This design comes from an exercise in tuning for a short achievable clock period and few clock cycles on the open sky130 flow, not from production work.
RTL that was checked went through simulation tests only; none was proved equivalent to the original.
The series may have gaps, and a smaller design here may also do less where the tests do not look.
No functional check of the RTL was part of runs 2, 4 and 6.
Power and IR drop assume default switching activity.

==> design.v <==
`timescale 1ns / 1ps
module ALU (ALUCtrl, Sign, In1, In2, Zero, Result);
    input [4:0] ALUCtrl;
    input Sign;
    input [31:0] In1;
    input [31:0] In2;
    output Zero;
    output reg [31:0] Result;
    assign Zero = (Result == 0);
    wire [1:0] ss;
    wire lt_31;
    wire lt_signed;
    assign ss = {In1[31], In2[31]};
    assign lt_31 = (In1[30:0] < In2[30:0]);
    assign lt_signed = (In1[31] ^ In2[31])? ((ss == 2'b01)? 0: 1): lt_31;
    always @(*) begin
        case (ALUCtrl)
            5'b00000: Result <= In1 & In2;
            5'b00001: Result <= In1 | In2;
            5'b00010: Result <= In1 + In2;
            5'b00110: Result <= In1 - In2;
            5'b00111: Result <= {31'h00000000, Sign? lt_signed: (In1 < In2)};
            5'b01100: Result <= ~(In1 | In2);
            5'b01101: Result <= In1 ^ In2;
            5'b10000: Result <= (In2 << In1[10:6]);
            5'b10001: Result <= (In2 >> In1[10:6]);
            5'b10010: Result <= ({{32{In2[31]}}, In2} >> In1[10:6]);
            default: Result <= 32'h00000000;
        endcase
    end
endmodule
`timescale 1ns / 1ps
module ALUControl(ALUOp, Funct, ALUCtrl, Sign);
    input [3:0] ALUOp;
    input [5:0] Funct;
    output reg [4:0] ALUCtrl;
    output Sign;
    parameter aluAND = 5'b00000;
    parameter aluOR  = 5'b00001;
    parameter aluADD = 5'b00010;
    parameter aluSUB = 5'b00110;
    parameter aluSLT = 5'b00111;
    parameter aluNOR = 5'b01100;
    parameter aluXOR = 5'b01101;
    parameter aluSLL = 5'b10000;
    parameter aluSRL = 5'b10001;
    parameter aluSRA = 5'b10010;
    assign Sign = (ALUOp[2:0] == 3'b001)? ~Funct[0]: ~ALUOp[3];
    reg [4:0] aluFunct;
    always @(*)
        case (Funct)
            6'b00_0000: aluFunct <= aluSLL;
            6'b00_0010: aluFunct <= aluSRL;
            6'b00_0011: aluFunct <= aluSRA;
            6'b10_0000: aluFunct <= aluADD;
            6'b10_0001: aluFunct <= aluADD;
            6'b10_0010: aluFunct <= aluSUB;
            6'b10_0011: aluFunct <= aluSUB;
            6'b10_0100: aluFunct <= aluAND;
            6'b10_0101: aluFunct <= aluOR;
            6'b10_0110: aluFunct <= aluXOR;
            6'b10_0111: aluFunct <= aluNOR;
            6'b10_1010: aluFunct <= aluSLT;
            6'b10_1011: aluFunct <= aluSLT;
            default: aluFunct <= aluADD;
        endcase
    always @(*)
        case (ALUOp[2:0])
            3'b000: ALUCtrl <= aluADD;
            3'b001: ALUCtrl <= aluFunct;
            3'b010: ALUCtrl <= aluAND;
            3'b011: ALUCtrl <= aluOR;
            3'b100: ALUCtrl <= aluXOR;
            3'b101: ALUCtrl <= aluSLT;
            default: ALUCtrl <= aluADD;
        endcase
endmodule
`timescale 1ns / 1ps
module Branch(In1, In2, BranchOp, flag, branch_hazard);
    input [31:0] In1, In2;
    input [2:0] BranchOp;
    input [4:0] flag;
    output reg branch_hazard;
    always @(*)
        begin
            case (BranchOp)
                3'h4:        
                    branch_hazard <= In1 == In2;
                3'h7:        
                    branch_hazard <= ~In1[31] && (| In1);
                3'h6:        
                    branch_hazard <= In1[31] || ~| In1;
                3'h1:        
                    branch_hazard <= (flag == 5'b00001) ? ~In1[31] :
                        (flag == 5'b0) ? In1[31] : 0;
                3'h5:        
                    branch_hazard <= ~(In1 == In2);
                default:
                branch_hazard <= 0;
            endcase
        end
endmodule
`timescale 1ns / 1ps
module Control(OpCode, Funct, ImmSrc, PCSrc, BranchOp, RegDst, ALUSrc,
               ALUOp, ExtOp, RegWrite, MemWrite, MemRead, MemToReg, jump_hazard, is_lb);
    input [5:0] OpCode, Funct;
    output ImmSrc, RegWrite, MemWrite, MemRead, ExtOp, jump_hazard, is_lb;
    output [2:0] ALUSrc, BranchOp;
    output [1:0] PCSrc;
    output [3:0] ALUOp;
    output [1:0] MemToReg, RegDst;
    wire is_R;
    assign is_R = (OpCode == 6'h00);
    assign ImmSrc = ~(OpCode == 6'h0f);
    assign ExtOp = (~is_R && (OpCode != 6'h0c) && (OpCode != 6'h0d) && (OpCode !=6'h0e));
    assign PCSrc = (OpCode == 6'h02 || OpCode == 6'h03)? 2'b01:
                   (OpCode == 6'h00 && (Funct == 6'h08 || Funct == 6'h09))? 2'b10:
                   2'b00;
    assign BranchOp = ((OpCode == 6'h1) || (OpCode == 6'h4) || (OpCode == 6'h5) || (OpCode == 6'h6) || (OpCode == 6'h7)) ? OpCode[2:0]:
                      3'h0;
    assign RegWrite = (~((OpCode == 6'h2b) || (| BranchOp) || (OpCode == 6'h02) || (OpCode == 6'h00 && Funct == 6'h08)));
    assign MemRead = (OpCode == 6'h23 || OpCode == 6'h20);
    assign MemWrite = (OpCode == 6'h2b);
    assign is_lb = (OpCode == 6'h20);
    assign RegDst = (OpCode == 6'h03 || (OpCode == 6'h00 && Funct == 6'h09))? 2'b10:
                    is_R? 2'b01:
                    2'b00;
    assign ALUOp[3] = OpCode[0];
    assign ALUOp[2:0] = (OpCode == 6'h00)? 3'b001:
                        (OpCode == 6'h0c)? 3'b010:
                        (OpCode == 6'h0d)? 3'b011:
                        (OpCode == 6'h0e)? 3'b100:
                        (OpCode == 6'h0a || OpCode == 6'h0b)? 3'b101:
                        3'b000;
    assign ALUSrc[1:0] = (is_R && (Funct == 6'h00 || Funct == 6'h02 || Funct == 6'h03))? 2'b01:
                         (OpCode == 6'h0f)? 2'b10:
                         2'b00;
    assign ALUSrc[2] = ~is_R;
    assign MemToReg = (OpCode == 6'h03 || (OpCode == 6'h00 && Funct == 6'h09))? 2'b10:
                      (OpCode == 6'h23 || OpCode == 6'h20)? 2'b01:
                      2'b00;
    assign jump_hazard = (OpCode == 6'h02) || (OpCode == 6'h03) || (is_R && (Funct == 6'h08 || Funct == 6'h09));
endmodule
`timescale 1ns / 1ps
module DataMem(Address, Mem_data, Read_data, MemRead, is_lb);
    input [31:0] Address, Mem_data;
    input MemRead, is_lb;
    output [31:0] Read_data;
    assign Read_data = (MemRead == 0)? 32'b0:
                       (is_lb && Address[1:0] == 2'b00)? {24'h0, Mem_data[7:0]}:
                       (is_lb && Address[1:0] == 2'b01)? {24'h0, Mem_data[15:8]}:
                       (is_lb && Address[1:0] == 2'b10)? {24'h0, Mem_data[23:16]}:
                       (is_lb && Address[1:0] == 2'b11)? {24'h0, Mem_data[31:24]}:
                       Mem_data;
endmodule
`timescale 1ns / 1ps
module EX_Forward(EX_MEM_Rd, MEM_WB_Rd, EX_MEM_RegWrite, MEM_WB_RegWrite,
                  ID_EX_Rs, ID_EX_Rt, EX_Forward_1, EX_Forward_2);
    input EX_MEM_RegWrite, MEM_WB_RegWrite;
    input [4:0] EX_MEM_Rd, MEM_WB_Rd, ID_EX_Rs, ID_EX_Rt;
    output [1:0] EX_Forward_1, EX_Forward_2;
    assign EX_Forward_1 = (EX_MEM_RegWrite && (EX_MEM_Rd != 5'h0) && (EX_MEM_Rd == ID_EX_Rs))? 2'b01:
                          (MEM_WB_RegWrite && (MEM_WB_Rd != 5'h0) && (MEM_WB_Rd == ID_EX_Rs))? 2'b10:
                          2'b00;
    assign EX_Forward_2 = (EX_MEM_RegWrite && (EX_MEM_Rd != 5'h0) && (EX_MEM_Rd == ID_EX_Rt))? 2'b01:
                          (MEM_WB_RegWrite && (MEM_WB_Rd != 5'h0) && (MEM_WB_Rd == ID_EX_Rt))? 2'b10:
                          2'b00;
endmodule
`timescale 1ns / 1ps
module ID_Forward(EX_MEM_Rd, MEM_WB_Rd, EX_MEM_RegWrite, MEM_WB_RegWrite,
                  IF_ID_Rs, IF_ID_Rt, ID_Forward_1, ID_Forward_2);
    input EX_MEM_RegWrite, MEM_WB_RegWrite;
    input [4:0] EX_MEM_Rd, MEM_WB_Rd, IF_ID_Rs, IF_ID_Rt;
    output [1:0] ID_Forward_1;
    output ID_Forward_2;
    assign ID_Forward_1 = (EX_MEM_RegWrite && (EX_MEM_Rd != 5'h0) && (EX_MEM_Rd == IF_ID_Rs))? 2'b01:
                          (MEM_WB_RegWrite && (MEM_WB_Rd != 5'h0) && (MEM_WB_Rd == IF_ID_Rs))? 2'b10:
                          2'b00;
    assign ID_Forward_2 = (MEM_WB_RegWrite && (MEM_WB_Rd != 5'h0) && (MEM_WB_Rd == IF_ID_Rt));
endmodule
`timescale 1ns / 1ps
module Hazard(reset, branch_hazard, jump_hazard, ID_EX_MemRead,
              ID_EX_Rt, IF_ID_Rs, IF_ID_Rt, PC_Wen, IF_Flush, IF_Wen, ID_Flush,
              IF_ID_is_jr, ID_EX_RegWrite, ID_EX_Rd, EX_MEM_MemRead, EX_MEM_Rd);
    input reset, branch_hazard, jump_hazard, ID_EX_MemRead;
    input [4:0] ID_EX_Rt, IF_ID_Rs, IF_ID_Rt;
    input IF_ID_is_jr, ID_EX_RegWrite, EX_MEM_MemRead;
    input [4:0] ID_EX_Rd, EX_MEM_Rd;
    output PC_Wen, IF_Flush, IF_Wen, ID_Flush;
    wire load_use_hazard;
    assign load_use_hazard = reset? 1'b0: (ID_EX_MemRead && (ID_EX_Rt != 0) && ((ID_EX_Rt == IF_ID_Rs) || (ID_EX_Rt == IF_ID_Rt)));
    wire jr_hazard;
    assign jr_hazard = reset? 1'b0: (IF_ID_is_jr && (IF_ID_Rs != 0) &&
                                     ((ID_EX_RegWrite && (ID_EX_Rd == IF_ID_Rs)) ||
                                      (EX_MEM_MemRead && (EX_MEM_Rd == IF_ID_Rs))));
    wire stall;
    assign stall = load_use_hazard || jr_hazard;
    assign PC_Wen = ~stall || branch_hazard;
    assign IF_Wen = ~stall || branch_hazard;
    assign IF_Flush = reset? 1'b0: (jump_hazard || branch_hazard);
    assign ID_Flush = reset? 1'b0: (branch_hazard || stall);
endmodule
`timescale 1ns / 1ps
module PC(reset, clk, PCWrite, PC_i, PC_o);
    input reset;
    input clk;
    input PCWrite;
    input [31:0] PC_i;
    output reg [31:0] PC_o;
    always @(posedge reset or posedge clk)
    begin
        if (reset) begin
            PC_o <= 32'h00400000;
        end
        else if(PCWrite) begin
            PC_o <= PC_i;
        end 
    end
endmodule
`timescale 1ns / 1ps
module RegisterFile(reset, clk, RegWrite, Read_register1, Read_register2, Write_register, Write_data, Read_data1, Read_data2);
    input reset, clk;
    input RegWrite;
    input [4:0] Read_register1, Read_register2, Write_register;
    input [31:0] Write_data;
    output [31:0] Read_data1, Read_data2;
    reg [31:0] RF_data[31:1];
    assign Read_data1 = (Read_register1 == 5'b00000)? 32'h00000000: RF_data[Read_register1];
    assign Read_data2 = (Read_register2 == 5'b00000)? 32'h00000000: RF_data[Read_register2];
    integer i;
    always @(posedge reset or posedge clk)
        if (reset)
            for (i = 1; i < 32; i = i + 1)
                RF_data[i] <= 32'h00000000;
        else if (RegWrite && (Write_register != 5'b00000))
            RF_data[Write_register] <= Write_data;
endmodule
`timescale 1ns / 1ps
module IF_ID_Reg(reset, clk, wen, Flush, IF_Instuction, IF_PC_plus4, Instruction, PC_plus4);
    input reset, clk, wen, Flush;
    input [31:0] IF_Instuction, IF_PC_plus4;
    output [31:0] Instruction, PC_plus4;
    reg [31:0] Instruction, PC_plus4;
    always @(posedge clk or posedge reset) begin
        if (reset) begin
            Instruction <= 32'h0;
            PC_plus4 <= 32'h0;
        end
        else if (wen) begin
            Instruction <= Flush? 32'h0: IF_Instuction;
            PC_plus4 <= IF_PC_plus4; 
        end
    end
endmodule
`timescale 1ns / 1ps
module ID_EX_Reg(reset, clk, Flush, ID_PC_plus4, ID_Rs_Data, 
                 ID_Rt_Data, ID_Imm, ID_Rs, ID_Rt, ID_Rd, 
                 ID_BranchOp, ID_ALUSrc, ID_ALUOp, ID_RegDst,
                 ID_MemWrite, ID_MemRead, ID_MemToReg, ID_RegWrite, ID_is_lb,
                 PC_plus4, Rs_Data, Rt_Data, Imm, Rs, Rt, Rd, ALUOp, ALUSrc, BranchOp,
                 RegDst, MemToReg, MemWrite, MemRead, RegWrite, is_lb);
    input reset, clk, Flush;
    input [31:0] ID_PC_plus4, ID_Rs_Data, ID_Rt_Data, ID_Imm;
    input [4:0] ID_Rs, ID_Rt, ID_Rd;
    input [3:0] ID_ALUOp;
    input [2:0] ID_ALUSrc, ID_BranchOp;
    input [1:0] ID_RegDst, ID_MemToReg;
    input ID_MemWrite, ID_MemRead, ID_RegWrite, ID_is_lb;
    output [31:0] PC_plus4, Rs_Data, Rt_Data, Imm;
    output [4:0] Rs, Rt, Rd;
    output [3:0] ALUOp;
    output [2:0] ALUSrc, BranchOp;
    output [1:0] RegDst, MemToReg;
    output MemWrite, MemRead, RegWrite, is_lb;
    reg [31:0] PC_plus4, Rs_Data, Rt_Data, Imm;
    reg [4:0] Rs, Rt, Rd;
    reg [3:0] ALUOp;
    reg [2:0] ALUSrc, BranchOp;
    reg [1:0] RegDst, MemToReg;
    reg MemWrite, MemRead, RegWrite, is_lb;
    always @(posedge clk or posedge reset) begin
        if (reset) begin
            PC_plus4 <= 32'h0;
            Rs <= 5'h0;
            Rt <= 5'h0;
            Rd <= 5'h0;
            Rs_Data <= 32'h0;
            Rt_Data <= 32'h0;
            Imm <= 32'h0;
            ALUOp <= 4'h0;
            BranchOp <= 3'h0;
            ALUSrc <= 3'h0;
            RegDst <= 3'h0;
            MemToReg <= 2'h0;
            MemWrite <= 1'b0;
            MemRead <= 1'b0;
            RegWrite <= 1'b0;
            is_lb <= 1'b0;
        end
        else if (Flush) begin
            PC_plus4 <= 32'h0;
            Rs <= 5'h0;
            Rt <= 5'h0;
            Rd <= 5'h0;
            Rs_Data <= 32'h0;
            Rt_Data <= 32'h0;
            Imm <= 32'h0;
            ALUOp <= 4'h0;
            BranchOp <= 3'h0;
            ALUSrc <= 3'h0;
            RegDst <= 3'h0;
            MemToReg <= 2'h0;
            MemWrite <= 1'b0;
            MemRead <= 1'b0;
            RegWrite <= 1'b0;
            is_lb <= 1'b0;
        end
        else begin
            PC_plus4 <= ID_PC_plus4;
            Rs_Data <= ID_Rs_Data;
            Rt_Data <= ID_Rt_Data;
            Imm <= ID_Imm;
            Rs <= ID_Rs;
            Rt <= ID_Rt;
            Rd <= ID_Rd;
            ALUOp <= ID_ALUOp;
            BranchOp <= ID_BranchOp;
            ALUSrc <= ID_ALUSrc;
            RegDst <= ID_RegDst; 
            MemToReg <= ID_MemToReg;
            is_lb <= ID_is_lb;
            MemWrite <= ID_MemWrite;
            MemRead <= ID_MemRead;
            RegWrite <= ID_RegWrite;
        end
    end
endmodule    
`timescale 1ns / 1ps
module EX_MEM_Reg(reset, clk, EX_PC_plus4, EX_ALUOut, EX_Rt_Data, EX_Rd,
                  EX_MemWrite, EX_MemRead, EX_MemToReg, EX_RegWrite, EX_is_lb,
                  PC_plus4, ALUOut, Rt_Data, Rd, MemWrite, MemRead, MemToReg, RegWrite, is_lb);
    input reset, clk;
    input [31:0] EX_PC_plus4, EX_ALUOut, EX_Rt_Data;
    input [4:0] EX_Rd;
    input [1:0] EX_MemToReg;
    input EX_MemWrite, EX_MemRead, EX_RegWrite, EX_is_lb;
    output [31:0] PC_plus4, ALUOut, Rt_Data;
    output [4:0] Rd;
    output [1:0] MemToReg;
    output MemWrite, MemRead, RegWrite, is_lb;
    reg [31:0] PC_plus4, ALUOut, Rt_Data;
    reg [4:0] Rd;
    reg [1:0] MemToReg;
    reg MemWrite, MemRead, RegWrite, is_lb;
    always @(posedge reset or posedge clk) begin
        if (reset) begin
            PC_plus4 <= 32'h0;
            ALUOut <= 32'h0;
            Rt_Data <= 32'h0;
            Rd <= 5'h0;
            MemToReg <= 2'h0;
            MemWrite <= 1'b0;
            MemRead <= 1'b0;
            RegWrite <= 1'b0;
            is_lb <= 1'b0;
        end
        else begin
            PC_plus4 <= EX_PC_plus4;
            ALUOut <= EX_ALUOut;
            Rt_Data <= EX_Rt_Data;
            Rd <= EX_Rd;
            is_lb <= EX_is_lb;
            MemToReg <= EX_MemToReg;
            MemRead <= EX_MemRead;
            MemWrite <= EX_MemWrite;
            RegWrite <= EX_RegWrite;
        end
    end
endmodule
`timescale 1ns / 1ps
module MEM_WB_Reg(reset, clk, MEM_Write_Data, MEM_Rd, MEM_RegWrite, Write_data, Rd, RegWrite);
    input reset, clk;
    input [31:0] MEM_Write_Data;
    input [4:0] MEM_Rd;
    input MEM_RegWrite;
    output [31:0] Write_data;
    output [4:0] Rd;
    output RegWrite;
    reg [31:0] Write_data;
    reg [4:0] Rd;
    reg RegWrite;
    always @(posedge reset or posedge clk) begin
        if (reset) begin
            Write_data <= 32'h0;
            Rd <= 5'h0;
            RegWrite <= 1'b0;
        end
        else begin
            Write_data <= MEM_Write_Data;
            Rd <= MEM_Rd;
            RegWrite <= MEM_RegWrite;
        end
    end
endmodule
`timescale 1ns / 1ps
module CPU(reset, clk, imem_addr, imem_data, dmem_addr, dmem_wdata, dmem_we, dmem_rdata);
    input reset, clk;
    output [31:0] imem_addr;
    input  [31:0] imem_data;
    output [31:0] dmem_addr, dmem_wdata;
    output dmem_we;
    input  [31:0] dmem_rdata;
    wire IF_Wen, IF_Flush, ID_Flush;
    wire [31:0] branch_target, jump_target, jr_target;
    wire [1:0] PCSrc;
    wire branch_hazard;
    wire [31:0] PC_o, PC_next, PC_plus4;
    wire PC_Wen;
    assign PC_plus4 = {PC_o[31], PC_o[30:0] + 31'd4};
    assign PC_next = branch_hazard? branch_target:
                     (PCSrc == 2'b00)? PC_plus4:
                     (PCSrc == 2'b01)? jump_target:
                     (PCSrc == 2'b10)? jr_target:
                     32'h00400000;
    PC pc(.reset(reset), .clk(clk), .PCWrite(PC_Wen), .PC_i(PC_next), .PC_o(PC_o));
    wire [31:0] Instruction;
    assign imem_addr = PC_o;
    assign Instruction = imem_data;
    wire [31:0] if_id_Instruction, if_id_PC_plus4;
    IF_ID_Reg if_id(.reset(reset), .clk(clk), .wen(IF_Wen), .Flush(IF_Flush), .IF_Instuction(Instruction), .IF_PC_plus4(PC_plus4),
                    .Instruction(if_id_Instruction), .PC_plus4(if_id_PC_plus4));
    wire [31:0] id_ex_PC_plus4, id_ex_Rs_Data, id_ex_Rt_Data, id_ex_Imm;
    wire [4:0] id_ex_Rs, id_ex_Rt, id_ex_Rd;
    wire [3:0] id_ex_ALUOp;
    wire [2:0] id_ex_ALUSrc, id_ex_BranchOp;
    wire [1:0] id_ex_RegDst, id_ex_MemToReg;
    wire id_ex_MemWrite, id_ex_MemRead, id_ex_RegWrite, id_ex_is_lb;
    wire [31:0] ex_mem_PC_plus4, ex_mem_ALUOut, ex_mem_Rt_Data;
    wire [4:0] ex_mem_Rd;
    wire [1:0] ex_mem_MemToReg;
    wire ex_mem_MemWrite, ex_mem_MemRead, ex_mem_RegWrite, ex_mem_is_lb;
    wire [31:0] mem_wb_Write_data;
    wire [4:0] mem_wb_Rd;
    wire mem_wb_RegWrite;
    wire [1:0] RegDst, MemToReg;
    wire [2:0] BranchOp, ALUSrc;
    wire [3:0] ALUOp;
    wire ImmSrc, ExtOp, RegWrite, MemWrite, MemRead, jump_hazard, is_lb;
    Control control(.OpCode(if_id_Instruction[31:26]), .Funct(if_id_Instruction[5:0]), .ImmSrc(ImmSrc), .PCSrc(PCSrc),
                    .BranchOp(BranchOp), .RegDst(RegDst), .ALUSrc(ALUSrc), .ALUOp(ALUOp), .ExtOp(ExtOp),
                    .RegWrite(RegWrite), .MemWrite(MemWrite), .MemRead(MemRead), .MemToReg(MemToReg),
                    .jump_hazard(jump_hazard), .is_lb(is_lb));
    wire [4:0] Rd;
    Hazard hazard(.reset(reset), .branch_hazard(branch_hazard), .jump_hazard(jump_hazard), .ID_EX_MemRead(id_ex_MemRead),
                  .ID_EX_Rt(id_ex_Rt), .IF_ID_Rs(if_id_Instruction[25:21]), .IF_ID_Rt(if_id_Instruction[20:16]),
                  .PC_Wen(PC_Wen), .IF_Flush(IF_Flush), .IF_Wen(IF_Wen), .ID_Flush(ID_Flush),
                  .IF_ID_is_jr(PCSrc == 2'b10), .ID_EX_RegWrite(id_ex_RegWrite), .ID_EX_Rd(Rd),
                  .EX_MEM_MemRead(ex_mem_MemRead), .EX_MEM_Rd(ex_mem_Rd));
    wire [31:0] rs_data, rt_data;
    RegisterFile regs(.reset(reset), .clk(clk), .RegWrite(mem_wb_RegWrite), .Read_register1(if_id_Instruction[25:21]),
                      .Read_register2(if_id_Instruction[20:16]), .Write_register(mem_wb_Rd), .Write_data(mem_wb_Write_data),
                      .Read_data1(rs_data), .Read_data2(rt_data));
    wire [31:0] Imm;
    assign Imm = ImmSrc? (ExtOp? {{17{if_id_Instruction[15]}}, if_id_Instruction[14:0]}:
                                 {16'b0, if_id_Instruction[15:0]}):
                                 {if_id_Instruction[15:0], 16'b0};
    assign jump_target = {if_id_PC_plus4[31:28], if_id_Instruction[25:0], 2'b00};
    wire [31:0] ex_mem_Forward_data;
    assign ex_mem_Forward_data = (ex_mem_MemToReg == 2'b10)? ex_mem_PC_plus4: ex_mem_ALUOut;
    wire [1:0] id_forward_1;
    wire id_forward_2;
    ID_Forward id_forward_control(.EX_MEM_Rd(ex_mem_Rd), .MEM_WB_Rd(mem_wb_Rd), .EX_MEM_RegWrite(ex_mem_RegWrite),
                                  .MEM_WB_RegWrite(mem_wb_RegWrite), .IF_ID_Rs(if_id_Instruction[25:21]),
                                  .IF_ID_Rt(if_id_Instruction[20:16]), .ID_Forward_1(id_forward_1), .ID_Forward_2(id_forward_2));
    wire [31:0] rs_data_foward_id, rt_data_foward_id;
    assign rs_data_foward_id = (id_forward_1 == 2'b00)? rs_data:
                               (id_forward_1 == 2'b01)? ex_mem_Forward_data:
                               mem_wb_Write_data;
    assign rt_data_foward_id = id_forward_2? mem_wb_Write_data: rt_data;
    assign jr_target = rs_data_foward_id;
    ID_EX_Reg id_ex(.reset(reset), .clk(clk), .Flush(ID_Flush), .ID_PC_plus4(if_id_PC_plus4), .ID_Rs_Data(rs_data_foward_id),
                    .ID_Rt_Data(rt_data_foward_id), .ID_Imm(Imm), .ID_Rs(if_id_Instruction[25:21]), .ID_Rt(if_id_Instruction[20:16]),
                    .ID_Rd(if_id_Instruction[15:11]), .ID_BranchOp(BranchOp), .ID_ALUSrc(ALUSrc), .ID_ALUOp(ALUOp), .ID_RegDst(RegDst),
                    .ID_MemWrite(MemWrite), .ID_MemRead(MemRead), .ID_MemToReg(MemToReg), .ID_RegWrite(RegWrite), .ID_is_lb(is_lb),
                    .PC_plus4(id_ex_PC_plus4), .Rs_Data(id_ex_Rs_Data), .Rt_Data(id_ex_Rt_Data), .Imm(id_ex_Imm),
                    .Rs(id_ex_Rs), .Rt(id_ex_Rt), .Rd(id_ex_Rd), .ALUOp(id_ex_ALUOp), .ALUSrc(id_ex_ALUSrc),
                    .BranchOp(id_ex_BranchOp), .RegDst(id_ex_RegDst), .MemToReg(id_ex_MemToReg), .MemWrite(id_ex_MemWrite),
                    .MemRead(id_ex_MemRead), .RegWrite(id_ex_RegWrite), .is_lb(id_ex_is_lb));
    wire [4:0] ALUCtrl;
    wire sign;
    ALUControl alu_control(.ALUOp(id_ex_ALUOp), .Funct(id_ex_Imm[5:0]), .ALUCtrl(ALUCtrl), .Sign(sign));
    wire [1:0] ex_forward_1, ex_forward_2;
    EX_Forward ex_forward_control(.EX_MEM_Rd(ex_mem_Rd), .MEM_WB_Rd(mem_wb_Rd), .EX_MEM_RegWrite(ex_mem_RegWrite),
                                  .MEM_WB_RegWrite(mem_wb_RegWrite), .ID_EX_Rs(id_ex_Rs), .ID_EX_Rt(id_ex_Rt),
                                  .EX_Forward_1(ex_forward_1), .EX_Forward_2(ex_forward_2));
    wire [31:0] rs_data_foward_ex, rt_data_foward_ex;
    assign rs_data_foward_ex = (ex_forward_1 == 2'b01)? ex_mem_Forward_data:
                               (ex_forward_1 == 2'b10)? mem_wb_Write_data:
                               id_ex_Rs_Data;
    assign rt_data_foward_ex = (ex_forward_2 == 2'b01)? ex_mem_Forward_data:
                               (ex_forward_2 == 2'b10)? mem_wb_Write_data:
                               id_ex_Rt_Data;
    wire [31:0] alu_src1, alu_src2;
    assign alu_src1 = (id_ex_ALUSrc[1:0] == 2'b01)? id_ex_Imm:
                      (id_ex_ALUSrc[1:0] == 2'b10)? 32'h0:
                      rs_data_foward_ex;
    assign alu_src2 = id_ex_ALUSrc[2]? id_ex_Imm: rt_data_foward_ex;
    wire [31:0] alu_out;
    wire zero;
    ALU alu(.ALUCtrl(ALUCtrl), .Sign(sign), .In1(alu_src1), .In2(alu_src2), .Zero(zero), .Result(alu_out));
    assign branch_target = id_ex_PC_plus4 + {id_ex_Imm[29:0], 2'b00};
    Branch branch(.In1(rs_data_foward_ex), .In2(rt_data_foward_ex), .BranchOp(id_ex_BranchOp), .flag(id_ex_Rt), .branch_hazard(branch_hazard));
    assign Rd = (id_ex_RegDst == 2'b01)? id_ex_Rd:
                (id_ex_RegDst == 2'b10)? 5'd31:
                id_ex_Rt;
    EX_MEM_Reg ex_mem(.reset(reset), .clk(clk), .EX_PC_plus4(id_ex_PC_plus4), .EX_ALUOut(alu_out), .EX_Rt_Data(rt_data_foward_ex),
                      .EX_Rd(Rd), .EX_MemWrite(id_ex_MemWrite), .EX_MemRead(id_ex_MemRead), .EX_MemToReg(id_ex_MemToReg),
                      .EX_RegWrite(id_ex_RegWrite), .EX_is_lb(id_ex_is_lb),
                      .PC_plus4(ex_mem_PC_plus4), .ALUOut(ex_mem_ALUOut), .Rt_Data(ex_mem_Rt_Data), .Rd(ex_mem_Rd),
                      .MemWrite(ex_mem_MemWrite), .MemRead(ex_mem_MemRead), .MemToReg(ex_mem_MemToReg),
                      .RegWrite(ex_mem_RegWrite), .is_lb(ex_mem_is_lb));
    wire [31:0] mem_out, write_data;
    assign write_data = (ex_mem_MemToReg == 2'b10)? ex_mem_PC_plus4:
                        (ex_mem_MemToReg == 2'b01)? mem_out:
                        ex_mem_ALUOut;
    assign dmem_addr = ex_mem_ALUOut;
    assign dmem_wdata = ex_mem_Rt_Data;
    assign dmem_we = ex_mem_MemWrite;
    DataMem data_mem(.Address(ex_mem_ALUOut), .Mem_data(dmem_rdata), .Read_data(mem_out),
                     .MemRead(ex_mem_MemRead), .is_lb(ex_mem_is_lb));
    MEM_WB_Reg mem_wb(.reset(reset), .clk(clk), .MEM_Write_Data(write_data), .MEM_Rd(ex_mem_Rd), .MEM_RegWrite(ex_mem_RegWrite),
                      .Write_data(mem_wb_Write_data), .Rd(mem_wb_Rd), .RegWrite(mem_wb_RegWrite));
endmodule
==> run.sh <==
#!/bin/bash
# synth_recipe.tcl (not shown) runs the flow's synth.tcl, then flattens the netlist and writes it again
# the make line also repeats each setting of config.mk as NAME=value (left out here)
make -C /OpenROAD-flow-scripts/flow DESIGN_CONFIG=/design/flow/config.mk WORK_HOME=/design/flow/orfs CLKGATE_MAP_FILE= SYNTH_SCRIPT=/design/flow/synth_recipe.tcl finish
==> config.mk <==
export PLATFORM = sky130hd
export DESIGN_NAME = CPU
export DESIGN_NICKNAME = CPU
export VERILOG_FILES = /design/flow/design.v
export SDC_FILE = /design/flow/constraint.sdc
export NUM_CORES = 8
export LEC_CHECK = 0
export CAP_MARGIN = 30
export CORE_MARGIN = 2
export CORE_UTILIZATION = 40
export SLEW_MARGIN = 30
==> constraint.sdc <==
create_clock -name core_clock -period 10.0 [get_ports {clk}]
set_input_delay 2.0000 -clock core_clock [delete_from_list [all_inputs] [get_ports {clk}]]
set_output_delay 2.0000 -clock core_clock [all_outputs]
set_load 0.01 [all_outputs]
==> run notes, run 1 <==
internal power=15.9 mW; multi-input gate count=5191; Hold Crit Start=id_ex.MemWrite; most flop-heavy register=regs.RF_data; Crit. End Element=flop; sequential share of power=39.5%; Post-synth top flop=dfrtp_1; FMAX=117 MHz; Clock Skews=0.0361 ns; Worst Slack Setup Final=1.48 ns; Via Count=74100; DRC Markers=0; top power group=sequential cells; first-pass GRT wire length=580 mm; pin count of the biggest net entering global routing=163; Pwr Total=27.9 mW; Post-synth EDFFs=0; Post-Synth XOR/XNOR Area=1.54%; worst skew pair latency=0.86 ns; Arrival @ worst endpoint=9.26 ns; Final ANT Viol Nets=0; Clk pwr share=22.4%; Netlist Area Pre-Place=0.0789 mm^2; mean post-synth cell area=10.6 um^2; wl on met1=148 mm; TNS Setup=0 ns; post-synth top area cell=dfrtp_1; Die H=448 um; met3 wire length=55.0 mm; HPWL Detailed=272 mm; Setup-failing EPs final=0; Max VDD drop=0.000175 V; synth cell count leaders=dfrtp_1 (1392), mux2_2 (1029), clkbuf_1 (553), a22oi_1 (444), nand2_1 (404); reported leakage power=37.9 nW; post-CTS setup buffer count=0; Die X=448 um; CTS Hold Bufs=0; GRT met2 Usage=58.8%; synth-to-layout area growth=14.0%; Layout non-clock buf frac=4.47%; status=finished clean; met2 WL=175 mm; relative slew slack=19.6%; clk sinks=1393; complex-gate fraction of the synthesized area=19.8%; max cap viols=0; largest class=multi-input gates; met3 Use GR=14.6%; CP startpoint=ex_mem.MemToReg[1]; drt total wl=425 mm; layout cell share with drive strength beyond 1=23.8%; CTS Buffer Depth=3; min-delay worst type=flop to flop; dpl cells=9798; worst endpoint required time=10.73 ns; Cell Area, Placed=0.0843 mm^2; top-count cell post-synth=dfrtp_1; clock-pin slew on the worst setup and hold paths=0.06 ns; fraction of area in registers=38.8%; largest family of logic cells by synthesized area=compound AO/OA/AOI/OAI gates; drt first pass iters=10; GRT busiest layer=met2; CTS tree=yes; footprint of the multi-input gates=0.0416 mm^2
Testbench counts for the RTL of run 1, summed over its fixed seeds: cycles 426,985.
==> run_1/layer_met2.png <==
The bar under the picture is 100 um long.
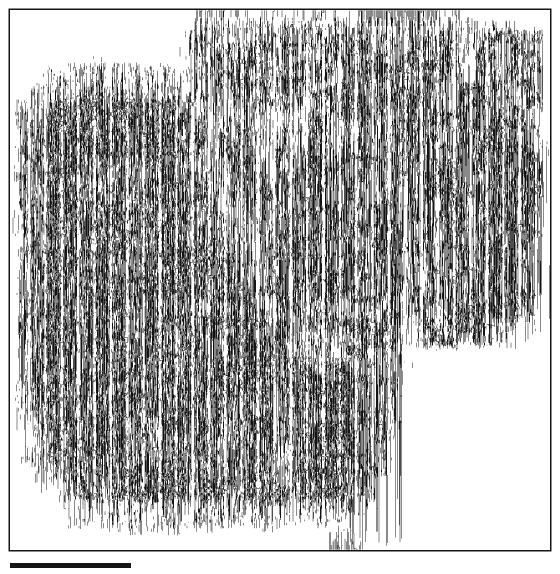
The longest straight run is 168 um. 6498 nets have wire on it.

==> run_1/clocks.png <==
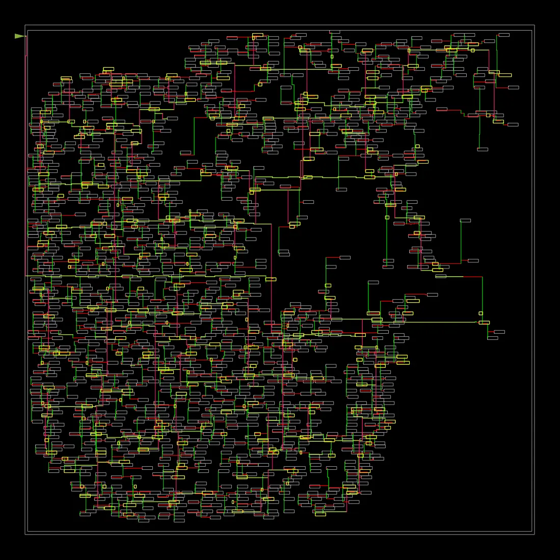
FFs & Latches: 1393
Clock Power: 6.26 mW

==> run_1/io_fan.png <==
The bar under the picture is 100 um long.
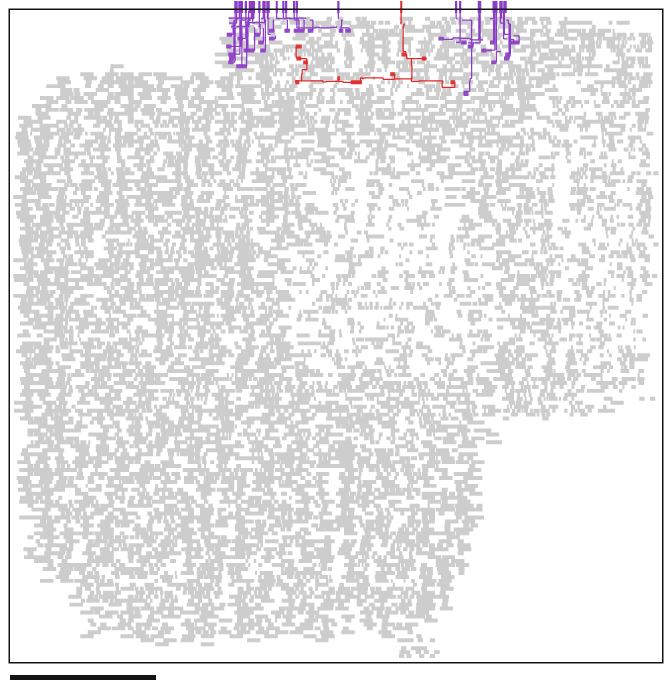
Key: imem_data = purple [direction input, end cells 32, buffers 32, wire 1010 um]; reset = red [direction input, end cells 10, buffers 1, wire 233 um]
Port Buffers: 162
Ports: 163

==> run_1/placement_by_type.png <==
The bar under the picture is 100 um long.
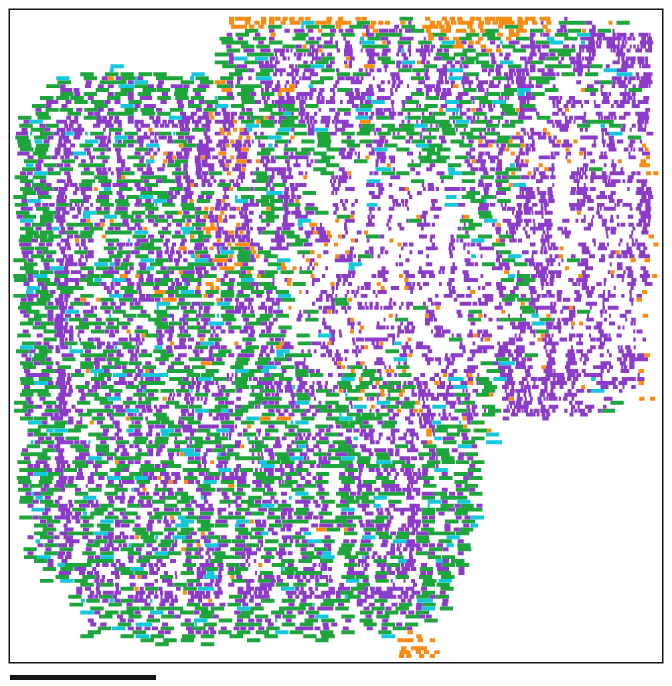
Key: other buffers and delay cells = orange [cells 445]; combinational and other logic = purple [cells 5338]; clock drivers and dummy loads = cyan [cells 295]; flops = green [cells 1393]
final core occ: 46.0%
post-route cell area: 0.0899 mm^2
Core Footprint: 0.195 mm^2
num rows: 162

## Run 2: files that changed since run 1, shown whole
==> design.v <==
`timescale 1ns / 1ps
module CPU(reset, clk, imem_addr, imem_data, dmem_addr, dmem_wdata, dmem_we, dmem_rdata);
    input reset, clk;
    output [31:0] imem_addr;
    input  [31:0] imem_data;
    output [31:0] dmem_addr, dmem_wdata;
    output dmem_we;
    input  [31:0] dmem_rdata;
    integer i;
    reg  [31:0] pc;
    reg  [15:0] btb_v;
    reg  [5:0]  btb_tag [0:15];
    reg  [29:0] btb_tgt [0:15];
    reg  [1:0]  btb_ctr [0:15];
    reg         d_v;
    reg  [31:0] d_ir;
    reg  [31:0] d_pc4;
    reg  [9:0]  d_pcl;       
    reg         d_pt;        
    reg  [29:0] d_ptgt;      
    reg         d_hit;
    reg  [1:0]  d_ctr;
    reg  [31:0] x_a, x_b, x_sd;
    reg         x_sa_d, x_sa_m, x_sa_w;    
    reg         x_sb_d, x_sb_m, x_sb_w;
    reg         x_ss_d, x_ss_m, x_ss_w;    
    reg  [4:0]  x_rd;
    reg         x_ld, x_lb, x_st;
    reg         x_sub, x_uns;
    reg  [3:0]  x_tt;
    reg         x_radd, x_rlog, x_rslt, x_rshl, x_rshr, x_sra;
    reg  [4:0]  x_sh;
    reg         x_beq, x_bne, x_blez, x_bgtz, x_bltz, x_bgez, x_jmp, x_jr;
    reg         x_pt, x_mpt, x_sk;
    reg  [31:0] x_tgt, x_pc4;
    reg         x_hit;
    reg  [1:0]  x_ctr;
    reg  [9:0]  x_pcl;
    reg  [31:0] m_res, m_sd;
    reg  [4:0]  m_rd;
    reg         m_ld, m_lb, m_st;
    reg  [31:0] w_res;
    reg  [4:0]  w_rd;
    reg  [31:0] rf [1:31];
    reg         u_en;
    reg  [3:0]  u_idx;
    reg  [5:0]  u_tag;
    reg  [29:0] u_tgt;
    reg  [1:0]  u_ctr;
    wire [31:0] pc4_f = {pc[31], pc[30:0] + 31'd4};
    wire [3:0]  f_idx = pc[5:2];
    wire [5:0]  f_tag = btb_tag[f_idx];
    wire [29:0] f_tgt = btb_tgt[f_idx];
    wire [1:0]  f_ctr = btb_ctr[f_idx];
    wire        f_hit = btb_v[f_idx] && (f_tag == pc[11:6]);
    wire        f_pt  = f_hit && f_ctr[1];
    assign imem_addr = pc;
    wire [5:0] op = d_ir[31:26];
    wire [5:0] fn = d_ir[5:0];
    wire [4:0] rs = d_ir[25:21];
    wire [4:0] rt = d_ir[20:16];
    wire [4:0] rdf = d_ir[15:11];
    wire [15:0] imm = d_ir[15:0];
    wire is_r    = (op == 6'h00);
    wire i_sll   = is_r && (fn == 6'h00);
    wire i_srl   = is_r && (fn == 6'h02);
    wire i_sra   = is_r && (fn == 6'h03);
    wire i_jr    = is_r && (fn == 6'h08);
    wire i_jalr  = is_r && (fn == 6'h09);
    wire i_subr  = is_r && (fn == 6'h22 || fn == 6'h23);
    wire i_andr  = is_r && (fn == 6'h24);
    wire i_orr   = is_r && (fn == 6'h25);
    wire i_xorr  = is_r && (fn == 6'h26);
    wire i_norr  = is_r && (fn == 6'h27);
    wire i_sltr  = is_r && (fn == 6'h2a);
    wire i_sltur = is_r && (fn == 6'h2b);
    wire i_j     = (op == 6'h02);
    wire i_jal   = (op == 6'h03);
    wire i_beq   = (op == 6'h04);
    wire i_bne   = (op == 6'h05);
    wire i_blez  = (op == 6'h06);
    wire i_bgtz  = (op == 6'h07);
    wire i_bltz  = (op == 6'h01) && (rt == 5'd0);
    wire i_bgez  = (op == 6'h01) && (rt == 5'd1);
    wire i_addi  = (op == 6'h08) || (op == 6'h09);
    wire i_slti  = (op == 6'h0a);
    wire i_sltiu = (op == 6'h0b);
    wire i_andi  = (op == 6'h0c);
    wire i_ori   = (op == 6'h0d);
    wire i_xori  = (op == 6'h0e);
    wire i_lui   = (op == 6'h0f);
    wire i_lw    = (op == 6'h23);
    wire i_lb    = (op == 6'h20);
    wire i_sw    = (op == 6'h2b);
    wire i_shift = i_sll || i_srl || i_sra;
    wire i_cbr   = i_beq || i_bne || i_blez || i_bgtz || i_bltz || i_bgez;
    wire i_link  = i_jal || i_jalr;
    wire i_ld    = i_lw || i_lb;
    wire i_immop = i_addi || i_slti || i_sltiu || i_andi || i_ori || i_xori || i_lui || i_ld || i_sw;
    wire use_rs = !(i_j || i_jal || i_lui || i_shift);
    wire use_rt = (is_r && !i_jr && !i_jalr) || i_beq || i_bne || i_sw;
    wire [4:0] dest = i_link ? 5'd31 :
                      (is_r && !i_jr) ? rdf :
                      (i_addi || i_slti || i_sltiu || i_andi || i_ori || i_xori || i_lui || i_ld) ? rt :
                      5'd0;
    wire [31:0] rs_val = (rs == 5'd0) ? 32'd0 : (rs == w_rd) ? w_res : rf[rs];
    wire [31:0] rt_val = (rt == 5'd0) ? 32'd0 : (rt == w_rd) ? w_res : rf[rt];
    wire stall = d_v && x_ld && (x_rd != 5'd0) &&
                 ((use_rs && (rs == x_rd)) || (use_rt && (rt == x_rd)));
    wire fa_m = (rs != 5'd0) && (rs == x_rd);
    wire fa_w = (rs != 5'd0) && (rs == m_rd) && !fa_m;
    wire fb_m = (rt != 5'd0) && (rt == x_rd);
    wire fb_w = (rt != 5'd0) && (rt == m_rd) && !fb_m;
    wire b_rt = !(i_immop || i_link);
    wire [31:0] imm_s = {{16{imm[15]}}, imm};
    wire [31:0] imm_v = i_lui ? {imm, 16'd0} :
                        (i_andi || i_ori || i_xori) ? {16'd0, imm} :
                        imm_s;
    wire [31:0] b_val = i_link ? d_pc4 : i_immop ? imm_v : rt_val;
    wire [31:0] br_tgt = d_pc4 + {imm_s[29:0], 2'b00};
    wire [31:0] j_tgt  = {d_pc4[31:28], d_ir[25:0], 2'b00};
    wire [31:0] tgt    = (i_j || i_jal) ? j_tgt : br_tgt;
    wire        mpt    = !(d_pt && ({d_ptgt, 2'b00} == tgt));
    wire [3:0] tt = (i_andr || i_andi) ? 4'b1000 :
                    (i_orr  || i_ori)  ? 4'b1110 :
                    (i_xorr || i_xori) ? 4'b0110 :
                    i_norr             ? 4'b0001 :
                                         4'b1010;    
    wire [31:0] ea = ({32{x_sa_d}} & x_a) | ({32{x_sa_m}} & m_res) | ({32{x_sa_w}} & w_res);
    wire [31:0] eb = ({32{x_sb_d}} & x_b) | ({32{x_sb_m}} & m_res) | ({32{x_sb_w}} & w_res);
    wire [31:0] es = ({32{x_ss_d}} & x_sd) | ({32{x_ss_m}} & m_res) | ({32{x_ss_w}} & w_res);
    wire [31:0] ebx = eb ^ {32{x_sub}};
    wire [33:0] sum34 = {1'b0, ea, 1'b1} + {1'b0, ebx, x_sub};
    wire [31:0] sum = sum34[32:1];
    wire        cout = sum34[33];
    wire        lt = x_uns ? !cout : ((ea[31] ^ eb[31]) ? ea[31] : sum[31]);
    wire [31:0] logic_r;
    genvar g;
    generate
        for (g = 0; g < 32; g = g + 1) begin : lu
            assign logic_r[g] = x_tt[{ea[g], eb[g]}];
        end
    endgenerate
    wire [31:0] shl = eb << x_sh;
    wire [31:0] shr = $signed({x_sra & eb[31], eb}) >>> x_sh;
    wire [31:0] res = ({32{x_radd}} & sum) | ({32{x_rlog}} & logic_r) |
                      ({32{x_rshl}} & shl) | ({32{x_rshr}} & shr) |
                      {31'd0, x_rslt & lt};
    wire a_neg  = ea[31];
    wire a_zero = (ea == 32'd0);
    wire eq     = (ea == eb);
    wire taken  = (x_beq && eq) || (x_bne && !eq) || (x_blez && (a_neg || a_zero)) ||
                  (x_bgtz && !a_neg && !a_zero) || (x_bltz && a_neg) || (x_bgez && !a_neg) || x_jmp;
    wire skip_ok  = x_sk && !d_pt;           
    wire redirect = x_jr || (taken ? (x_mpt && !skip_ok) : x_pt);
    wire kill_d   = redirect || (taken && skip_ok);
    wire [31:0] redirect_pc = x_jr ? ea : taken ? x_tgt : x_pc4;
    wire x_isbr = x_beq || x_bne || x_blez || x_bgtz || x_bltz || x_bgez;
    wire [7:0] ld_byte = (m_res[1:0] == 2'd0) ? dmem_rdata[7:0] :
                         (m_res[1:0] == 2'd1) ? dmem_rdata[15:8] :
                         (m_res[1:0] == 2'd2) ? dmem_rdata[23:16] :
                                                dmem_rdata[31:24];
    wire [31:0] ld_val = m_lb ? {24'd0, ld_byte} : dmem_rdata;
    assign dmem_addr  = m_res;
    assign dmem_wdata = m_sd;
    assign dmem_we    = m_st;
    always @(posedge clk or posedge reset)
        if (reset)
            pc <= 32'h00400000;
        else if (redirect)
            pc <= redirect_pc;
        else if (!stall)
            pc <= f_pt ? {f_tgt, 2'b00} : pc4_f;
    always @(posedge clk or posedge reset)
        if (reset) begin
            d_v  <= 1'b0;
            d_pt <= 1'b0;
        end else if (redirect) begin
            d_v  <= 1'b0;
            d_pt <= 1'b0;
        end else if (!stall) begin
            d_v  <= 1'b1;
            d_pt <= f_pt;
        end
    always @(posedge clk)
        if (!stall) begin
            d_ir   <= imem_data;
            d_pc4  <= pc4_f;
            d_pcl  <= pc[11:2];
            d_ptgt <= f_tgt;
            d_hit  <= f_hit;
            d_ctr  <= f_ctr;
        end
    wire go = d_v && !stall && !kill_d;
    always @(posedge clk or posedge reset)
        if (reset) begin
            x_rd <= 5'd0; x_ld <= 1'b0; x_st <= 1'b0;
            x_beq <= 1'b0; x_bne <= 1'b0; x_blez <= 1'b0; x_bgtz <= 1'b0;
            x_bltz <= 1'b0; x_bgez <= 1'b0; x_jmp <= 1'b0; x_jr <= 1'b0;
            x_pt <= 1'b0; x_sk <= 1'b0;
        end else begin
            x_rd   <= go ? dest : 5'd0;
            x_ld   <= go && i_ld;
            x_st   <= go && i_sw;
            x_beq  <= go && i_beq;
            x_bne  <= go && i_bne;
            x_blez <= go && i_blez;
            x_bgtz <= go && i_bgtz;
            x_bltz <= go && i_bltz;
            x_bgez <= go && i_bgez;
            x_jmp  <= go && (i_j || i_jal);
            x_jr   <= go && (i_jr || i_jalr);
            x_pt   <= go && d_pt;
            x_sk   <= go && i_cbr && (imm == 16'd1) && !d_pt;
        end
    always @(posedge clk) begin
        x_a    <= rs_val;
        x_b    <= b_val;
        x_sd   <= rt_val;
        x_sa_m <= fa_m;
        x_sa_w <= fa_w;
        x_sa_d <= !fa_m && !fa_w;
        x_sb_m <= b_rt && fb_m;
        x_sb_w <= b_rt && fb_w;
        x_sb_d <= !(b_rt && (fb_m || fb_w));
        x_ss_m <= fb_m;
        x_ss_w <= fb_w;
        x_ss_d <= !fb_m && !fb_w;
        x_lb   <= i_lb;
        x_sub  <= i_subr || i_sltr || i_sltur || i_slti || i_sltiu;
        x_uns  <= i_sltur || i_sltiu;
        x_tt   <= tt;
        x_radd <= !(i_andr || i_orr || i_xorr || i_norr || i_andi || i_ori || i_xori || i_lui || i_link ||
                    i_sltr || i_sltur || i_slti || i_sltiu || i_shift);
        x_rlog <= i_andr || i_orr || i_xorr || i_norr || i_andi || i_ori || i_xori || i_lui || i_link;
        x_rslt <= i_sltr || i_sltur || i_slti || i_sltiu;
        x_rshl <= i_sll;
        x_rshr <= i_srl || i_sra;
        x_sra  <= i_sra;
        x_sh   <= d_ir[10:6];
        x_mpt  <= mpt;
        x_tgt  <= tgt;
        x_pc4  <= d_pc4;
        x_hit  <= d_hit;
        x_ctr  <= d_ctr;
        x_pcl  <= d_pcl;
    end
    always @(posedge clk or posedge reset)
        if (reset) begin
            m_rd <= 5'd0; m_ld <= 1'b0; m_st <= 1'b0;
        end else begin
            m_rd <= x_rd;
            m_ld <= x_ld;
            m_st <= x_st;
        end
    always @(posedge clk) begin
        m_res <= res;
        m_sd  <= es;
        m_lb  <= x_lb;
    end
    always @(posedge clk or posedge reset)
        if (reset)
            w_rd <= 5'd0;
        else
            w_rd <= m_rd;
    always @(posedge clk)
        w_res <= m_ld ? ld_val : m_res;
    always @(posedge clk or posedge reset)
        if (reset) begin
            for (i = 1; i < 32; i = i + 1)
                rf[i] <= 32'd0;
        end else if (w_rd != 5'd0)
            rf[w_rd] <= w_res;
    always @(posedge clk or posedge reset)
        if (reset)
            u_en <= 1'b0;
        else
            u_en <= (x_isbr || x_jmp) && (x_hit || taken);
    always @(posedge clk) begin
        u_idx <= x_pcl[3:0];
        u_tag <= x_pcl[9:4];
        u_tgt <= x_tgt[31:2];
        u_ctr <= x_jmp ? 2'd3 :
                 !x_hit ? 2'd2 :
                 taken ? ((x_ctr == 2'd3) ? 2'd3 : x_ctr + 2'd1) :
                         ((x_ctr == 2'd0) ? 2'd0 : x_ctr - 2'd1);
    end
    always @(posedge clk or posedge reset)
        if (reset)
            btb_v <= 16'd0;
        else if (u_en)
            btb_v[u_idx] <= 1'b1;
    always @(posedge clk)
        if (u_en) begin
            btb_tag[u_idx] <= u_tag;
            btb_tgt[u_idx] <= u_tgt;
            btb_ctr[u_idx] <= u_ctr;
        end
endmodule
==> config.mk <==
export PLATFORM = sky130hd
export DESIGN_NAME = CPU
export DESIGN_NICKNAME = CPU
export VERILOG_FILES = /design/flow/design.v
export SDC_FILE = /design/flow/constraint.sdc
export NUM_CORES = 8
export LEC_CHECK = 0
export CAP_MARGIN = 30
export CORE_MARGIN = 2
export CORE_UTILIZATION = 40
export SETUP_SLACK_MARGIN = 5
export SLEW_MARGIN = 30
==> run_2/clocks.png <==
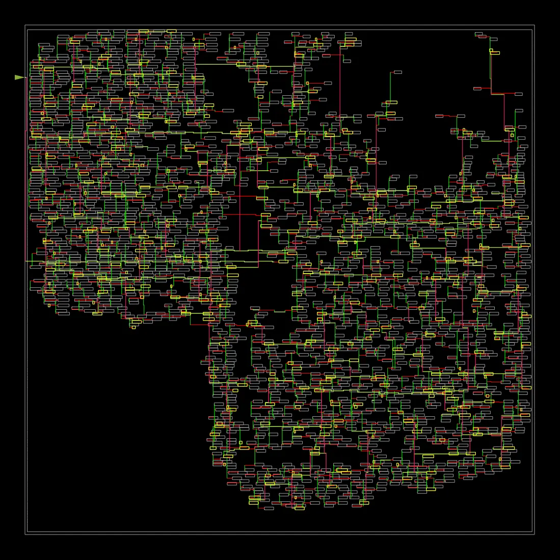
clock buffers: 301
Clock Power: 8.60 mW
CTS buffer count: 219

==> run 2 against run 1 <==
  * Worst setup slack better by 3.4 ns
  * Combinational power is 31% lower
  * Clock skew is 0.071 ns higher
  * Largest power group unchanged
  * Still clean on timing, DRC and antenna
  * Maximum frequency is 65% higher
  * Global-route usage is 7.7 points lower
  * Non-clock buffer count is 96 higher
  * Via count is 11% higher
  * Sequential cell count is 734 higher
  * Sequential share of layout area is 9.1 points higher
==> run notes, run 2 <==
final core occ=46.2% (was 46.0%); sequential share of the synthesized area=54.8% (was 44.2%); Netlist Area Pre-Place=0.100 mm^2 (was 0.0789 mm^2); status=finished clean (unchanged); Final ANT Viol Nets=0 (unchanged); TNS Setup=0 ns (unchanged); Final Max Slew Viols=0 (unchanged); multi-input gate count=5401 (was 5191); top-count cell post-synth=dfrtp_1 (unchanged); worst skew pair latency=0.95 ns (was 0.86 ns); Pwr Total=28.3 mW (was 27.9 mW); Die H=505 um (was 448 um); CTS tree=yes (unchanged); HPWL Detailed=273 mm (was 272 mm); synth-to-layout area growth=14.5% (was 14.0%); met3 wire length=64.7 mm (was 55.0 mm); syn_nets=8537 (was 7622); Cell Area, Placed=0.107 mm^2 (was 0.0843 mm^2); min-delay worst type=flop to flop (unchanged); Arrival @ worst endpoint=5.88 ns (was 9.26 ns); sequential share of power=43.7% (was 39.5%); invs w/o clock=120 (was 147); Max VDD drop=0.000193 V (was 0.000175 V); complex-gate fraction of the synthesized area=15.7% (was 19.8%); CP startpoint=d_ir[19] (was ex_mem.MemToReg[1]); CTS Buffer Depth=3 (unchanged); Hold Crit Start=x_lb (was id_ex.MemWrite); max cap viols=0 (unchanged); layout cell share with drive strength beyond 1=24.1% (was 23.8%); Worst Slack Setup Final=4.83 ns (was 1.48 ns); clock-pin slew on the worst setup and hold paths=0.06 ns (about the same); routability cong.=1.01 (was 1.06); Die X=505 um (was 448 um); post-CTS setup buffer count=15 (was 0); Crit. End Element=flop (unchanged); largest class=flip-flops and latches (was multi-input gates); reported leakage power=46.9 nW (was 37.9 nW); num rows=183 (was 162); Core Footprint=0.249 mm^2 (was 0.195 mm^2); final net count=8522 (was 7545); met2 WL=181 mm (was 175 mm); Setup-failing EPs final=0 (unchanged); top power group=sequential cells (unchanged); Ports=163 (unchanged); post-DR wirelength/cell=37.3 um (was 42.0 um); Final clock-cell share=6.60% (was 6.13%); internal power=18.3 mW (was 15.9 mW); worst endpoint required time=10.71 ns (was 10.73 ns); drt first pass iters=14 (was 10); Hold EP=m_lb (was ex_mem.MemWrite); switching share of power=35.3% (was 42.9%); GRT met2 Usage=47.0% (was 58.8%); Post-Synth XOR/XNOR Area=1.96% (was 1.54%); R2R Setup Slk=4.83 ns (was 1.48 ns); Reg2Reg Depth=11 (was 26); Post-synth top flop=dfrtp_1 (unchanged); pin count of the biggest net entering global routing=176 (was 163); footprint of the multi-input gates=0.0430 mm^2 (was 0.0416 mm^2); DRC Markers=0 (unchanged); relative slew slack=21.5% (was 19.6%); fillers=22600 (was 18200); post-layout min period=5.17 ns (was 8.52 ns); mean post-synth cell area=11.9 um^2 (was 10.6 um^2); dpl cells=11500 (was 9798); most flop-heavy register=rf (was regs.RF_data); DRT iter0 DRCs=16900 (was 13500); CTS Hold Bufs=0 (unchanged); max FFs per register=992 (unchanged); FMAX=193 MHz (was 117 MHz); clk sinks=2127 (was 1393); drt total wl=445 mm (was 425 mm); fraction of area in registers=47.9% (was 38.8%); post-route cell area=0.115 mm^2 (was 0.0899 mm^2); FFs & Latches=2127 (was 1393); post-synth top area cell=dfrtp_1 (unchanged); Post-synth EDFFs=715 (was 0); Clk pwr share=30.4% (was 22.4%); largest family of logic cells by synthesized area=compound AO/OA/AOI/OAI gates (unchanged); WS Path Type=flop to flop (unchanged); Clock Skews=0.107 ns (was 0.0361 ns); first-pass GRT wire length=616 mm (was 580 mm); wl on met1=166 mm (was 148 mm); synth cell count leaders=dfrtp_1 (1071), mux2_2 (1042), edfxtp_1 (715), a22oi_1 (643), clkbuf_1 (621) (was dfrtp_1 (1392), mux2_2 (1029), clkbuf_1 (553), a22oi_1 (444), nand2_1 (404)); Port Buffers=162 (unchanged); Layout non-clock buf frac=4.08% (was 4.47%); commonest non-fill, non-tap cell in the layout=dfrtp_1 (unchanged); Warnings, synthesis=2 (was 10); Via Count=82600 (was 74100); met3 Use GR=13.2% (was 14.6%); GRT busiest layer=met2 (unchanged)
==> run_2/placement_by_type.png <==
The bar under the picture is 200 um long.
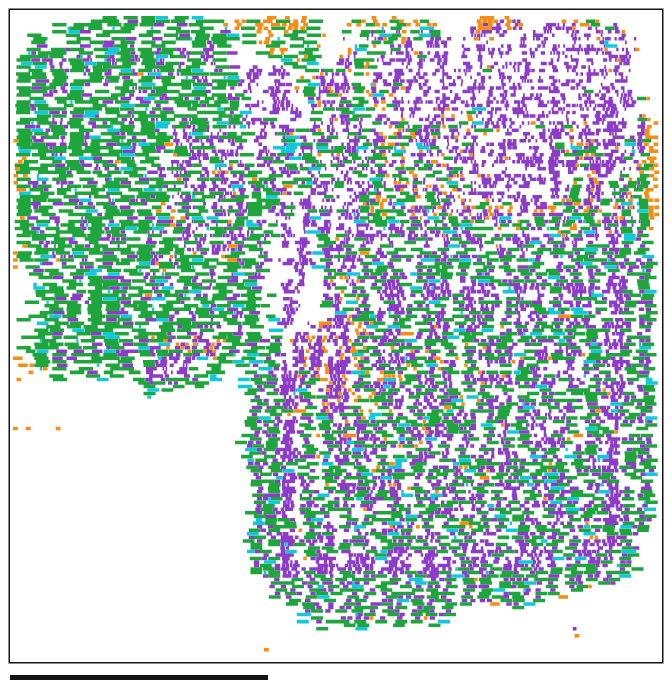
Key: other buffers and delay cells = orange [cells 541]; flops = green [cells 2127]; combinational and other logic = purple [cells 5521]; clock drivers and dummy loads = cyan [cells 409]

==> run_2/layer_met2.png <==
The bar under the picture is 200 um long.
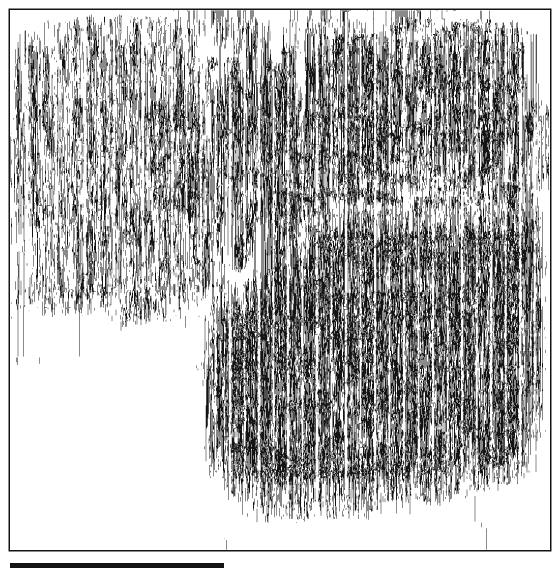

==> run 3, diff against run 2 <==
--- a/design.v
+++ b/design.v
@@ -143,5 +143,5 @@
     endgenerate
     wire [31:0] shl = eb << x_sh;
-    wire [31:0] shr = $signed({x_sra & eb[31], eb}) >>> x_sh;
+    wire [31:0] shr = (eb >> x_sh) | ({32{x_sra & eb[31]}} & ~(32'hffffffff >> x_sh));
     wire [31:0] res = ({32{x_radd}} & sum) | ({32{x_rlog}} & logic_r) |
                       ({32{x_rshl}} & shl) | ({32{x_rshr}} & shr) |
==> run_3/layer_met2.png <==
The bar under the picture is 200 um long.
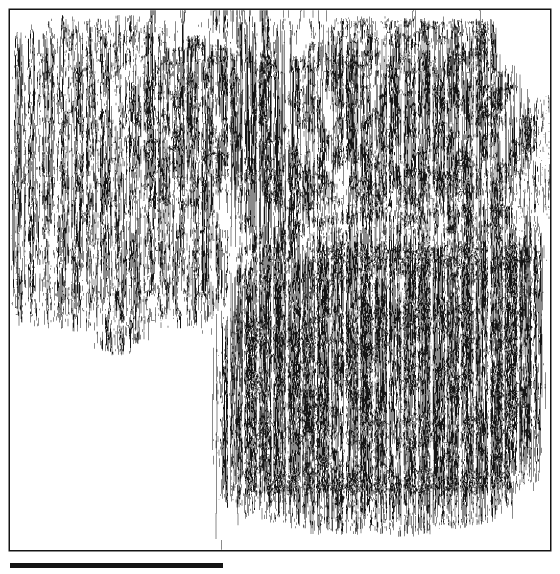
The wires run mostly vertical. The layer carries 187 mm of wire. The layer holds 41% of the routed length. The longest straight run is 173 um. 7415 nets have wire on it.

==> run_3/io_fan.png <==
The bar under the picture is 200 um long.
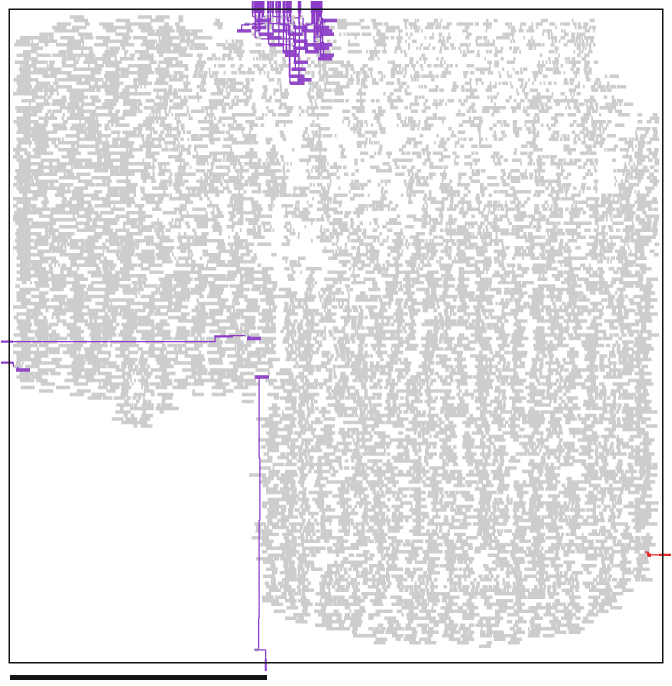
Key: imem_data = purple [direction input, end cells 32, buffers 32, wire 1410 um]; reset = red [direction input, end cells 1, buffers 1, wire 17.5 um]

==> run 3 against run 2 <==
  * Via count grew 1.8%
  * Core utilization shrank 0.12 points
  * Sequential share of layout area down 0.35 points
  * Die area up 0.81%
  * Clock power about the same
  * Critical path depth fell by 1
  * Synthesized cell count grew 1.6%
  * Maximum frequency fell by 5.5%
  * First-iteration DRC count is 0.33% lower
  * Critical path type unchanged
  * Largest power group unchanged
==> run notes, run 3 <==
status=finished clean (unchanged); post-CTS setup buffer count=5 (was 15); internal power=18.3 mW (about the same); Core Footprint=0.252 mm^2 (was 0.249 mm^2); Arrival @ worst endpoint=6.15 ns (was 5.88 ns); DRC Markers=0 (unchanged); HPWL Detailed=276 mm (was 273 mm); Layout non-clock buf frac=4.13% (was 4.08%); post-DR wirelength/cell=37.7 um (was 37.3 um); Die X=507 um (was 505 um); switching share of power=36.0% (was 35.3%); sequential share of the synthesized area=54.4% (was 54.8%); Worst Slack Setup Final=4.53 ns (was 4.83 ns); post-route cell area=0.116 mm^2 (was 0.115 mm^2); Reg2Reg Depth=10 (was 11); Post-synth EDFFs=715 (unchanged); worst endpoint required time=10.68 ns (was 10.71 ns); post-synth top area cell=dfrtp_1 (unchanged); Die H=507 um (was 505 um); drt first pass iters=14 (unchanged); WS Path Type=flop to flop (unchanged); max cap viols=0 (unchanged); met2 WL=187 mm (was 181 mm); Hold Crit Start=x_pcl[4] (was x_lb); Final clock-cell share=6.55% (was 6.60%); Pwr Total=28.5 mW (was 28.3 mW); dpl cells=11600 (was 11500); largest class=flip-flops and latches (unchanged); fillers=22700 (was 22600); synth-to-layout area growth=14.5% (about the same); max FFs per register=992 (unchanged); wl on met1=174 mm (was 166 mm); CTS buffer count=219 (unchanged); final net count=8635 (was 8522); Warnings, synthesis=2 (unchanged); invs w/o clock=122 (was 120); CTS Hold Bufs=0 (unchanged); clk sinks=2127 (unchanged); Netlist Area Pre-Place=0.101 mm^2 (was 0.100 mm^2); first-pass GRT wire length=628 mm (was 616 mm); Clock Power=8.62 mW (was 8.60 mW); R2R Setup Slk=4.53 ns (was 4.83 ns); initial cell density of the core=40.3% (about the same); FFs & Latches=2127 (unchanged); post-layout min period=5.47 ns (was 5.17 ns); Post-synth top flop=dfrtp_1 (unchanged); GRT busiest layer=met2 (unchanged); Crit. End Element=flop (unchanged); clock-pin slew on the worst setup and hold paths=0.06 ns (about the same); Hold EP=u_tag[0] (was m_lb); footprint of the multi-input gates=0.0437 mm^2 (was 0.0430 mm^2); CTS Buffer Depth=3 (unchanged); worst skew pair latency=0.93 ns (was 0.95 ns); sequential share of power=44.0% (was 43.7%); Final Max Slew Viols=0 (unchanged); final core occ=46.1% (was 46.2%); multi-input gate count=5512 (was 5401); relative slew slack=17.1% (was 21.5%); routability cong.=0.979 (was 1.01); complex-gate fraction of the synthesized area=16.1% (was 15.7%); Ports=163 (unchanged); Cell Area, Placed=0.108 mm^2 (was 0.107 mm^2); syn_nets=8672 (was 8537); Max VDD drop=0.000242 V (was 0.000193 V); TNS Setup=0 ns (unchanged); DRT iter0 DRCs=16800 (was 16900); mean post-synth cell area=11.8 um^2 (was 11.9 um^2); fraction of area in registers=47.6% (was 47.9%); Via Count=84000 (was 82600); met3 Use GR=13.3% (was 13.2%); largest family of logic cells by synthesized area=compound AO/OA/AOI/OAI gates (unchanged); Post-Synth XOR/XNOR Area=1.86% (was 1.96%); drt total wl=456 mm (was 445 mm); top power group=sequential cells (unchanged); pin count of the biggest net entering global routing=152 (was 176); commonest non-fill, non-tap cell in the layout=dfrtp_1 (unchanged); top-count cell post-synth=dfrtp_1 (unchanged); Clock Skews=0.109 ns (was 0.107 ns); Setup-failing EPs final=0 (unchanged); CTS tree=yes (unchanged)
Testbench counts for the RTL of run 3, summed over its fixed seeds: cycles 367,798.
==> run_3/placement_by_type.png <==
The bar under the picture is 200 um long.
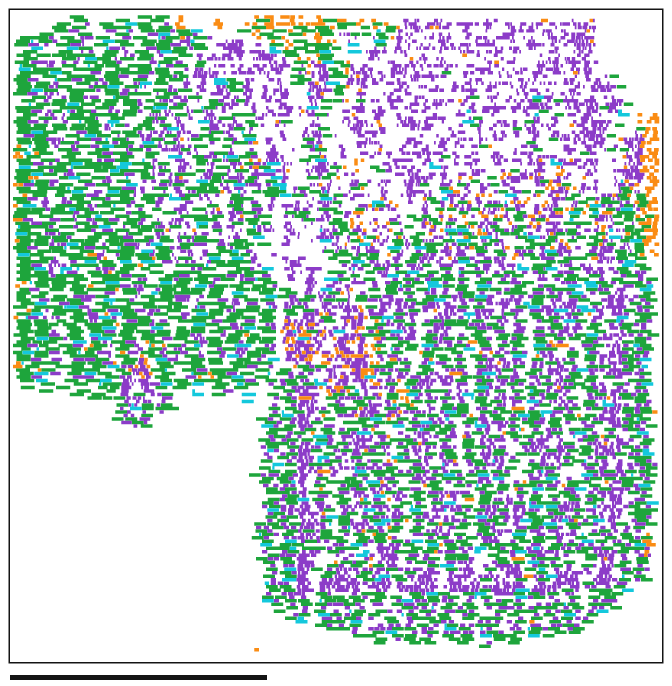

==> run 4, diff against run 3 <==
--- a/design.v
+++ b/design.v
@@ -34,4 +34,9 @@
     reg         x_pt, x_mpt, x_sk;
     reg  [31:0] x_tgt, x_pc4;
+    reg         x_late;                    
+    reg         x_lbeq, x_lbne, x_lblez, x_lbgtz, x_lbltz, x_lbgez;
+    reg         x_lpt, x_lsk;
+    reg         x_la, x_lbo;               
+    reg         x_ptr;                     
     reg         x_hit;
     reg  [1:0]  x_ctr;
@@ -40,4 +45,10 @@
     reg  [4:0]  m_rd;
     reg         m_ld, m_lb, m_st;
+    reg         m_late;
+    reg         m_beq, m_bne, m_blez, m_bgtz, m_bltz, m_bgez;
+    reg         m_pt, m_sk, m_mpt, m_la, m_lbo, m_hit;
+    reg  [1:0]  m_ctr;
+    reg  [9:0]  m_pcl;
+    reg  [31:0] m_a, m_b, m_tgt, m_pc4;
     reg  [31:0] w_res;
     reg  [4:0]  w_rd;
@@ -106,6 +117,9 @@
     wire [31:0] rs_val = (rs == 5'd0) ? 32'd0 : (rs == w_rd) ? w_res : rf[rs];
     wire [31:0] rt_val = (rt == 5'd0) ? 32'd0 : (rt == w_rd) ? w_res : rf[rt];
-    wire stall = d_v && x_ld && (x_rd != 5'd0) &&
-                 ((use_rs && (rs == x_rd)) || (use_rt && (rt == x_rd)));
+    wire dep_rs = use_rs && (rs == x_rd);
+    wire dep_rt = use_rt && (rt == x_rd);
+    wire ld_dep = d_v && x_ld && (x_rd != 5'd0) && (dep_rs || dep_rt);
+    wire stall  = ld_dep && !i_cbr;
+    wire late   = ld_dep && i_cbr;
     wire fa_m = (rs != 5'd0) && (rs == x_rd);
     wire fa_w = (rs != 5'd0) && (rs == m_rd) && !fa_m;
@@ -143,5 +157,5 @@
     endgenerate
     wire [31:0] shl = eb << x_sh;
-    wire [31:0] shr = (eb >> x_sh) | ({32{x_sra & eb[31]}} & ~(32'hffffffff >> x_sh));
+    wire [31:0] shr = $signed({x_sra & eb[31], eb}) >>> x_sh;
     wire [31:0] res = ({32{x_radd}} & sum) | ({32{x_rlog}} & logic_r) |
                       ({32{x_rshl}} & shl) | ({32{x_rshr}} & shr) |
@@ -153,7 +167,20 @@
                   (x_bgtz && !a_neg && !a_zero) || (x_bltz && a_neg) || (x_bgez && !a_neg) || x_jmp;
     wire skip_ok  = x_sk && !d_pt;           
-    wire redirect = x_jr || (taken ? (x_mpt && !skip_ok) : x_pt);
-    wire kill_d   = redirect || (taken && skip_ok);
-    wire [31:0] redirect_pc = x_jr ? ea : taken ? x_tgt : x_pc4;
+    wire redir_x  = x_jr || (taken ? (x_mpt && !skip_ok) : x_pt);
+    wire [31:0] rpc_x = x_jr ? ea : taken ? x_tgt : x_pc4;
+    wire [31:0] ma = m_la ? w_res : m_a;
+    wire [31:0] mb = m_lbo ? w_res : m_b;
+    wire ma_neg  = ma[31];
+    wire ma_zero = (ma == 32'd0);
+    wire m_eq    = (ma == mb);
+    wire taken_m = (m_beq && m_eq) || (m_bne && !m_eq) || (m_blez && (ma_neg || ma_zero)) ||
+                   (m_bgtz && !ma_neg && !ma_zero) || (m_bltz && ma_neg) || (m_bgez && !ma_neg);
+    wire skip_m  = m_sk && !x_ptr;
+    wire redir_m = taken_m ? (m_mpt && !skip_m) : m_pt;
+    wire kill_x  = redir_m || (taken_m && skip_m);    
+    wire [31:0] rpc_m = taken_m ? m_tgt : m_pc4;
+    wire redirect = redir_m || (redir_x && !kill_x);
+    wire kill_d   = redirect || (taken && skip_ok && !kill_x);
+    wire [31:0] redirect_pc = redir_m ? rpc_m : rpc_x;
     wire x_isbr = x_beq || x_bne || x_blez || x_bgtz || x_bltz || x_bgez;
     wire [7:0] ld_byte = (m_res[1:0] == 2'd0) ? dmem_rdata[7:0] :
@@ -198,19 +225,29 @@
             x_beq <= 1'b0; x_bne <= 1'b0; x_blez <= 1'b0; x_bgtz <= 1'b0;
             x_bltz <= 1'b0; x_bgez <= 1'b0; x_jmp <= 1'b0; x_jr <= 1'b0;
-            x_pt <= 1'b0; x_sk <= 1'b0;
+            x_pt <= 1'b0; x_sk <= 1'b0; x_ptr <= 1'b0; x_late <= 1'b0;
+            x_lbeq <= 1'b0; x_lbne <= 1'b0; x_lblez <= 1'b0; x_lbgtz <= 1'b0;
+            x_lbltz <= 1'b0; x_lbgez <= 1'b0;
         end else begin
             x_rd   <= go ? dest : 5'd0;
             x_ld   <= go && i_ld;
             x_st   <= go && i_sw;
-            x_beq  <= go && i_beq;
-            x_bne  <= go && i_bne;
-            x_blez <= go && i_blez;
-            x_bgtz <= go && i_bgtz;
-            x_bltz <= go && i_bltz;
-            x_bgez <= go && i_bgez;
+            x_beq  <= go && !late && i_beq;
+            x_bne  <= go && !late && i_bne;
+            x_blez <= go && !late && i_blez;
+            x_bgtz <= go && !late && i_bgtz;
+            x_bltz <= go && !late && i_bltz;
+            x_bgez <= go && !late && i_bgez;
             x_jmp  <= go && (i_j || i_jal);
             x_jr   <= go && (i_jr || i_jalr);
-            x_pt   <= go && d_pt;
-            x_sk   <= go && i_cbr && (imm == 16'd1) && !d_pt;
+            x_pt   <= go && !late && d_pt;
+            x_sk   <= go && !late && i_cbr && (imm == 16'd1) && !d_pt;
+            x_ptr  <= go && d_pt;
+            x_late  <= go && late;
+            x_lbeq  <= go && late && i_beq;
+            x_lbne  <= go && late && i_bne;
+            x_lblez <= go && late && i_blez;
+            x_lbgtz <= go && late && i_bgtz;
+            x_lbltz <= go && late && i_bltz;
+            x_lbgez <= go && late && i_bgez;
         end
     always @(posedge clk) begin
@@ -245,12 +282,27 @@
         x_ctr  <= d_ctr;
         x_pcl  <= d_pcl;
+        x_lpt  <= d_pt;
+        x_lsk  <= (imm == 16'd1) && !d_pt;
+        x_la   <= dep_rs;
+        x_lbo  <= dep_rt;
     end
     always @(posedge clk or posedge reset)
         if (reset) begin
             m_rd <= 5'd0; m_ld <= 1'b0; m_st <= 1'b0;
+            m_beq <= 1'b0; m_bne <= 1'b0; m_blez <= 1'b0; m_bgtz <= 1'b0;
+            m_bltz <= 1'b0; m_bgez <= 1'b0; m_pt <= 1'b0; m_sk <= 1'b0; m_late <= 1'b0;
         end else begin
-            m_rd <= x_rd;
-            m_ld <= x_ld;
-            m_st <= x_st;
+            m_rd   <= kill_x ? 5'd0 : x_rd;
+            m_ld   <= !kill_x && x_ld;
+            m_st   <= !kill_x && x_st;
+            m_late <= !kill_x && x_late;
+            m_beq  <= !kill_x && x_lbeq;
+            m_bne  <= !kill_x && x_lbne;
+            m_blez <= !kill_x && x_lblez;
+            m_bgtz <= !kill_x && x_lbgtz;
+            m_bltz <= !kill_x && x_lbltz;
+            m_bgez <= !kill_x && x_lbgez;
+            m_pt   <= !kill_x && x_late && x_lpt;
+            m_sk   <= !kill_x && x_late && x_lsk;
         end
     always @(posedge clk) begin
@@ -258,4 +310,14 @@
         m_sd  <= es;
         m_lb  <= x_lb;
+        m_a   <= ea;
+        m_b   <= eb;
+        m_la  <= x_la;
+        m_lbo <= x_lbo;
+        m_mpt <= x_mpt;
+        m_tgt <= x_tgt;
+        m_pc4 <= x_pc4;
+        m_hit <= x_hit;
+        m_ctr <= x_ctr;
+        m_pcl <= x_pcl;
     end
     always @(posedge clk or posedge reset)
@@ -276,10 +338,13 @@
             u_en <= 1'b0;
         else
-            u_en <= (x_isbr || x_jmp) && (x_hit || taken);
+            u_en <= m_late ? (m_hit || taken_m) : (!kill_x && (x_isbr || x_jmp) && (x_hit || taken));
     always @(posedge clk) begin
-        u_idx <= x_pcl[3:0];
-        u_tag <= x_pcl[9:4];
-        u_tgt <= x_tgt[31:2];
-        u_ctr <= x_jmp ? 2'd3 :
+        u_idx <= m_late ? m_pcl[3:0] : x_pcl[3:0];
+        u_tag <= m_late ? m_pcl[9:4] : x_pcl[9:4];
+        u_tgt <= m_late ? m_tgt[31:2] : x_tgt[31:2];
+        u_ctr <= m_late ? (!m_hit ? 2'd2 :
+                           taken_m ? ((m_ctr == 2'd3) ? 2'd3 : m_ctr + 2'd1) :
+                                     ((m_ctr == 2'd0) ? 2'd0 : m_ctr - 2'd1)) :
+                 x_jmp ? 2'd3 :
                  !x_hit ? 2'd2 :
                  taken ? ((x_ctr == 2'd3) ? 2'd3 : x_ctr + 2'd1) :
==> flow/run.sh (new file) <==
#!/bin/bash
# Standard ORFS layout (standard.sh) with a larger setup slack margin, so that
# repair_timing keeps improving paths beyond the slack the design's clock period leaves.
set -euo pipefail
MARGIN=$(cat flow/margin.txt)
bash standard.sh SETUP_SLACK_MARGIN=$MARGIN finish > standard_flow.log 2>&1
==> flow/margin.txt (new file) <==
6.5
==> standard.sh (new file) <==
#!/bin/bash
# synth_recipe.tcl (not shown) runs the flow's synth.tcl, then flattens the netlist and writes it again
# the make line also repeats each setting of config.mk as NAME=value (left out here)
make -C /OpenROAD-flow-scripts/flow DESIGN_CONFIG=/design/flow/config.mk WORK_HOME=/design/flow/orfs CLKGATE_MAP_FILE= SYNTH_SCRIPT=/design/flow/synth_recipe.tcl "${@:-finish}"
--- a/config.mk
+++ b/config.mk
@@ -9,4 +9,3 @@
 export CORE_MARGIN = 2
 export CORE_UTILIZATION = 40
-export SETUP_SLACK_MARGIN = 5
 export SLEW_MARGIN = 30
removed: run.sh
==> run_4/placement_by_type.png <==
The bar under the picture is 200 um long.
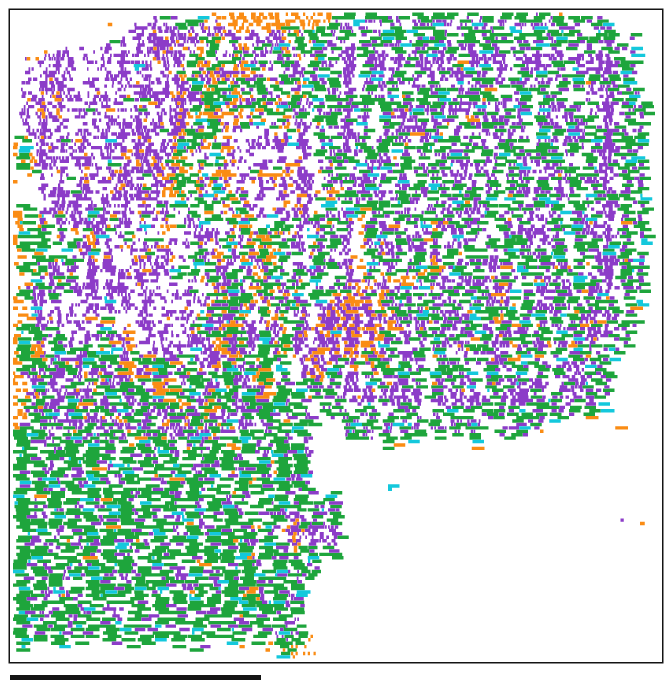
Key: other buffers and delay cells = orange [cells 991]; clock drivers and dummy loads = cyan [cells 453]; combinational and other logic = purple [cells 6549]; flops = green [cells 2292]
num rows: 189
Core Footprint: 0.264 mm^2
final core occ: 49.1%

==> run_4/io_fan.png <==
The bar under the picture is 200 um long.
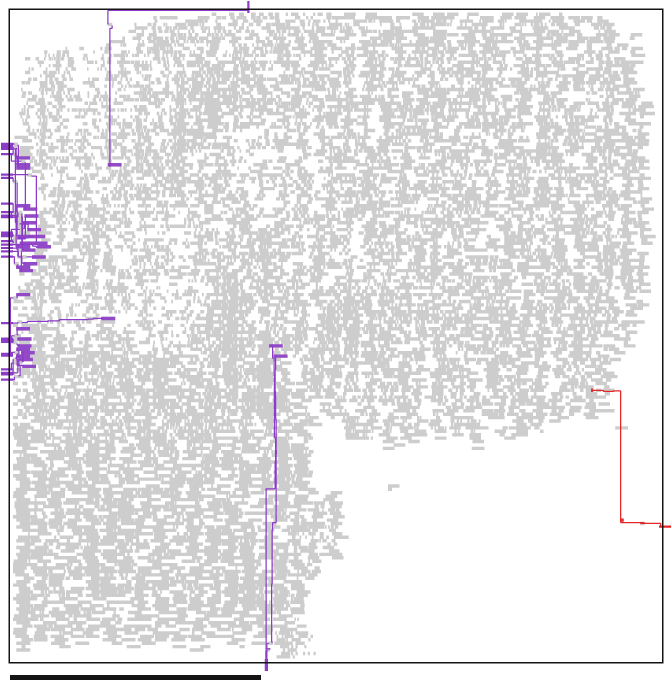
Key: reset = red [direction input, end cells 2, buffers 1, wire 167 um]; imem_data = purple [direction input, end cells 32, buffers 32, wire 1590 um]

==> run 4 against run 3 <==
  * Worst setup slack gained 0.88 ns
  * Routed wire length grew 14%
  * Design area grew 12%
  * First-iteration DRC count grew 14%
  * Core utilization grew 3.1 points
  * Synthesized cell count grew 13%
  * Global-route usage grew 2.7 points
  * Register-to-register slack gained 0.88 ns
  * Non-clock buffer count grew 450
  * Critical path type unchanged
  * Critical endpoint is now x_ld
  * Highest routed layer unchanged
==> run notes, run 4 <==
status=finished clean (unchanged); WS Path Type=flop to flop (unchanged); complex-gate fraction of the synthesized area=18.0% (was 16.1%); top power group=sequential cells (unchanged); max cap viols=0 (unchanged); Crit. End Element=flop (unchanged); Die H=519 um (was 507 um); Warnings, synthesis=2 (unchanged); HPWL Detailed=301 mm (was 276 mm); clk sinks=2292 (was 2127); fillers=23700 (was 22700); Die X=519 um (was 507 um); pin count of the biggest net entering global routing=169 (was 152); drt total wl=521 mm (was 456 mm); mean post-synth cell area=10.9 um^2 (was 11.8 um^2); Via Count=95600 (was 84000); Ports=163 (unchanged); invs w/o clock=241 (was 122); final net count=10200 (was 8635); CTS Hold Bufs=0 (unchanged); FMAX=218 MHz (was 183 MHz); Hold Crit Start=x_pc4[27] (was x_pcl[4]); min-delay worst type=flop to flop (unchanged); CP startpoint=x_sb_w (was d_ir[16]); internal power=21.1 mW (was 18.3 mW); CTS Buffer Depth=4 (was 3); post-CTS setup buffer count=358 (was 5); CTS tree=yes (unchanged); wl on met1=187 mm (was 174 mm); first-pass GRT wire length=710 mm (was 628 mm); worst skew pair latency=0.98 ns (was 0.93 ns); commonest non-fill, non-tap cell in the layout=dfrtp_1 (unchanged); Final clock-cell share=6.49% (was 6.55%); Post-synth top flop=dfrtp_1 (unchanged); sequential share of the synthesized area=55.2% (was 54.4%); Clock Skews=0.0823 ns (was 0.109 ns); DRC Markers=0 (unchanged); post-layout min period=4.59 ns (was 5.47 ns); largest class=flip-flops and latches (unchanged); met3 Use GR=15.5% (was 13.3%); footprint of the multi-input gates=0.0470 mm^2 (was 0.0437 mm^2); GRT met2 Usage=51.2% (was 48.4%); Layout non-clock buf frac=7.89% (was 4.13%); DRT iter0 DRCs=19200 (was 16800); met2 WL=207 mm (was 187 mm); Post-Synth XOR/XNOR Area=2.05% (was 1.86%); Final Max Slew Viols=0 (unchanged); syn_nets=9812 (was 8672); Arrival @ worst endpoint=5.45 ns (was 6.15 ns); reported leakage power=52.4 nW (was 47.3 nW); R2R Setup Slk=5.41 ns (was 4.53 ns); Pwr Total=33.7 mW (was 28.5 mW); post-synth top area cell=dfrtp_1 (unchanged); Post-synth EDFFs=715 (unchanged); largest family of logic cells by synthesized area=compound AO/OA/AOI/OAI gates (unchanged); synth cell count leaders=dfrtp_1 (1088), nand2_1 (989), o21ai_0 (805), clkbuf_1 (776), edfxtp_1 (715) (was dfrtp_1 (1071), mux2_2 (1058), edfxtp_1 (715), a22oi_1 (690), clkbuf_1 (623)); fraction of area in registers=45.2% (was 47.6%); Netlist Area Pre-Place=0.106 mm^2 (was 0.101 mm^2); most flop-heavy register=rf (unchanged); post-route cell area=0.130 mm^2 (was 0.116 mm^2); routability cong.=0.998 (was 0.979); layout cell share with drive strength beyond 1=26.3% (was 24.1%); Clock Power=9.59 mW (was 8.62 mW); Reg2Reg Depth=18 (was 10)
==> run_4/clocks.png <==
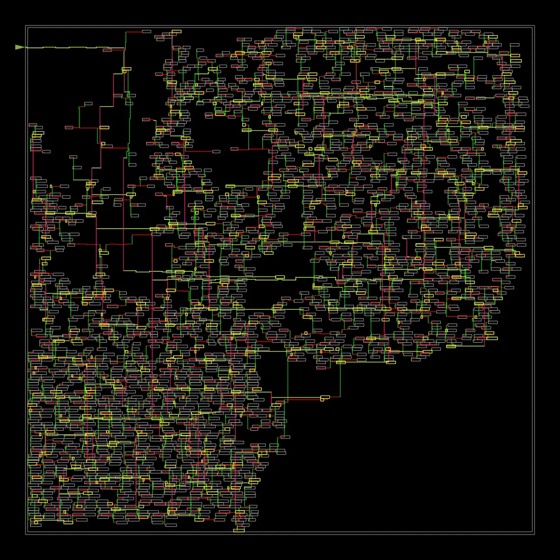

==> run 5: a larger rewrite; changed files in full <==
==> design.v <==
`timescale 1ns / 1ps
module CPU(reset, clk, imem_addr, imem_data, dmem_addr, dmem_wdata, dmem_we, dmem_rdata);
    input reset, clk;
    output [31:0] imem_addr;
    input  [31:0] imem_data;
    output [31:0] dmem_addr, dmem_wdata;
    output dmem_we;
    input  [31:0] dmem_rdata;
    integer i, j;
    genvar g;
    reg  [31:0] pc;
    reg  [15:0] btb_v;
    reg  [5:0]  btb_tag [0:15];
    reg  [9:0]  btb_tgt [0:15];
    reg  [1:0]  btb_ctr [0:15];
    reg         d_v;
    reg  [31:0] d_ir;
    reg  [31:0] d_pc4;
    reg  [9:0]  d_pcl;       
    reg         d_pt;        
    reg  [31:2] d_ptgt;      
    reg         d_hit;
    reg  [1:0]  d_ctr;
    reg         d_urs, d_urt, d_cbr;
    reg  [31:0] d_rs_oh, d_rt_oh;    
    reg         stall;               
    reg         x_v;
    reg  [31:0] x_a, x_b, x_sd;            
    reg  [4:0]  x_rd;                      
    reg         x_ld, x_lb, x_st;
    reg         x_sub, x_uns;
    reg  [3:0]  x_tt;
    reg         x_radd, x_rlog, x_rslt, x_rshl, x_rshr, x_sra;
    reg  [4:0]  x_sh;
    reg         x_beq, x_bne, x_blez, x_bgtz, x_bltz, x_bgez, x_jmp, x_jr;
    reg         x_pt, x_sk;
    reg  [31:2] x_ptgt;
    reg  [31:0] x_tgt, x_pc4;
    reg         x_hit;
    reg  [1:0]  x_ctr;
    reg  [9:0]  x_pcl;
    reg         x_late;                    
    reg         x_la, x_lbo;               
    reg         m_v;
    reg  [31:0] m_res, m_sd;
    reg  [4:0]  m_rd;
    reg         m_ld, m_lb, m_st;
    reg         m_late;
    reg         m_beq, m_bne, m_blez, m_bgtz, m_bltz, m_bgez;
    reg         m_pt, m_mpt, m_hit;
    reg         m_eq, m_aneg, m_azero;      
    reg  [1:0]  m_ctr;
    reg  [9:0]  m_pcl;
    reg  [31:0] m_tgt, m_pc4;
    reg  [31:0] w_res;
    reg  [4:0]  w_rd;
    reg  [31:0] rf [1:31];
    reg         u_br, u_taken, u_hit, u_jmp;
    reg  [1:0]  u_ctr;
    reg  [9:0]  u_pcl;
    reg  [9:0]  u_tgt;
    wire [31:0] pc4_f = {pc[31], pc[30:0] + 31'd4};
    wire [3:0]  f_idx = pc[5:2];
    wire [9:0]  f_tl  = btb_tgt[f_idx];
    wire [1:0]  f_ctr = btb_ctr[f_idx];
    wire        f_hit = btb_v[f_idx] && (btb_tag[f_idx] == pc[11:6]);
    wire        f_pt  = f_hit && f_ctr[1];
    wire [31:0] f_tgt = {pc[31:12], f_tl, 2'b00};
    wire [5:0] f_op  = imem_data[31:26];
    wire [5:0] f_fn  = imem_data[5:0];
    wire       f_isr = (f_op == 6'h00);
    wire       f_shift = f_isr && (f_fn == 6'h00 || f_fn == 6'h02 || f_fn == 6'h03);
    wire       f_jrx = f_isr && (f_fn == 6'h08 || f_fn == 6'h09);
    wire       f_urs = !(f_op == 6'h02 || f_op == 6'h03 || f_op == 6'h0f || f_shift);
    wire       f_urt = (f_isr && !f_jrx) || f_op == 6'h04 || f_op == 6'h05 || f_op == 6'h2b;
    wire       f_cbr = (f_op[5:2] == 4'b0001) || (f_op == 6'h01 && imem_data[20:17] == 4'd0);
    wire [4:0] f_rs  = imem_data[25:21];
    wire [4:0] f_rt  = imem_data[20:16];
    assign imem_addr = pc;
    wire [5:0] op = d_ir[31:26];
    wire [5:0] fn = d_ir[5:0];
    wire [4:0] rs = d_ir[25:21];
    wire [4:0] rt = d_ir[20:16];
    wire [4:0] rdf = d_ir[15:11];
    wire [15:0] imm = d_ir[15:0];
    wire is_r    = (op == 6'h00);
    wire i_sll   = is_r && (fn == 6'h00);
    wire i_srl   = is_r && (fn == 6'h02);
    wire i_sra   = is_r && (fn == 6'h03);
    wire i_jr    = is_r && (fn == 6'h08);
    wire i_jalr  = is_r && (fn == 6'h09);
    wire i_subr  = is_r && (fn == 6'h22 || fn == 6'h23);
    wire i_andr  = is_r && (fn == 6'h24);
    wire i_orr   = is_r && (fn == 6'h25);
    wire i_xorr  = is_r && (fn == 6'h26);
    wire i_norr  = is_r && (fn == 6'h27);
    wire i_sltr  = is_r && (fn == 6'h2a);
    wire i_sltur = is_r && (fn == 6'h2b);
    wire i_j     = (op == 6'h02);
    wire i_jal   = (op == 6'h03);
    wire i_beq   = (op == 6'h04);
    wire i_bne   = (op == 6'h05);
    wire i_blez  = (op == 6'h06);
    wire i_bgtz  = (op == 6'h07);
    wire i_bltz  = (op == 6'h01) && (rt == 5'd0);
    wire i_bgez  = (op == 6'h01) && (rt == 5'd1);
    wire i_addi  = (op == 6'h08) || (op == 6'h09);
    wire i_slti  = (op == 6'h0a);
    wire i_sltiu = (op == 6'h0b);
    wire i_andi  = (op == 6'h0c);
    wire i_ori   = (op == 6'h0d);
    wire i_xori  = (op == 6'h0e);
    wire i_lui   = (op == 6'h0f);
    wire i_lw    = (op == 6'h23);
    wire i_lb    = (op == 6'h20);
    wire i_sw    = (op == 6'h2b);
    wire i_shift = i_sll || i_srl || i_sra;
    wire i_cbr   = i_beq || i_bne || i_blez || i_bgtz || i_bltz || i_bgez;
    wire i_link  = i_jal || i_jalr;
    wire i_ld    = i_lw || i_lb;
    wire i_immop = i_addi || i_slti || i_sltiu || i_andi || i_ori || i_xori || i_lui || i_ld || i_sw;
    wire [4:0] dest = i_link ? 5'd31 :
                      (is_r && !i_jr) ? rdf :
                      (i_addi || i_slti || i_sltiu || i_andi || i_ori || i_xori || i_lui || i_ld) ? rt :
                      5'd0;
    reg  [31:0] rs_rd, rt_rd;
    always @(*) begin
        rs_rd = 32'd0;
        rt_rd = 32'd0;
        for (j = 1; j < 32; j = j + 1) begin
            rs_rd = rs_rd | ({32{d_rs_oh[j]}} & rf[j]);
            rt_rd = rt_rd | ({32{d_rt_oh[j]}} & rf[j]);
        end
    end
    wire [31:0] rs_val = (rs != 5'd0 && rs == w_rd) ? w_res : rs_rd;
    wire [31:0] rt_val = (rt != 5'd0 && rt == w_rd) ? w_res : rt_rd;
    wire x_ldv  = x_v && x_ld && (x_rd != 5'd0);
    wire dep_rs = d_urs && (rs == x_rd);
    wire dep_rt = d_urt && (rt == x_rd);
    wire ld_dep = d_v && x_ldv && (dep_rs || dep_rt);
    wire late   = ld_dep && d_cbr;
    wire id_ldd = d_v && i_ld && (rt != 5'd0);
    wire stall_next = !stall && !kill_d && id_ldd && !f_cbr &&
                      ((f_urs && (f_rs == rt)) || (f_urt && (f_rt == rt)));
    wire xw = x_v && (x_rd != 5'd0);
    wire mw = m_v && (m_rd != 5'd0);
    wire fa_x = xw && (rs == x_rd);
    wire fa_m = mw && (rs == m_rd) && !fa_x;
    wire fb_x = xw && (rt == x_rd);
    wire fb_m = mw && (rt == m_rd) && !fb_x;
    wire b_rt = !(i_immop || i_link);
    wire [31:0] imm_s = {{16{imm[15]}}, imm};
    wire [31:0] imm_v = i_lui ? {imm, 16'd0} :
                        (i_andi || i_ori || i_xori) ? {16'd0, imm} :
                        imm_s;
    wire [31:0] b_val = i_link ? d_pc4 : i_immop ? imm_v : rt_val;
    wire [31:0] br_tgt = d_pc4 + {imm_s[29:0], 2'b00};
    wire [31:0] j_tgt  = {d_pc4[31:28], d_ir[25:0], 2'b00};
    wire [31:0] tgt    = (i_j || i_jal) ? j_tgt : br_tgt;
    wire [3:0] tt = (i_andr || i_andi) ? 4'b1000 :
                    (i_orr  || i_ori)  ? 4'b1110 :
                    (i_xorr || i_xori) ? 4'b0110 :
                    i_norr             ? 4'b0001 :
                                         4'b1010;    
    wire [31:0] ea = x_a;
    wire [31:0] eb = x_b;
    wire [31:0] ebx = eb ^ {32{x_sub}};
    wire [33:0] sum34 = {1'b0, ea, 1'b1} + {1'b0, ebx, x_sub};
    wire [31:0] sum = sum34[32:1];
    wire        cout = sum34[33];
    wire        lt = x_uns ? !cout : ((ea[31] ^ eb[31]) ? ea[31] : sum[31]);
    wire [31:0] logic_r;
    generate
        for (g = 0; g < 32; g = g + 1) begin : lu
            assign logic_r[g] = x_tt[{ea[g], eb[g]}];
        end
    endgenerate
    wire [31:0] shl = eb << x_sh;
    wire [31:0] shr = (eb >> x_sh) | ({32{x_sra & eb[31]}} & ~(32'hffffffff >> x_sh));
    wire [31:0] res = ({32{x_radd}} & sum) | ({32{x_rlog}} & logic_r) |
                      ({32{x_rshl}} & shl) | ({32{x_rshr}} & shr) |
                      {31'd0, x_rslt & lt};
    wire a_neg  = ea[31];
    wire a_zero = (ea == 32'd0);
    wire eq     = (ea == eb);
    wire taken_x = (x_beq && eq) || (x_bne && !eq) || (x_blez && (a_neg || a_zero)) ||
                   (x_bgtz && !a_neg && !a_zero) || (x_bltz && a_neg) || (x_bgez && !a_neg) || x_jmp;
    wire taken_m = (m_beq && m_eq) || (m_bne && !m_eq) || (m_blez && (m_aneg || m_azero)) ||
                   (m_bgtz && !m_aneg && !m_azero) || (m_bltz && m_aneg) || (m_bgez && !m_aneg);
    wire ml      = m_v && m_late;
    wire mr_t    = ml && m_mpt;
    wire mr_n    = ml && m_pt;
    wire x_mpt   = !(x_pt && ({x_ptgt, 2'b00} == x_tgt));
    wire skip_x  = x_sk && !d_pt;
    wire xe      = x_v && !x_late;                   
    wire xr_t    = xe && x_mpt && !skip_x;
    wire xk_t    = xe && (x_mpt || skip_x);          
    wire xr_n    = xe && (x_jr || x_pt);
    wire [31:0] x_rpcn = x_jr ? ea : x_pc4;
    wire redir_m = taken_m ? mr_t : mr_n;
    wire kill_x  = redir_m;                          
    wire redir_x = !kill_x && (taken_x ? xr_t : xr_n);
    wire redirect = redir_m || redir_x;
    wire kill_d  = redirect || (!kill_x && taken_x && xk_t);
    wire s_mt = taken_m && mr_t;
    wire s_mn = !taken_m && mr_n;
    wire s_xt = !kill_x && taken_x && xr_t;
    wire s_xn = !kill_x && !taken_x && xr_n;
    wire [31:0] pc_if = stall ? pc : f_pt ? f_tgt : pc4_f;
    wire [31:0] pc_next = ({32{s_mt}} & m_tgt) | ({32{s_mn}} & m_pc4) |
                          ({32{s_xt}} & x_tgt) | ({32{s_xn}} & x_rpcn) |
                          ({32{!redirect}} & pc_if);
    wire x_isbr = x_beq || x_bne || x_blez || x_bgtz || x_bltz || x_bgez;
    wire [7:0] ld_byte = (m_res[1:0] == 2'd0) ? dmem_rdata[7:0] :
                         (m_res[1:0] == 2'd1) ? dmem_rdata[15:8] :
                         (m_res[1:0] == 2'd2) ? dmem_rdata[23:16] :
                                                dmem_rdata[31:24];
    wire [31:0] ld_val = m_lb ? {24'd0, ld_byte} : dmem_rdata;
    wire [31:0] mem_val = m_ld ? ld_val : m_res;
    wire [31:0] la_a = x_la ? mem_val : ea;
    wire [31:0] la_b = x_lbo ? mem_val : eb;
    wire [31:0] a_next  = fa_x ? res : fa_m ? mem_val : rs_val;
    wire [31:0] b_next  = (b_rt && fb_x) ? res : (b_rt && fb_m) ? mem_val : b_val;
    wire [31:0] sd_next = fb_x ? res : fb_m ? mem_val : rt_val;
    assign dmem_addr  = m_res;
    assign dmem_wdata = m_sd;
    assign dmem_we    = m_st;
    always @(posedge clk or posedge reset)
        if (reset)
            pc <= 32'h00400000;
        else
            pc <= pc_next;
    always @(posedge clk or posedge reset)
        if (reset)
            d_v <= 1'b0;
        else if (redirect)
            d_v <= 1'b0;
        else if (!stall)
            d_v <= 1'b1;
    always @(posedge clk)
        if (!stall) begin
            d_ir   <= imem_data;
            d_pc4  <= pc4_f;
            d_pcl  <= pc[11:2];
            d_pt   <= f_pt;
            d_ptgt <= f_tgt[31:2];
            d_hit  <= f_hit;
            d_ctr  <= f_ctr;
            d_urs  <= f_urs;
            d_urt  <= f_urt;
            d_cbr  <= f_cbr;
            d_rs_oh <= 32'd1 << f_rs;
            d_rt_oh <= 32'd1 << f_rt;
        end
    always @(posedge clk or posedge reset)
        if (reset)
            stall <= 1'b0;
        else
            stall <= stall_next;
    always @(posedge clk or posedge reset)
        if (reset)
            x_v <= 1'b0;
        else
            x_v <= d_v && !stall && !kill_d;
    always @(posedge clk) begin
        x_rd   <= dest;
        x_ld   <= i_ld;
        x_st   <= i_sw;
        x_beq  <= i_beq;
        x_bne  <= i_bne;
        x_blez <= i_blez;
        x_bgtz <= i_bgtz;
        x_bltz <= i_bltz;
        x_bgez <= i_bgez;
        x_jmp  <= i_j || i_jal;
        x_jr   <= i_jr || i_jalr;
        x_pt   <= d_pt;
        x_sk   <= i_cbr && (imm == 16'd1) && !d_pt;
        x_late <= late;
        x_la   <= dep_rs;
        x_lbo  <= dep_rt;
        x_a    <= a_next;
        x_b    <= b_next;
        x_sd   <= sd_next;
        x_lb   <= i_lb;
        x_sub  <= i_subr || i_sltr || i_sltur || i_slti || i_sltiu;
        x_uns  <= i_sltur || i_sltiu;
        x_tt   <= tt;
        x_radd <= !(i_andr || i_orr || i_xorr || i_norr || i_andi || i_ori || i_xori || i_lui || i_link ||
                    i_sltr || i_sltur || i_slti || i_sltiu || i_shift);
        x_rlog <= i_andr || i_orr || i_xorr || i_norr || i_andi || i_ori || i_xori || i_lui || i_link;
        x_rslt <= i_sltr || i_sltur || i_slti || i_sltiu;
        x_rshl <= i_sll;
        x_rshr <= i_srl || i_sra;
        x_sra  <= i_sra;
        x_sh   <= d_ir[10:6];
        x_ptgt <= d_ptgt;
        x_tgt  <= tgt;
        x_pc4  <= d_pc4;
        x_hit  <= d_hit;
        x_ctr  <= d_ctr;
        x_pcl  <= d_pcl;
    end
    always @(posedge clk or posedge reset)
        if (reset) begin
            m_v  <= 1'b0;
            m_st <= 1'b0;
        end else begin
            m_v  <= x_v && !kill_x;
            m_st <= x_v && x_st && !kill_x;
        end
    always @(posedge clk) begin
        m_rd   <= x_rd;
        m_ld   <= x_ld;
        m_res  <= res;
        m_sd   <= x_sd;
        m_lb   <= x_lb;
        m_late <= x_late;
        m_beq  <= x_late && x_beq;
        m_bne  <= x_late && x_bne;
        m_blez <= x_late && x_blez;
        m_bgtz <= x_late && x_bgtz;
        m_bltz <= x_late && x_bltz;
        m_bgez <= x_late && x_bgez;
        m_pt   <= x_pt;
        m_eq   <= (la_a == la_b);
        m_aneg <= la_a[31];
        m_azero <= (la_a == 32'd0);
        m_mpt  <= x_mpt;
        m_tgt  <= x_tgt;
        m_pc4  <= x_pc4;
        m_hit  <= x_hit;
        m_ctr  <= x_ctr;
        m_pcl  <= x_pcl;
    end
    always @(posedge clk or posedge reset)
        if (reset)
            w_rd <= 5'd0;
        else
            w_rd <= m_v ? m_rd : 5'd0;
    always @(posedge clk)
        w_res <= mem_val;
    always @(posedge clk or posedge reset)
        if (reset) begin
            for (i = 1; i < 32; i = i + 1)
                rf[i] <= 32'd0;
        end else if (w_rd != 5'd0)
            rf[w_rd] <= w_res;
    always @(posedge clk or posedge reset)
        if (reset)
            u_br <= 1'b0;
        else
            u_br <= ml || (xe && !kill_x && (x_isbr || x_jmp));
    always @(posedge clk) begin
        u_taken <= ml ? taken_m : taken_x;
        u_jmp   <= !ml && x_jmp;
        u_hit   <= ml ? m_hit : x_hit;
        u_ctr   <= ml ? m_ctr : x_ctr;
        u_pcl   <= ml ? m_pcl : x_pcl;
        u_tgt   <= ml ? m_tgt[11:2] : x_tgt[11:2];
    end
    wire       u_en  = u_br && (u_hit || u_taken);
    wire [1:0] u_new = u_jmp ? 2'd3 :
                       !u_hit ? 2'd2 :
                       u_taken ? ((u_ctr == 2'd3) ? 2'd3 : u_ctr + 2'd1) :
                                 ((u_ctr == 2'd0) ? 2'd0 : u_ctr - 2'd1);
    always @(posedge clk or posedge reset)
        if (reset)
            btb_v <= 16'd0;
        else if (u_en)
            btb_v[u_pcl[3:0]] <= 1'b1;
    always @(posedge clk)
        if (u_en) begin
            btb_tag[u_pcl[3:0]] <= u_pcl[9:4];
            btb_tgt[u_pcl[3:0]] <= u_tgt;
            btb_ctr[u_pcl[3:0]] <= u_new;
        end
endmodule
==> flow/run.sh <==
#!/bin/bash
# The standard layout (standard.sh), with two changes to how it is made:
#  - ADDER_MAP_FILE is emptied, so adders are left to abc as plain logic instead of being
#    mapped onto the library's full/half adder cells (which gave much slower carry chains);
#    registers and their names are the same as the standard synthesis's.
#  - repair_timing aims for a setup slack margin larger than the design's clock period
#    leaves, so it keeps shortening paths (flow/margin.txt, in ns).
# make's output goes to standard_flow.log; ORFS's per-step logs are under orfs/logs/.
set -euo pipefail
MARGIN=$(cat flow/margin.txt)
bash standard.sh ADDER_MAP_FILE= SETUP_SLACK_MARGIN=$MARGIN finish > standard_flow.log 2>&1
==> run_5/clocks.png <==
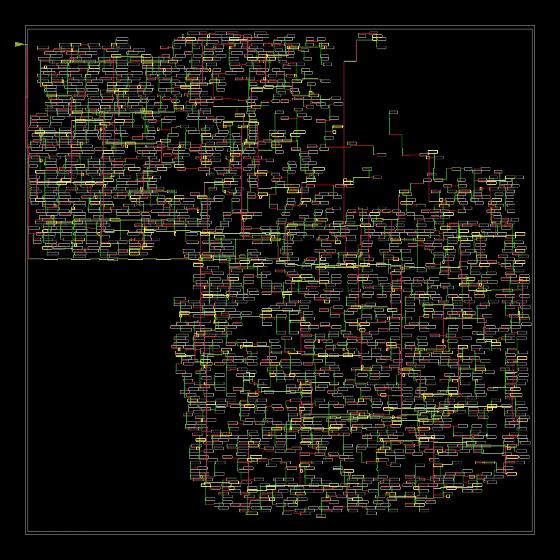
worst skew pair latency: 0.89 ns
FFs & Latches: 1968
Clock Power: 8.21 mW
Clock Skews: 0.100 ns
clock buffers: 284

==> run_5/layer_met2.png <==
The bar under the picture is 100 um long.
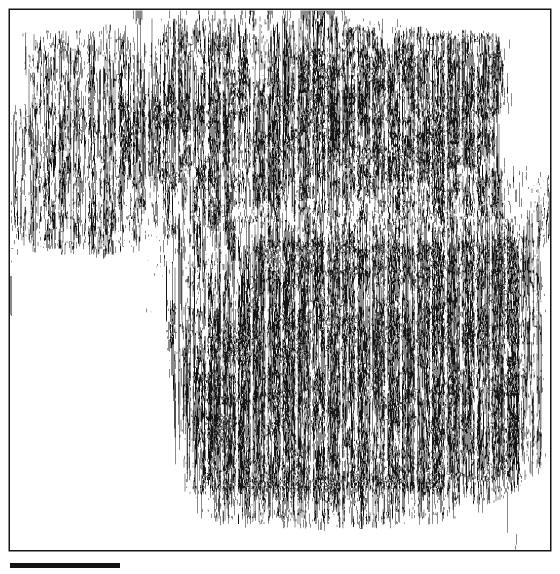
The layer carries 172 mm of wire. The longest straight run is 187 um. The wires run mostly vertical. 7240 nets have wire on it.
GRT met2 Usage: 46.9%
drt total wl: 430 mm

==> run 5 against run 4 <==
  * Still clean on timing, DRC and antenna
  * Via count shrank 15%
  * Sequential cell count shrank 324
  * Clock power shrank 14%
  * Combinational power shrank 38%
  * Synthesized cell count shrank 17%
  * Register-to-register slack gained 0.82 ns
  * Highest routed layer unchanged
==> run notes, run 5 <==
num rows=178 (was 189); Final ANT Viol Nets=0 (unchanged); synth-to-layout area growth=17.7% (was 22.5%); Arrival @ worst endpoint=4.59 ns (was 5.45 ns); Reg2Reg Depth=10 (was 18); post-route cell area=0.111 mm^2 (was 0.130 mm^2); syn_nets=8149 (was 9812); top power group=sequential cells (unchanged); met3 wire length=66.9 mm (was 79.1 mm); antenna violations before repair=51 (was 40); wl on met1=158 mm (was 187 mm); met3 Use GR=14.4% (was 15.5%); DRC Markers=0 (unchanged); CTS tree=yes (unchanged); Register Area=0.0495 mm^2 (was 0.0587 mm^2); Final Max Slew Viols=0 (unchanged); fillers=21000 (was 23700); Core Footprint=0.235 mm^2 (was 0.264 mm^2); post-synthesis adder-cell area fraction=0.338% (was 0.779%); commonest non-fill, non-tap cell in the layout=mux2_2 (was dfrtp_1); Pwr Total=26.3 mW (was 33.7 mW); max cap viols=0 (unchanged); pre-CTS setup slack=4.78 ns (was 4.06 ns); Via Count=80800 (was 95600); fraction of area in registers=44.5% (was 45.2%); CTS Hold Bufs=0 (unchanged); final core occ=47.4% (was 49.1%); clock-pin slew on the worst setup and hold paths=0.07 ns (was 0.06 ns); crit-path max FO=25 (was 6); mean post-synth cell area=11.7 um^2 (was 10.9 um^2); post-DR wirelength/cell=37.3 um (was 37.6 um); footprint of the multi-input gates=0.0437 mm^2 (was 0.0470 mm^2); HPWL Detailed=255 mm (was 301 mm); DRT iter0 DRCs=15300 (was 19200); min-delay worst type=flop to flop (unchanged); status=finished clean (unchanged); Clk pwr share=31.2% (was 28.5%); Netlist Area Pre-Place=0.0946 mm^2 (was 0.106 mm^2); CP startpoint=d_rt_oh[31] (was x_sb_w); max FFs per register=992 (unchanged); invs w/o clock=116 (was 241); worst endpoint required time=10.82 ns (was 10.86 ns); largest family of logic cells by synthesized area=multiplexers (was compound AO/OA/AOI/OAI gates); relative slew slack=24.9% (was 21.3%); power share of the combinational group=25.3% (was 31.9%); R2R Setup Slk=6.22 ns (was 5.41 ns); CTS buffer count=203 (was 243); Port Buffers=162 (unchanged); Hold EP=m_sd[11] (was m_pc4[27]); Crit. End Element=flop (unchanged); crit path cell chain=buf_4, a22oi_1, nand3_1, nor3_1, a21oi_1, o21ai_0, o21ai_0, a21oi_1, nor2_1, a221o_1 (was buf_12, buf_8, a222oi_1, buf_4, xor2_4, nor4_2, nand4_1, nor3_4, mux2i_1, nand4b_1, buf_12, mux2_4, nor2_4, a32o_2, buf_12, nand3_4, or3_4, nor3_2); Layout non-clock buf frac=5.78% (was 7.89%); Cell Area, Placed=0.0998 mm^2 (was 0.112 mm^2); Die X=490 um (was 519 um); Worst Slack Setup Final=6.22 ns (was 5.41 ns); WS Path Type=flop to flop (unchanged); synth cell count leaders=dfrtp_1 (1050), mux2_2 (1037), clkbuf_1 (559), edfxtp_1 (460), dfxtp_1 (457) (was dfrtp_1 (1088), nand2_1 (989), o21ai_0 (805), clkbuf_1 (776), edfxtp_1 (715)); Top Layer Used=met5 (unchanged); pin count of the biggest net entering global routing=170 (was 169); sequential share of the synthesized area=52.1% (was 55.2%); routability cong.=1.02 (was 0.998); Ports=163 (unchanged); clock root cell=clkbuf_16 (unchanged); largest class=flip-flops and latches (unchanged); post-layout min period=3.78 ns (was 4.59 ns); post-synth top area cell=dfrtp_1 (unchanged); initial cell density of the core=40.2% (was 40.1%); layout cell share with drive strength beyond 1=30.8% (was 26.3%); Die H=490 um (was 519 um); clk sinks=1968 (was 2292); Post-Synth XOR/XNOR Area=3.10% (was 2.05%); complex-gate fraction of the synthesized area=15.7% (was 18.0%); Final clock-cell share=6.48% (was 6.49%); drt first pass iters=17 (unchanged); most flop-heavy register=rf (unchanged); Post-synth top flop=dfrtp_1 (unchanged); Warnings, synthesis=2 (unchanged); multi-input gate count=5216 (was 6308); met2 WL=172 mm (was 207 mm); Hold Crit Start=x_sd[11] (was x_pc4[27]); startpoint types=flop (unchanged); FMAX=265 MHz (was 218 MHz); Max VDD drop=0.000200 V (was 0.000248 V); switching pwr=8.94 mW (was 12.6 mW); switching share of power=33.9% (was 37.3%); first-pass GRT wire length=591 mm (was 710 mm); Synth Area in Simple Gates=7.76% (was 9.62%); top-count cell post-synth=dfrtp_1 (unchanged); TNS Setup=0 ns (unchanged); dpl cells=10900 (was 12900); reported leakage power=45.7 nW (was 52.4 nW); count of non-CTS buffers in the layout=685 (was 991); CTS Buffer Depth=3 (was 4); Post-synth EDFFs=460 (was 715); GRT busiest layer=met2 (unchanged); post-CTS setup buffer count=112 (was 358); sequential share of power=43.5% (was 39.6%); final net count=8256 (was 10200); internal power=17.4 mW (was 21.1 mW); GRT met1 Usage=44.2% (was 46.7%); Setup-failing EPs final=0 (unchanged)
Testbench counts for the RTL of run 5, summed over its fixed seeds: cycles 358,060.
==> run_5/placement_by_type.png <==
The bar under the picture is 100 um long.
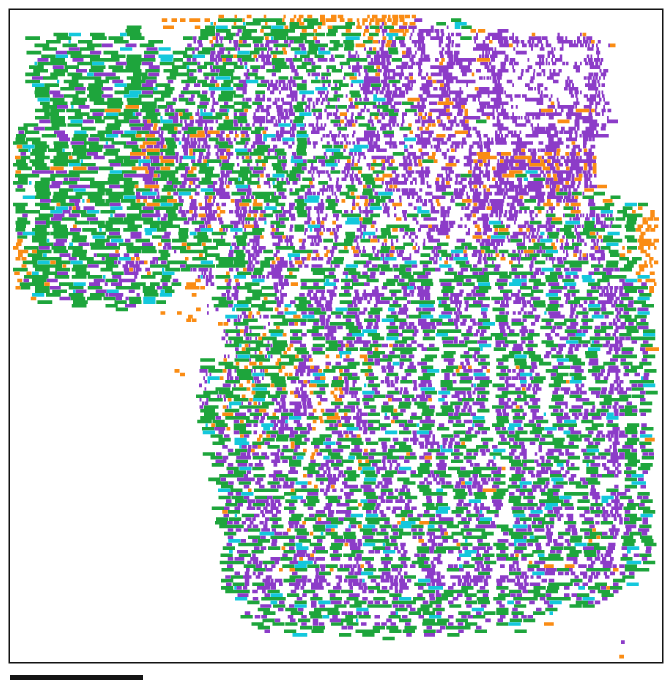

==> run 6, diff against run 5 <==
--- a/design.v
+++ b/design.v
@@ -10,4 +10,5 @@
     genvar g;
     reg  [31:0] pc;
+    reg  [31:0] pc_o;        
     reg  [15:0] btb_v;
     reg  [5:0]  btb_tag [0:15];
@@ -44,4 +45,5 @@
     reg         m_v;
     reg  [31:0] m_res, m_sd;
+    reg  [31:0] m_addr;      
     reg  [4:0]  m_rd;
     reg         m_ld, m_lb, m_st;
@@ -77,5 +79,5 @@
     wire [4:0] f_rs  = imem_data[25:21];
     wire [4:0] f_rt  = imem_data[20:16];
-    assign imem_addr = pc;
+    assign imem_addr = pc_o;
     wire [5:0] op = d_ir[31:26];
     wire [5:0] fn = d_ir[5:0];
@@ -223,8 +225,8 @@
     wire [31:0] b_next  = (b_rt && fb_x) ? res : (b_rt && fb_m) ? mem_val : b_val;
     wire [31:0] sd_next = fb_x ? res : fb_m ? mem_val : rt_val;
-    assign dmem_addr  = m_res;
+    assign dmem_addr  = m_addr;
     assign dmem_wdata = m_sd;
     assign dmem_we    = m_st;
-    always @(posedge clk or posedge reset)
+    always @(posedge clk)
         if (reset)
             pc <= 32'h00400000;
@@ -233,4 +235,14 @@
     always @(posedge clk or posedge reset)
         if (reset)
+            pc_o <= 32'h00400000;
+        else
+            pc_o <= pc_next;
+    always @(posedge clk or posedge reset)
+        if (reset)
+            m_addr <= 32'd0;
+        else
+            m_addr <= res;
+    always @(posedge clk or posedge reset)
+        if (reset)
             d_v <= 1'b0;
         else if (redirect)
@@ -250,7 +262,9 @@
             d_urt  <= f_urt;
             d_cbr  <= f_cbr;
-            d_rs_oh <= 32'd1 << f_rs;
-            d_rt_oh <= 32'd1 << f_rt;
         end
+    always @(posedge clk) begin
+        d_rs_oh <= stall ? (32'd1 << rs) : (32'd1 << f_rs);
+        d_rt_oh <= stall ? (32'd1 << rt) : (32'd1 << f_rt);
+    end
     always @(posedge clk or posedge reset)
         if (reset)
==> flow/run.sh (replaced) <==
#!/bin/bash
# The standard layout (standard.sh), with these changes to how it is made:
#  - synthesis: the standard flow's own script (synth_recipe.tcl), except that abc maps with flow/abc.script
#    (a delay-driven "map -D"), and ADDER_MAP_FILE is emptied so adders are left to abc as plain
#    logic rather than full/half adder cells. Registers and their names are unchanged.
#  - repair_timing aims for a setup slack margin larger than the design's clock period
#    leaves (flow/margin.txt, in ns), so it keeps shortening paths.
# Each tool's full output: make's in standard_flow.log, ORFS's per-step logs under orfs/logs/.
set -euo pipefail
W=$(pwd)
export MY_FLOW_DIR=$W/flow
MARGIN=$(cat flow/margin.txt)
sed 's#log_cmd abc {\*}$abc_args#set abc_args [lreplace $abc_args 1 1 $::env(MY_FLOW_DIR)/abc.script]\n  log_cmd abc {*}$abc_args#' \
    "$FLOW_HOME/scripts/synth.tcl" > "$W/synth_orfs.tcl"
grep -q 'MY_FLOW_DIR)/abc.script' "$W/synth_orfs.tcl"
sed "s#source \$::env(SCRIPTS_DIR)/synth.tcl#source $W/synth_orfs.tcl#" synth_recipe.tcl > "$W/my_synth.tcl"
grep -q "source $W/synth_orfs.tcl" "$W/my_synth.tcl"
bash standard.sh ADDER_MAP_FILE= SYNTH_SCRIPT="$W/my_synth.tcl" SETUP_SLACK_MARGIN=$MARGIN finish > standard_flow.log 2>&1
==> flow/abc.script (new file) <==
strash
dch -f
map -D 500
topo
buffer -c
upsize -D 500
dnsize -D 500
stime -p
==> run_6/placement_by_type.png <==
The bar under the picture is 100 um long.
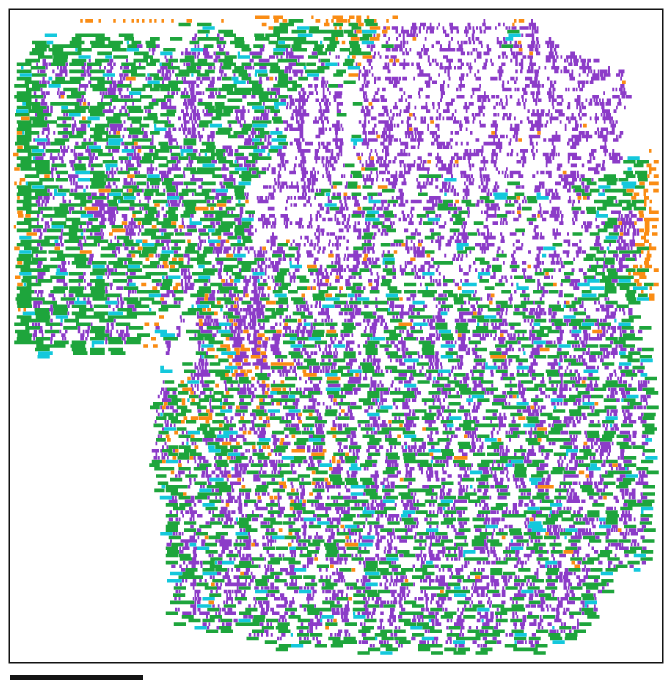
Key: other buffers and delay cells = orange [cells 478]; clock drivers and dummy loads = cyan [cells 404]; flops = green [cells 2032]; combinational and other logic = purple [cells 8262]
final core occ: 46.4%
Core Footprint: 0.235 mm^2
num rows: 178
fraction of area in registers: 46.0%
post-route cell area: 0.109 mm^2

==> run 6 against run 5 <==
  * Still clean on timing, DRC and antenna
  * Routed wire length grew 11%
  * Total power decreased by 12%
  * Cell count rose by 24%
  * Critical endpoint is now x_b[20]
  * Largest cell class unchanged
==> run notes, run 6 <==
Post-synth EDFFs=398 (was 460); largest class=flip-flops and latches (unchanged); post-synthesis adder-cell area fraction=0% (was 0.338%); CTS buffer count=216 (was 203); Arrival @ worst endpoint=4.51 ns (was 4.59 ns); max cap viols=0 (unchanged); GRT met1 Usage=49.7% (was 44.2%); dpl cells=13900 (was 10900); CTS tree=yes (unchanged); Via Count=93800 (was 80800); Clock Power=8.50 mW (was 8.21 mW); Final Max Slew Viols=0 (unchanged); Post-synth top flop=dfrtp_1 (unchanged); met3 Use GR=16.5% (was 14.4%); Register Area=0.0502 mm^2 (was 0.0495 mm^2); fillers=22600 (was 21000); clock root cell=clkbuf_16 (unchanged); Die H=491 um (was 490 um); DRT iter0 DRCs=17000 (was 15300); wl on met1=180 mm (was 158 mm); final net count=11100 (was 8256); relative slew slack=24.8% (was 24.9%); clock buffers=308 (was 284); Post-Synth XOR/XNOR Area=1.27% (was 3.10%); CTS Hold Bufs=0 (unchanged); top-count cell post-synth=nand2_1 (was dfrtp_1); reported leakage power=44.2 nW (was 45.7 nW); status=finished clean (unchanged); GRT busiest layer=met2 (unchanged); mean post-synth cell area=8.59 um^2 (was 11.7 um^2); switching share of power=33.4% (was 33.9%); synth-to-layout area growth=15.1% (was 17.7%); power share of the combinational group=17.7% (was 25.3%); worst endpoint required time=10.82 ns (about the same); Clk pwr share=36.8% (was 31.2%); top power group=sequential cells (unchanged); invs w/o clock=761 (was 116); clk sinks=2032 (was 1968); Top Layer Used=met5 (unchanged); post-synth top area cell=dfrtp_1 (unchanged); FFs & Latches=2032 (was 1968); max FFs per register=992 (unchanged); CP startpoint=d_rt_oh[5] (was d_rt_oh[31]); Worst Slack Setup Final=6.31 ns (was 6.22 ns); first-pass GRT wire length=657 mm (was 591 mm); WS Path Type=flop to flop (unchanged); pin count of the biggest net entering global routing=178 (was 170); routability cong.=1.07 (was 1.02); post-DR wirelength/cell=33.1 um (was 37.3 um); pre-CTS setup slack=5.03 ns (was 4.78 ns); met2 WL=186 mm (was 172 mm); syn_nets=11100 (was 8149); post-CTS setup buffer count=31 (was 112); footprint of the multi-input gates=0.0401 mm^2 (was 0.0437 mm^2); antenna violations before repair=75 (was 51); switching pwr=7.74 mW (was 8.94 mW); Pwr Total=23.1 mW (was 26.3 mW); min-delay worst type=flop to flop (unchanged); Hold EP=x_ptgt[16] (was m_sd[11]); worst skew pair latency=0.92 ns (was 0.89 ns); commonest non-fill, non-tap cell in the layout=nand2_1 (was mux2_2); Die X=491 um (was 490 um); sequential share of the synthesized area=52.8% (was 52.1%); Distinct cells, synth=89 (was 94); HPWL Detailed=314 mm (was 255 mm); Cell Area, Placed=0.100 mm^2 (was 0.0998 mm^2); Max VDD drop=0.000185 V (was 0.000200 V); crit path cell chain=buf_4, buf_4, inv_1, o21ai_0, a211oi_1, nand3b_1, a21oi_4, a21oi_1, o21ai_0, a21oi_1, a211oi_2, a21oi_1 (was buf_4, a22oi_1, nand3_1, nor3_1, a21oi_1, o21ai_0, o21ai_0, a21oi_1, nor2_1, a221o_1); post-layout min period=3.69 ns (was 3.78 ns); Final clock-cell share=6.88% (was 6.48%); multi-input gate count=7501 (was 5216); Warnings, synthesis=2 (unchanged); drt first pass iters=22 (was 17); Layout non-clock buf frac=4.05% (was 5.78%); Crit. End Element=flop (unchanged); complex-gate fraction of the synthesized area=23.1% (was 15.7%); most flop-heavy register=rf (unchanged); R2R Setup Slk=6.31 ns (was 6.22 ns); largest family of logic cells by synthesized area=compound AO/OA/AOI/OAI gates (was multiplexers); startpoint types=flop (unchanged); synth cell count leaders=nand2_1 (2192), o21ai_0 (1591), dfrtp_1 (1082), nor2_1 (906), inv_1 (717) (was dfrtp_1 (1050), mux2_2 (1037), clkbuf_1 (559), edfxtp_1 (460), dfxtp_1 (457)); Hold Crit Start=d_ptgt[16] (was x_sd[11]); Port Buffers=162 (unchanged); count of non-CTS buffers in the layout=478 (was 685); layout cell share with drive strength beyond 1=10.2% (was 30.8%); sequential share of power=45.5% (was 43.5%)
==> run_6/io_fan.png <==
The bar under the picture is 100 um long.
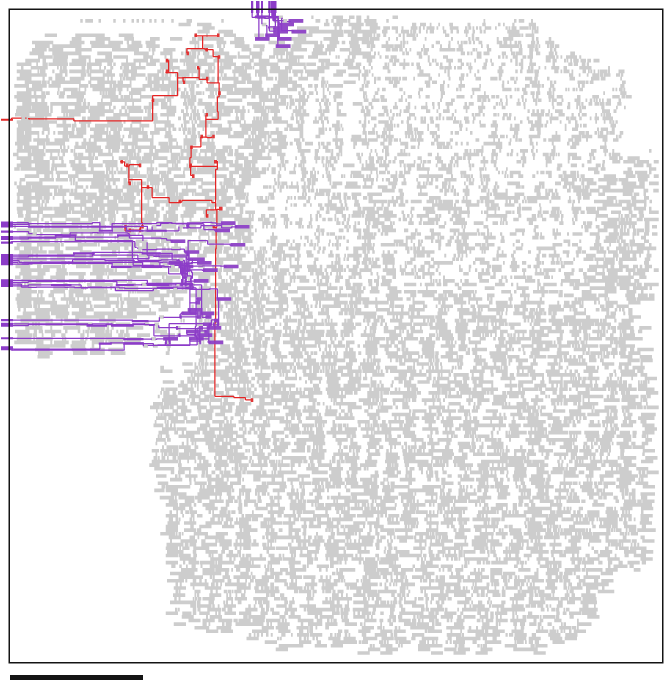
Key: reset = red [direction input, end cells 33, buffers 2, wire 834 um]; imem_data = purple [direction input, end cells 68, buffers 32, wire 4130 um]

==> run_6/layer_met2.png <==
The bar under the picture is 100 um long.
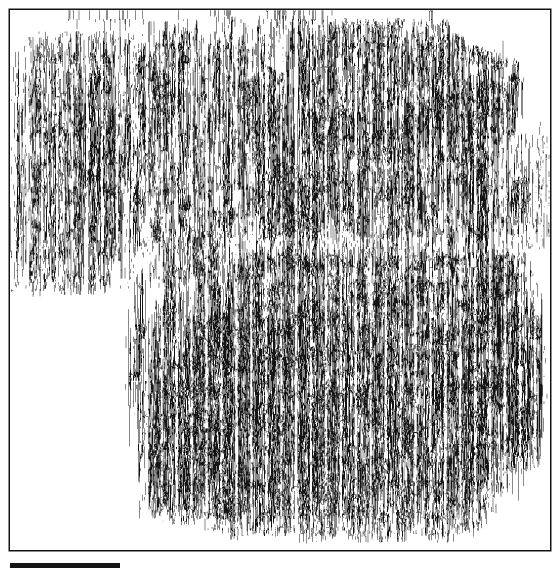

==> run 7, diff against run 6 <==
--- a/design.v
+++ b/design.v
@@ -15,5 +15,11 @@
     reg  [9:0]  btb_tgt [0:15];
     reg  [1:0]  btb_ctr [0:15];
+    reg  [1:0]  fo_v;
+    reg  [31:2] fo_tag0, fo_tag1, fo_tgt0, fo_tgt1;
+    reg         fo_ptr;
+    reg         fu_en;
+    reg  [31:2] fu_tag, fu_tgt;
     reg         d_v;
+    reg         d_fold;      
     reg  [31:0] d_ir;
     reg  [31:0] d_pc4;
@@ -36,4 +42,5 @@
     reg         x_beq, x_bne, x_blez, x_bgtz, x_bltz, x_bgez, x_jmp, x_jr;
     reg         x_pt, x_sk;
+    reg         x_fold, x_ctl, x_jp;       
     reg  [31:2] x_ptgt;
     reg  [31:0] x_tgt, x_pc4;
@@ -49,4 +56,5 @@
     reg         m_ld, m_lb, m_st;
     reg         m_late;
+    reg         m_nc;                      
     reg         m_beq, m_bne, m_blez, m_bgtz, m_bltz, m_bgez;
     reg         m_pt, m_mpt, m_hit;
@@ -69,4 +77,10 @@
     wire        f_pt  = f_hit && f_ctr[1];
     wire [31:0] f_tgt = {pc[31:12], f_tl, 2'b00};
+    wire        fo_h0  = fo_v[0] && (fo_tag0 == pc[31:2]);
+    wire        fo_h1  = fo_v[1] && (fo_tag1 == pc[31:2]);
+    wire        f_fold = fo_h0 || fo_h1;
+    wire [31:2] fo_t   = fo_h0 ? fo_tgt0 : fo_tgt1;
+    wire        f_ptx  = f_pt || f_fold;
+    wire [31:2] f_ptgt = f_fold ? fo_t : f_tgt[31:2];
     wire [5:0] f_op  = imem_data[31:26];
     wire [5:0] f_fn  = imem_data[5:0];
@@ -198,5 +212,5 @@
     wire xr_t    = xe && x_mpt && !skip_x;
     wire xk_t    = xe && (x_mpt || skip_x);          
-    wire xr_n    = xe && (x_jr || x_pt);
+    wire xr_n    = xe && (x_jr || (x_pt && !(x_fold && !x_ctl)));
     wire [31:0] x_rpcn = x_jr ? ea : x_pc4;
     wire redir_m = taken_m ? mr_t : mr_n;
@@ -209,5 +223,5 @@
     wire s_xt = !kill_x && taken_x && xr_t;
     wire s_xn = !kill_x && !taken_x && xr_n;
-    wire [31:0] pc_if = stall ? pc : f_pt ? f_tgt : pc4_f;
+    wire [31:0] pc_if = stall ? pc : f_ptx ? {f_ptgt, 2'b00} : pc4_f;
     wire [31:0] pc_next = ({32{s_mt}} & m_tgt) | ({32{s_mn}} & m_pc4) |
                           ({32{s_xt}} & x_tgt) | ({32{s_xn}} & x_rpcn) |
@@ -255,6 +269,7 @@
             d_pc4  <= pc4_f;
             d_pcl  <= pc[11:2];
-            d_pt   <= f_pt;
-            d_ptgt <= f_tgt[31:2];
+            d_pt   <= f_ptx;
+            d_ptgt <= f_ptgt;
+            d_fold <= f_fold;
             d_hit  <= f_hit;
             d_ctr  <= f_ctr;
@@ -290,4 +305,7 @@
         x_jr   <= i_jr || i_jalr;
         x_pt   <= d_pt;
+        x_fold <= d_fold;
+        x_ctl  <= i_cbr || i_j || i_jal || i_jr || i_jalr;
+        x_jp   <= i_j;
         x_sk   <= i_cbr && (imm == 16'd1) && !d_pt;
         x_late <= late;
@@ -344,4 +362,5 @@
         m_tgt  <= x_tgt;
         m_pc4  <= x_pc4;
+        m_nc   <= !x_ctl;
         m_hit  <= x_hit;
         m_ctr  <= x_ctr;
@@ -381,4 +400,31 @@
     always @(posedge clk or posedge reset)
         if (reset)
+            fu_en <= 1'b0;
+        else
+            fu_en <= xe && !kill_x && x_jp && m_v && m_nc && (m_pc4[31:2] + 30'd1 == x_pc4[31:2]);
+    always @(posedge clk) begin
+        fu_tag <= m_pc4[31:2] - 30'd1;
+        fu_tgt <= x_tgt[31:2];
+    end
+    always @(posedge clk or posedge reset)
+        if (reset) begin
+            fo_v   <= 2'b00;
+            fo_ptr <= 1'b0;
+        end else if (fu_en) begin
+            fo_v[fo_ptr] <= 1'b1;
+            fo_ptr <= !fo_ptr;
+        end
+    always @(posedge clk)
+        if (fu_en) begin
+            if (fo_ptr) begin
+                fo_tag1 <= fu_tag;
+                fo_tgt1 <= fu_tgt;
+            end else begin
+                fo_tag0 <= fu_tag;
+                fo_tgt0 <= fu_tgt;
+            end
+        end
+    always @(posedge clk or posedge reset)
+        if (reset)
             btb_v <= 16'd0;
         else if (u_en)
==> run_7/layer_met2.png <==
The bar under the picture is 200 um long.
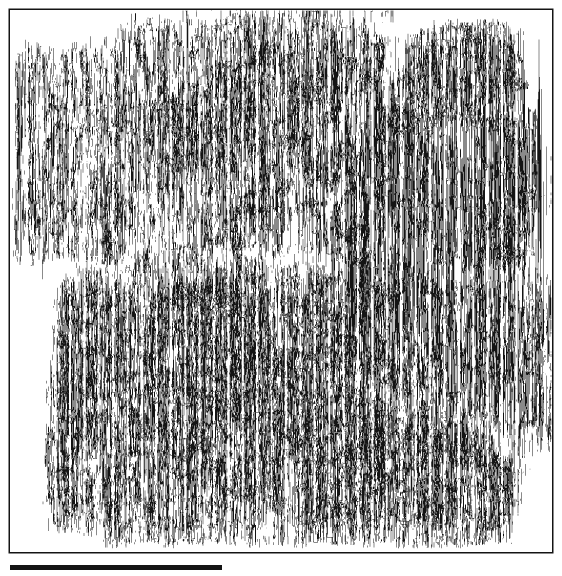
The wires run mostly vertical. The longest straight run is 163 um.
GRT met2 Usage: 57.6%
Via Count: 101000
drt total wl: 560 mm

==> run 7 against run 6 <==
  * Sequential share of layout area is 0.24 points lower
  * Via count is 8.1% higher
  * Hold slack better by 0.0045 ns
  * Maximum frequency is 4.2% lower
  * Sequential power is 9% higher
  * Count of clock-buffer cells in the layout is 31 higher
==> run notes, run 7 <==
status=finished clean (unchanged); Post-synth EDFFs=520 (was 398); initial cell density of the core=40.1% (was 40.3%); Worst Slack Setup Final=6.15 ns (was 6.31 ns); WS Path Type=flop to flop (unchanged); most flop-heavy register=rf (unchanged); top power group=sequential cells (unchanged); Die X=511 um (was 491 um); Cell Area, Placed=0.109 mm^2 (was 0.100 mm^2); worst endpoint required time=10.72 ns (was 10.82 ns); pre-CTS setup slack=5.00 ns (was 5.03 ns); post-CTS setup buffer count=53 (was 31); num rows=186 (was 178); commonest non-fill, non-tap cell in the layout=nand2_1 (unchanged); Final Max Slew Viols=0 (unchanged); pin count of the biggest net entering global routing=188 (was 178); CP startpoint=d_rs_oh[5] (was d_rt_oh[5]); antenna violations before repair=49 (was 75); post-route cell area=0.120 mm^2 (was 0.109 mm^2); clock root cell=clkbuf_16 (unchanged); crit path cell chain=buf_4, buf_4, inv_1, o211ai_1, a221oi_1, o2111ai_1, nor2_1, a211oi_2, a21oi_1, o21ai_0 (was buf_4, buf_4, inv_1, o21ai_0, a211oi_1, nand3b_1, a21oi_4, a21oi_1, o21ai_0, a21oi_1, a211oi_2, a21oi_1); fraction of area in registers=45.7% (was 46.0%); DRT iter0 DRCs=18100 (was 17000); relative slew slack=19.1% (was 24.8%); Netlist Area Pre-Place=0.103 mm^2 (was 0.0949 mm^2); sequential share of the synthesized area=53.1% (was 52.8%); invs w/o clock=840 (was 761); Final ANT Viol Nets=0 (unchanged); top-count cell post-synth=nand2_1 (unchanged); drt first pass iters=17 (was 22); Warnings, synthesis=2 (unchanged); post-synth top area cell=dfrtp_1 (unchanged); switching pwr=8.65 mW (was 7.74 mW); dpl cells=15100 (was 13900); Top Layer Used=met5 (unchanged); first-pass GRT wire length=760 mm (was 657 mm); mean post-synth cell area=8.58 um^2 (was 8.59 um^2); Ports=163 (unchanged); FMAX=260 MHz (was 271 MHz); reported leakage power=48.2 nW (was 44.2 nW); Register Area=0.0547 mm^2 (was 0.0502 mm^2); fillers=24400 (was 22600); max FFs per register=992 (unchanged); CTS Buffer Depth=3 (unchanged); Setup-failing EPs final=0 (unchanged); Crit. End Element=flop (unchanged); clock buffers=339 (was 308); post-DR wirelength/cell=35.8 um (was 33.1 um); CTS buffer count=233 (was 216); count of non-CTS buffers in the layout=598 (was 478); clock-pin slew on the worst setup and hold paths=0.06 ns (about the same); crit-path max FO=16 (unchanged); sequential share of power=45.1% (was 45.5%); DRC Markers=0 (unchanged); Die H=511 um (was 491 um); Pwr Total=25.2 mW (was 23.1 mW); Clk pwr share=36.1% (was 36.8%); Core Footprint=0.256 mm^2 (was 0.235 mm^2); R2R Setup Slk=6.15 ns (was 6.31 ns); worst skew pair latency=0.97 ns (was 0.92 ns); Reg2Reg Depth=10 (was 12); final net count=12100 (was 11100); synth-to-layout area growth=16.4% (was 15.1%); Distinct cells, synth=85 (was 89); clk sinks=2193 (was 2032); power share of the combinational group=18.8% (was 17.7%); wl on met1=213 mm (was 180 mm); internal power=16.5 mW (was 15.4 mW); Clock Power=9.09 mW (was 8.50 mW); Post-synth top flop=dfrtp_1 (unchanged); Final clock-cell share=6.74% (was 6.88%); min-delay worst type=flop to flop (unchanged); TNS Setup=0 ns (unchanged); met3 Use GR=18.0% (was 16.5%); CTS Hold Bufs=0 (unchanged); switching share of power=34.4% (was 33.4%); Hold Crit Start=d_fold (was d_ptgt[16]); largest family of logic cells by synthesized area=compound AO/OA/AOI/OAI gates (unchanged); max cap viols=0 (unchanged); Max VDD drop=0.000180 V (was 0.000185 V); CTS tree=yes (unchanged); met3 wire length=81.0 mm (was 74.5 mm)
Testbench counts for the RTL of run 7, summed over its fixed seeds: cycles 338,621.
==> run_7/io_fan.png <==
The bar under the picture is 200 um long.
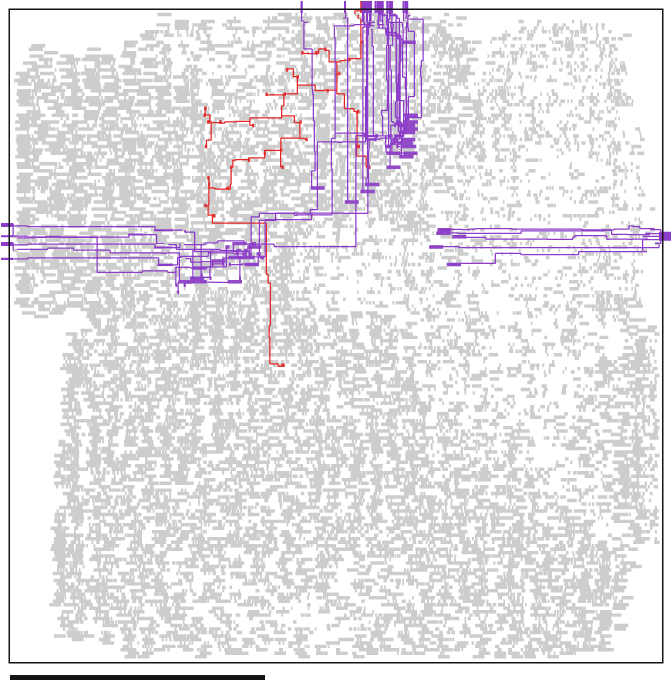
Key: reset = red [direction input, end cells 33, buffers 2, wire 814 um]; imem_data = purple [direction input, end cells 68, buffers 32, wire 5740 um]

==> port drivers added, routing unchanged <==
The results above use ideal ports. As a check the final layouts listed here were re-extracted and re-timed, cells and wires unchanged.
Step 1, drivers: a clkbuf_16 drives clk and a buf_2 each remaining input, both assumed.
Step 2, shift: input delay + t, output delay - t, t = (earliest + latest rising clock arrival at the registers) / 2. This alone moves slack from input paths to output paths.
a / b / c = ideal ports / drivers / drivers and shift; a / b = the first two.
run	shift t [ns]	setup slack, ns	slew at the worst register clock pin (ns)	worst data-port slew with drivers (ns)	pins driven straight from the clock port
run 1	0.924	1.478 / 1.478 / 1.478	0.07 / 0.07	0.16	1
run 2	0.972	4.829 / 4.829 / 4.829	0.07 / 0.07	0.05	1
run 3	0.990	4.530 / 4.530 / 4.530	0.08 / 0.08	0.16	1
run 4	1.055	5.407 / 5.407 / 5.407	0.07 / 0.07	0.07	1
run 5	0.947	6.223 / 6.223 / 5.505	0.08 / 0.08	0.17	1
run 6	0.964	6.310 / 6.310 / 5.553	0.07 / 0.07	0.16	1
run 7	1.008	6.150 / 6.150 / 5.531	0.07 / 0.07	0.14	1
After both steps setup and hold are still met in every run listed. For run 6, which loses most, drivers alone change the setup slack by 0.000 ns; drivers and shift together by -0.757 ns.
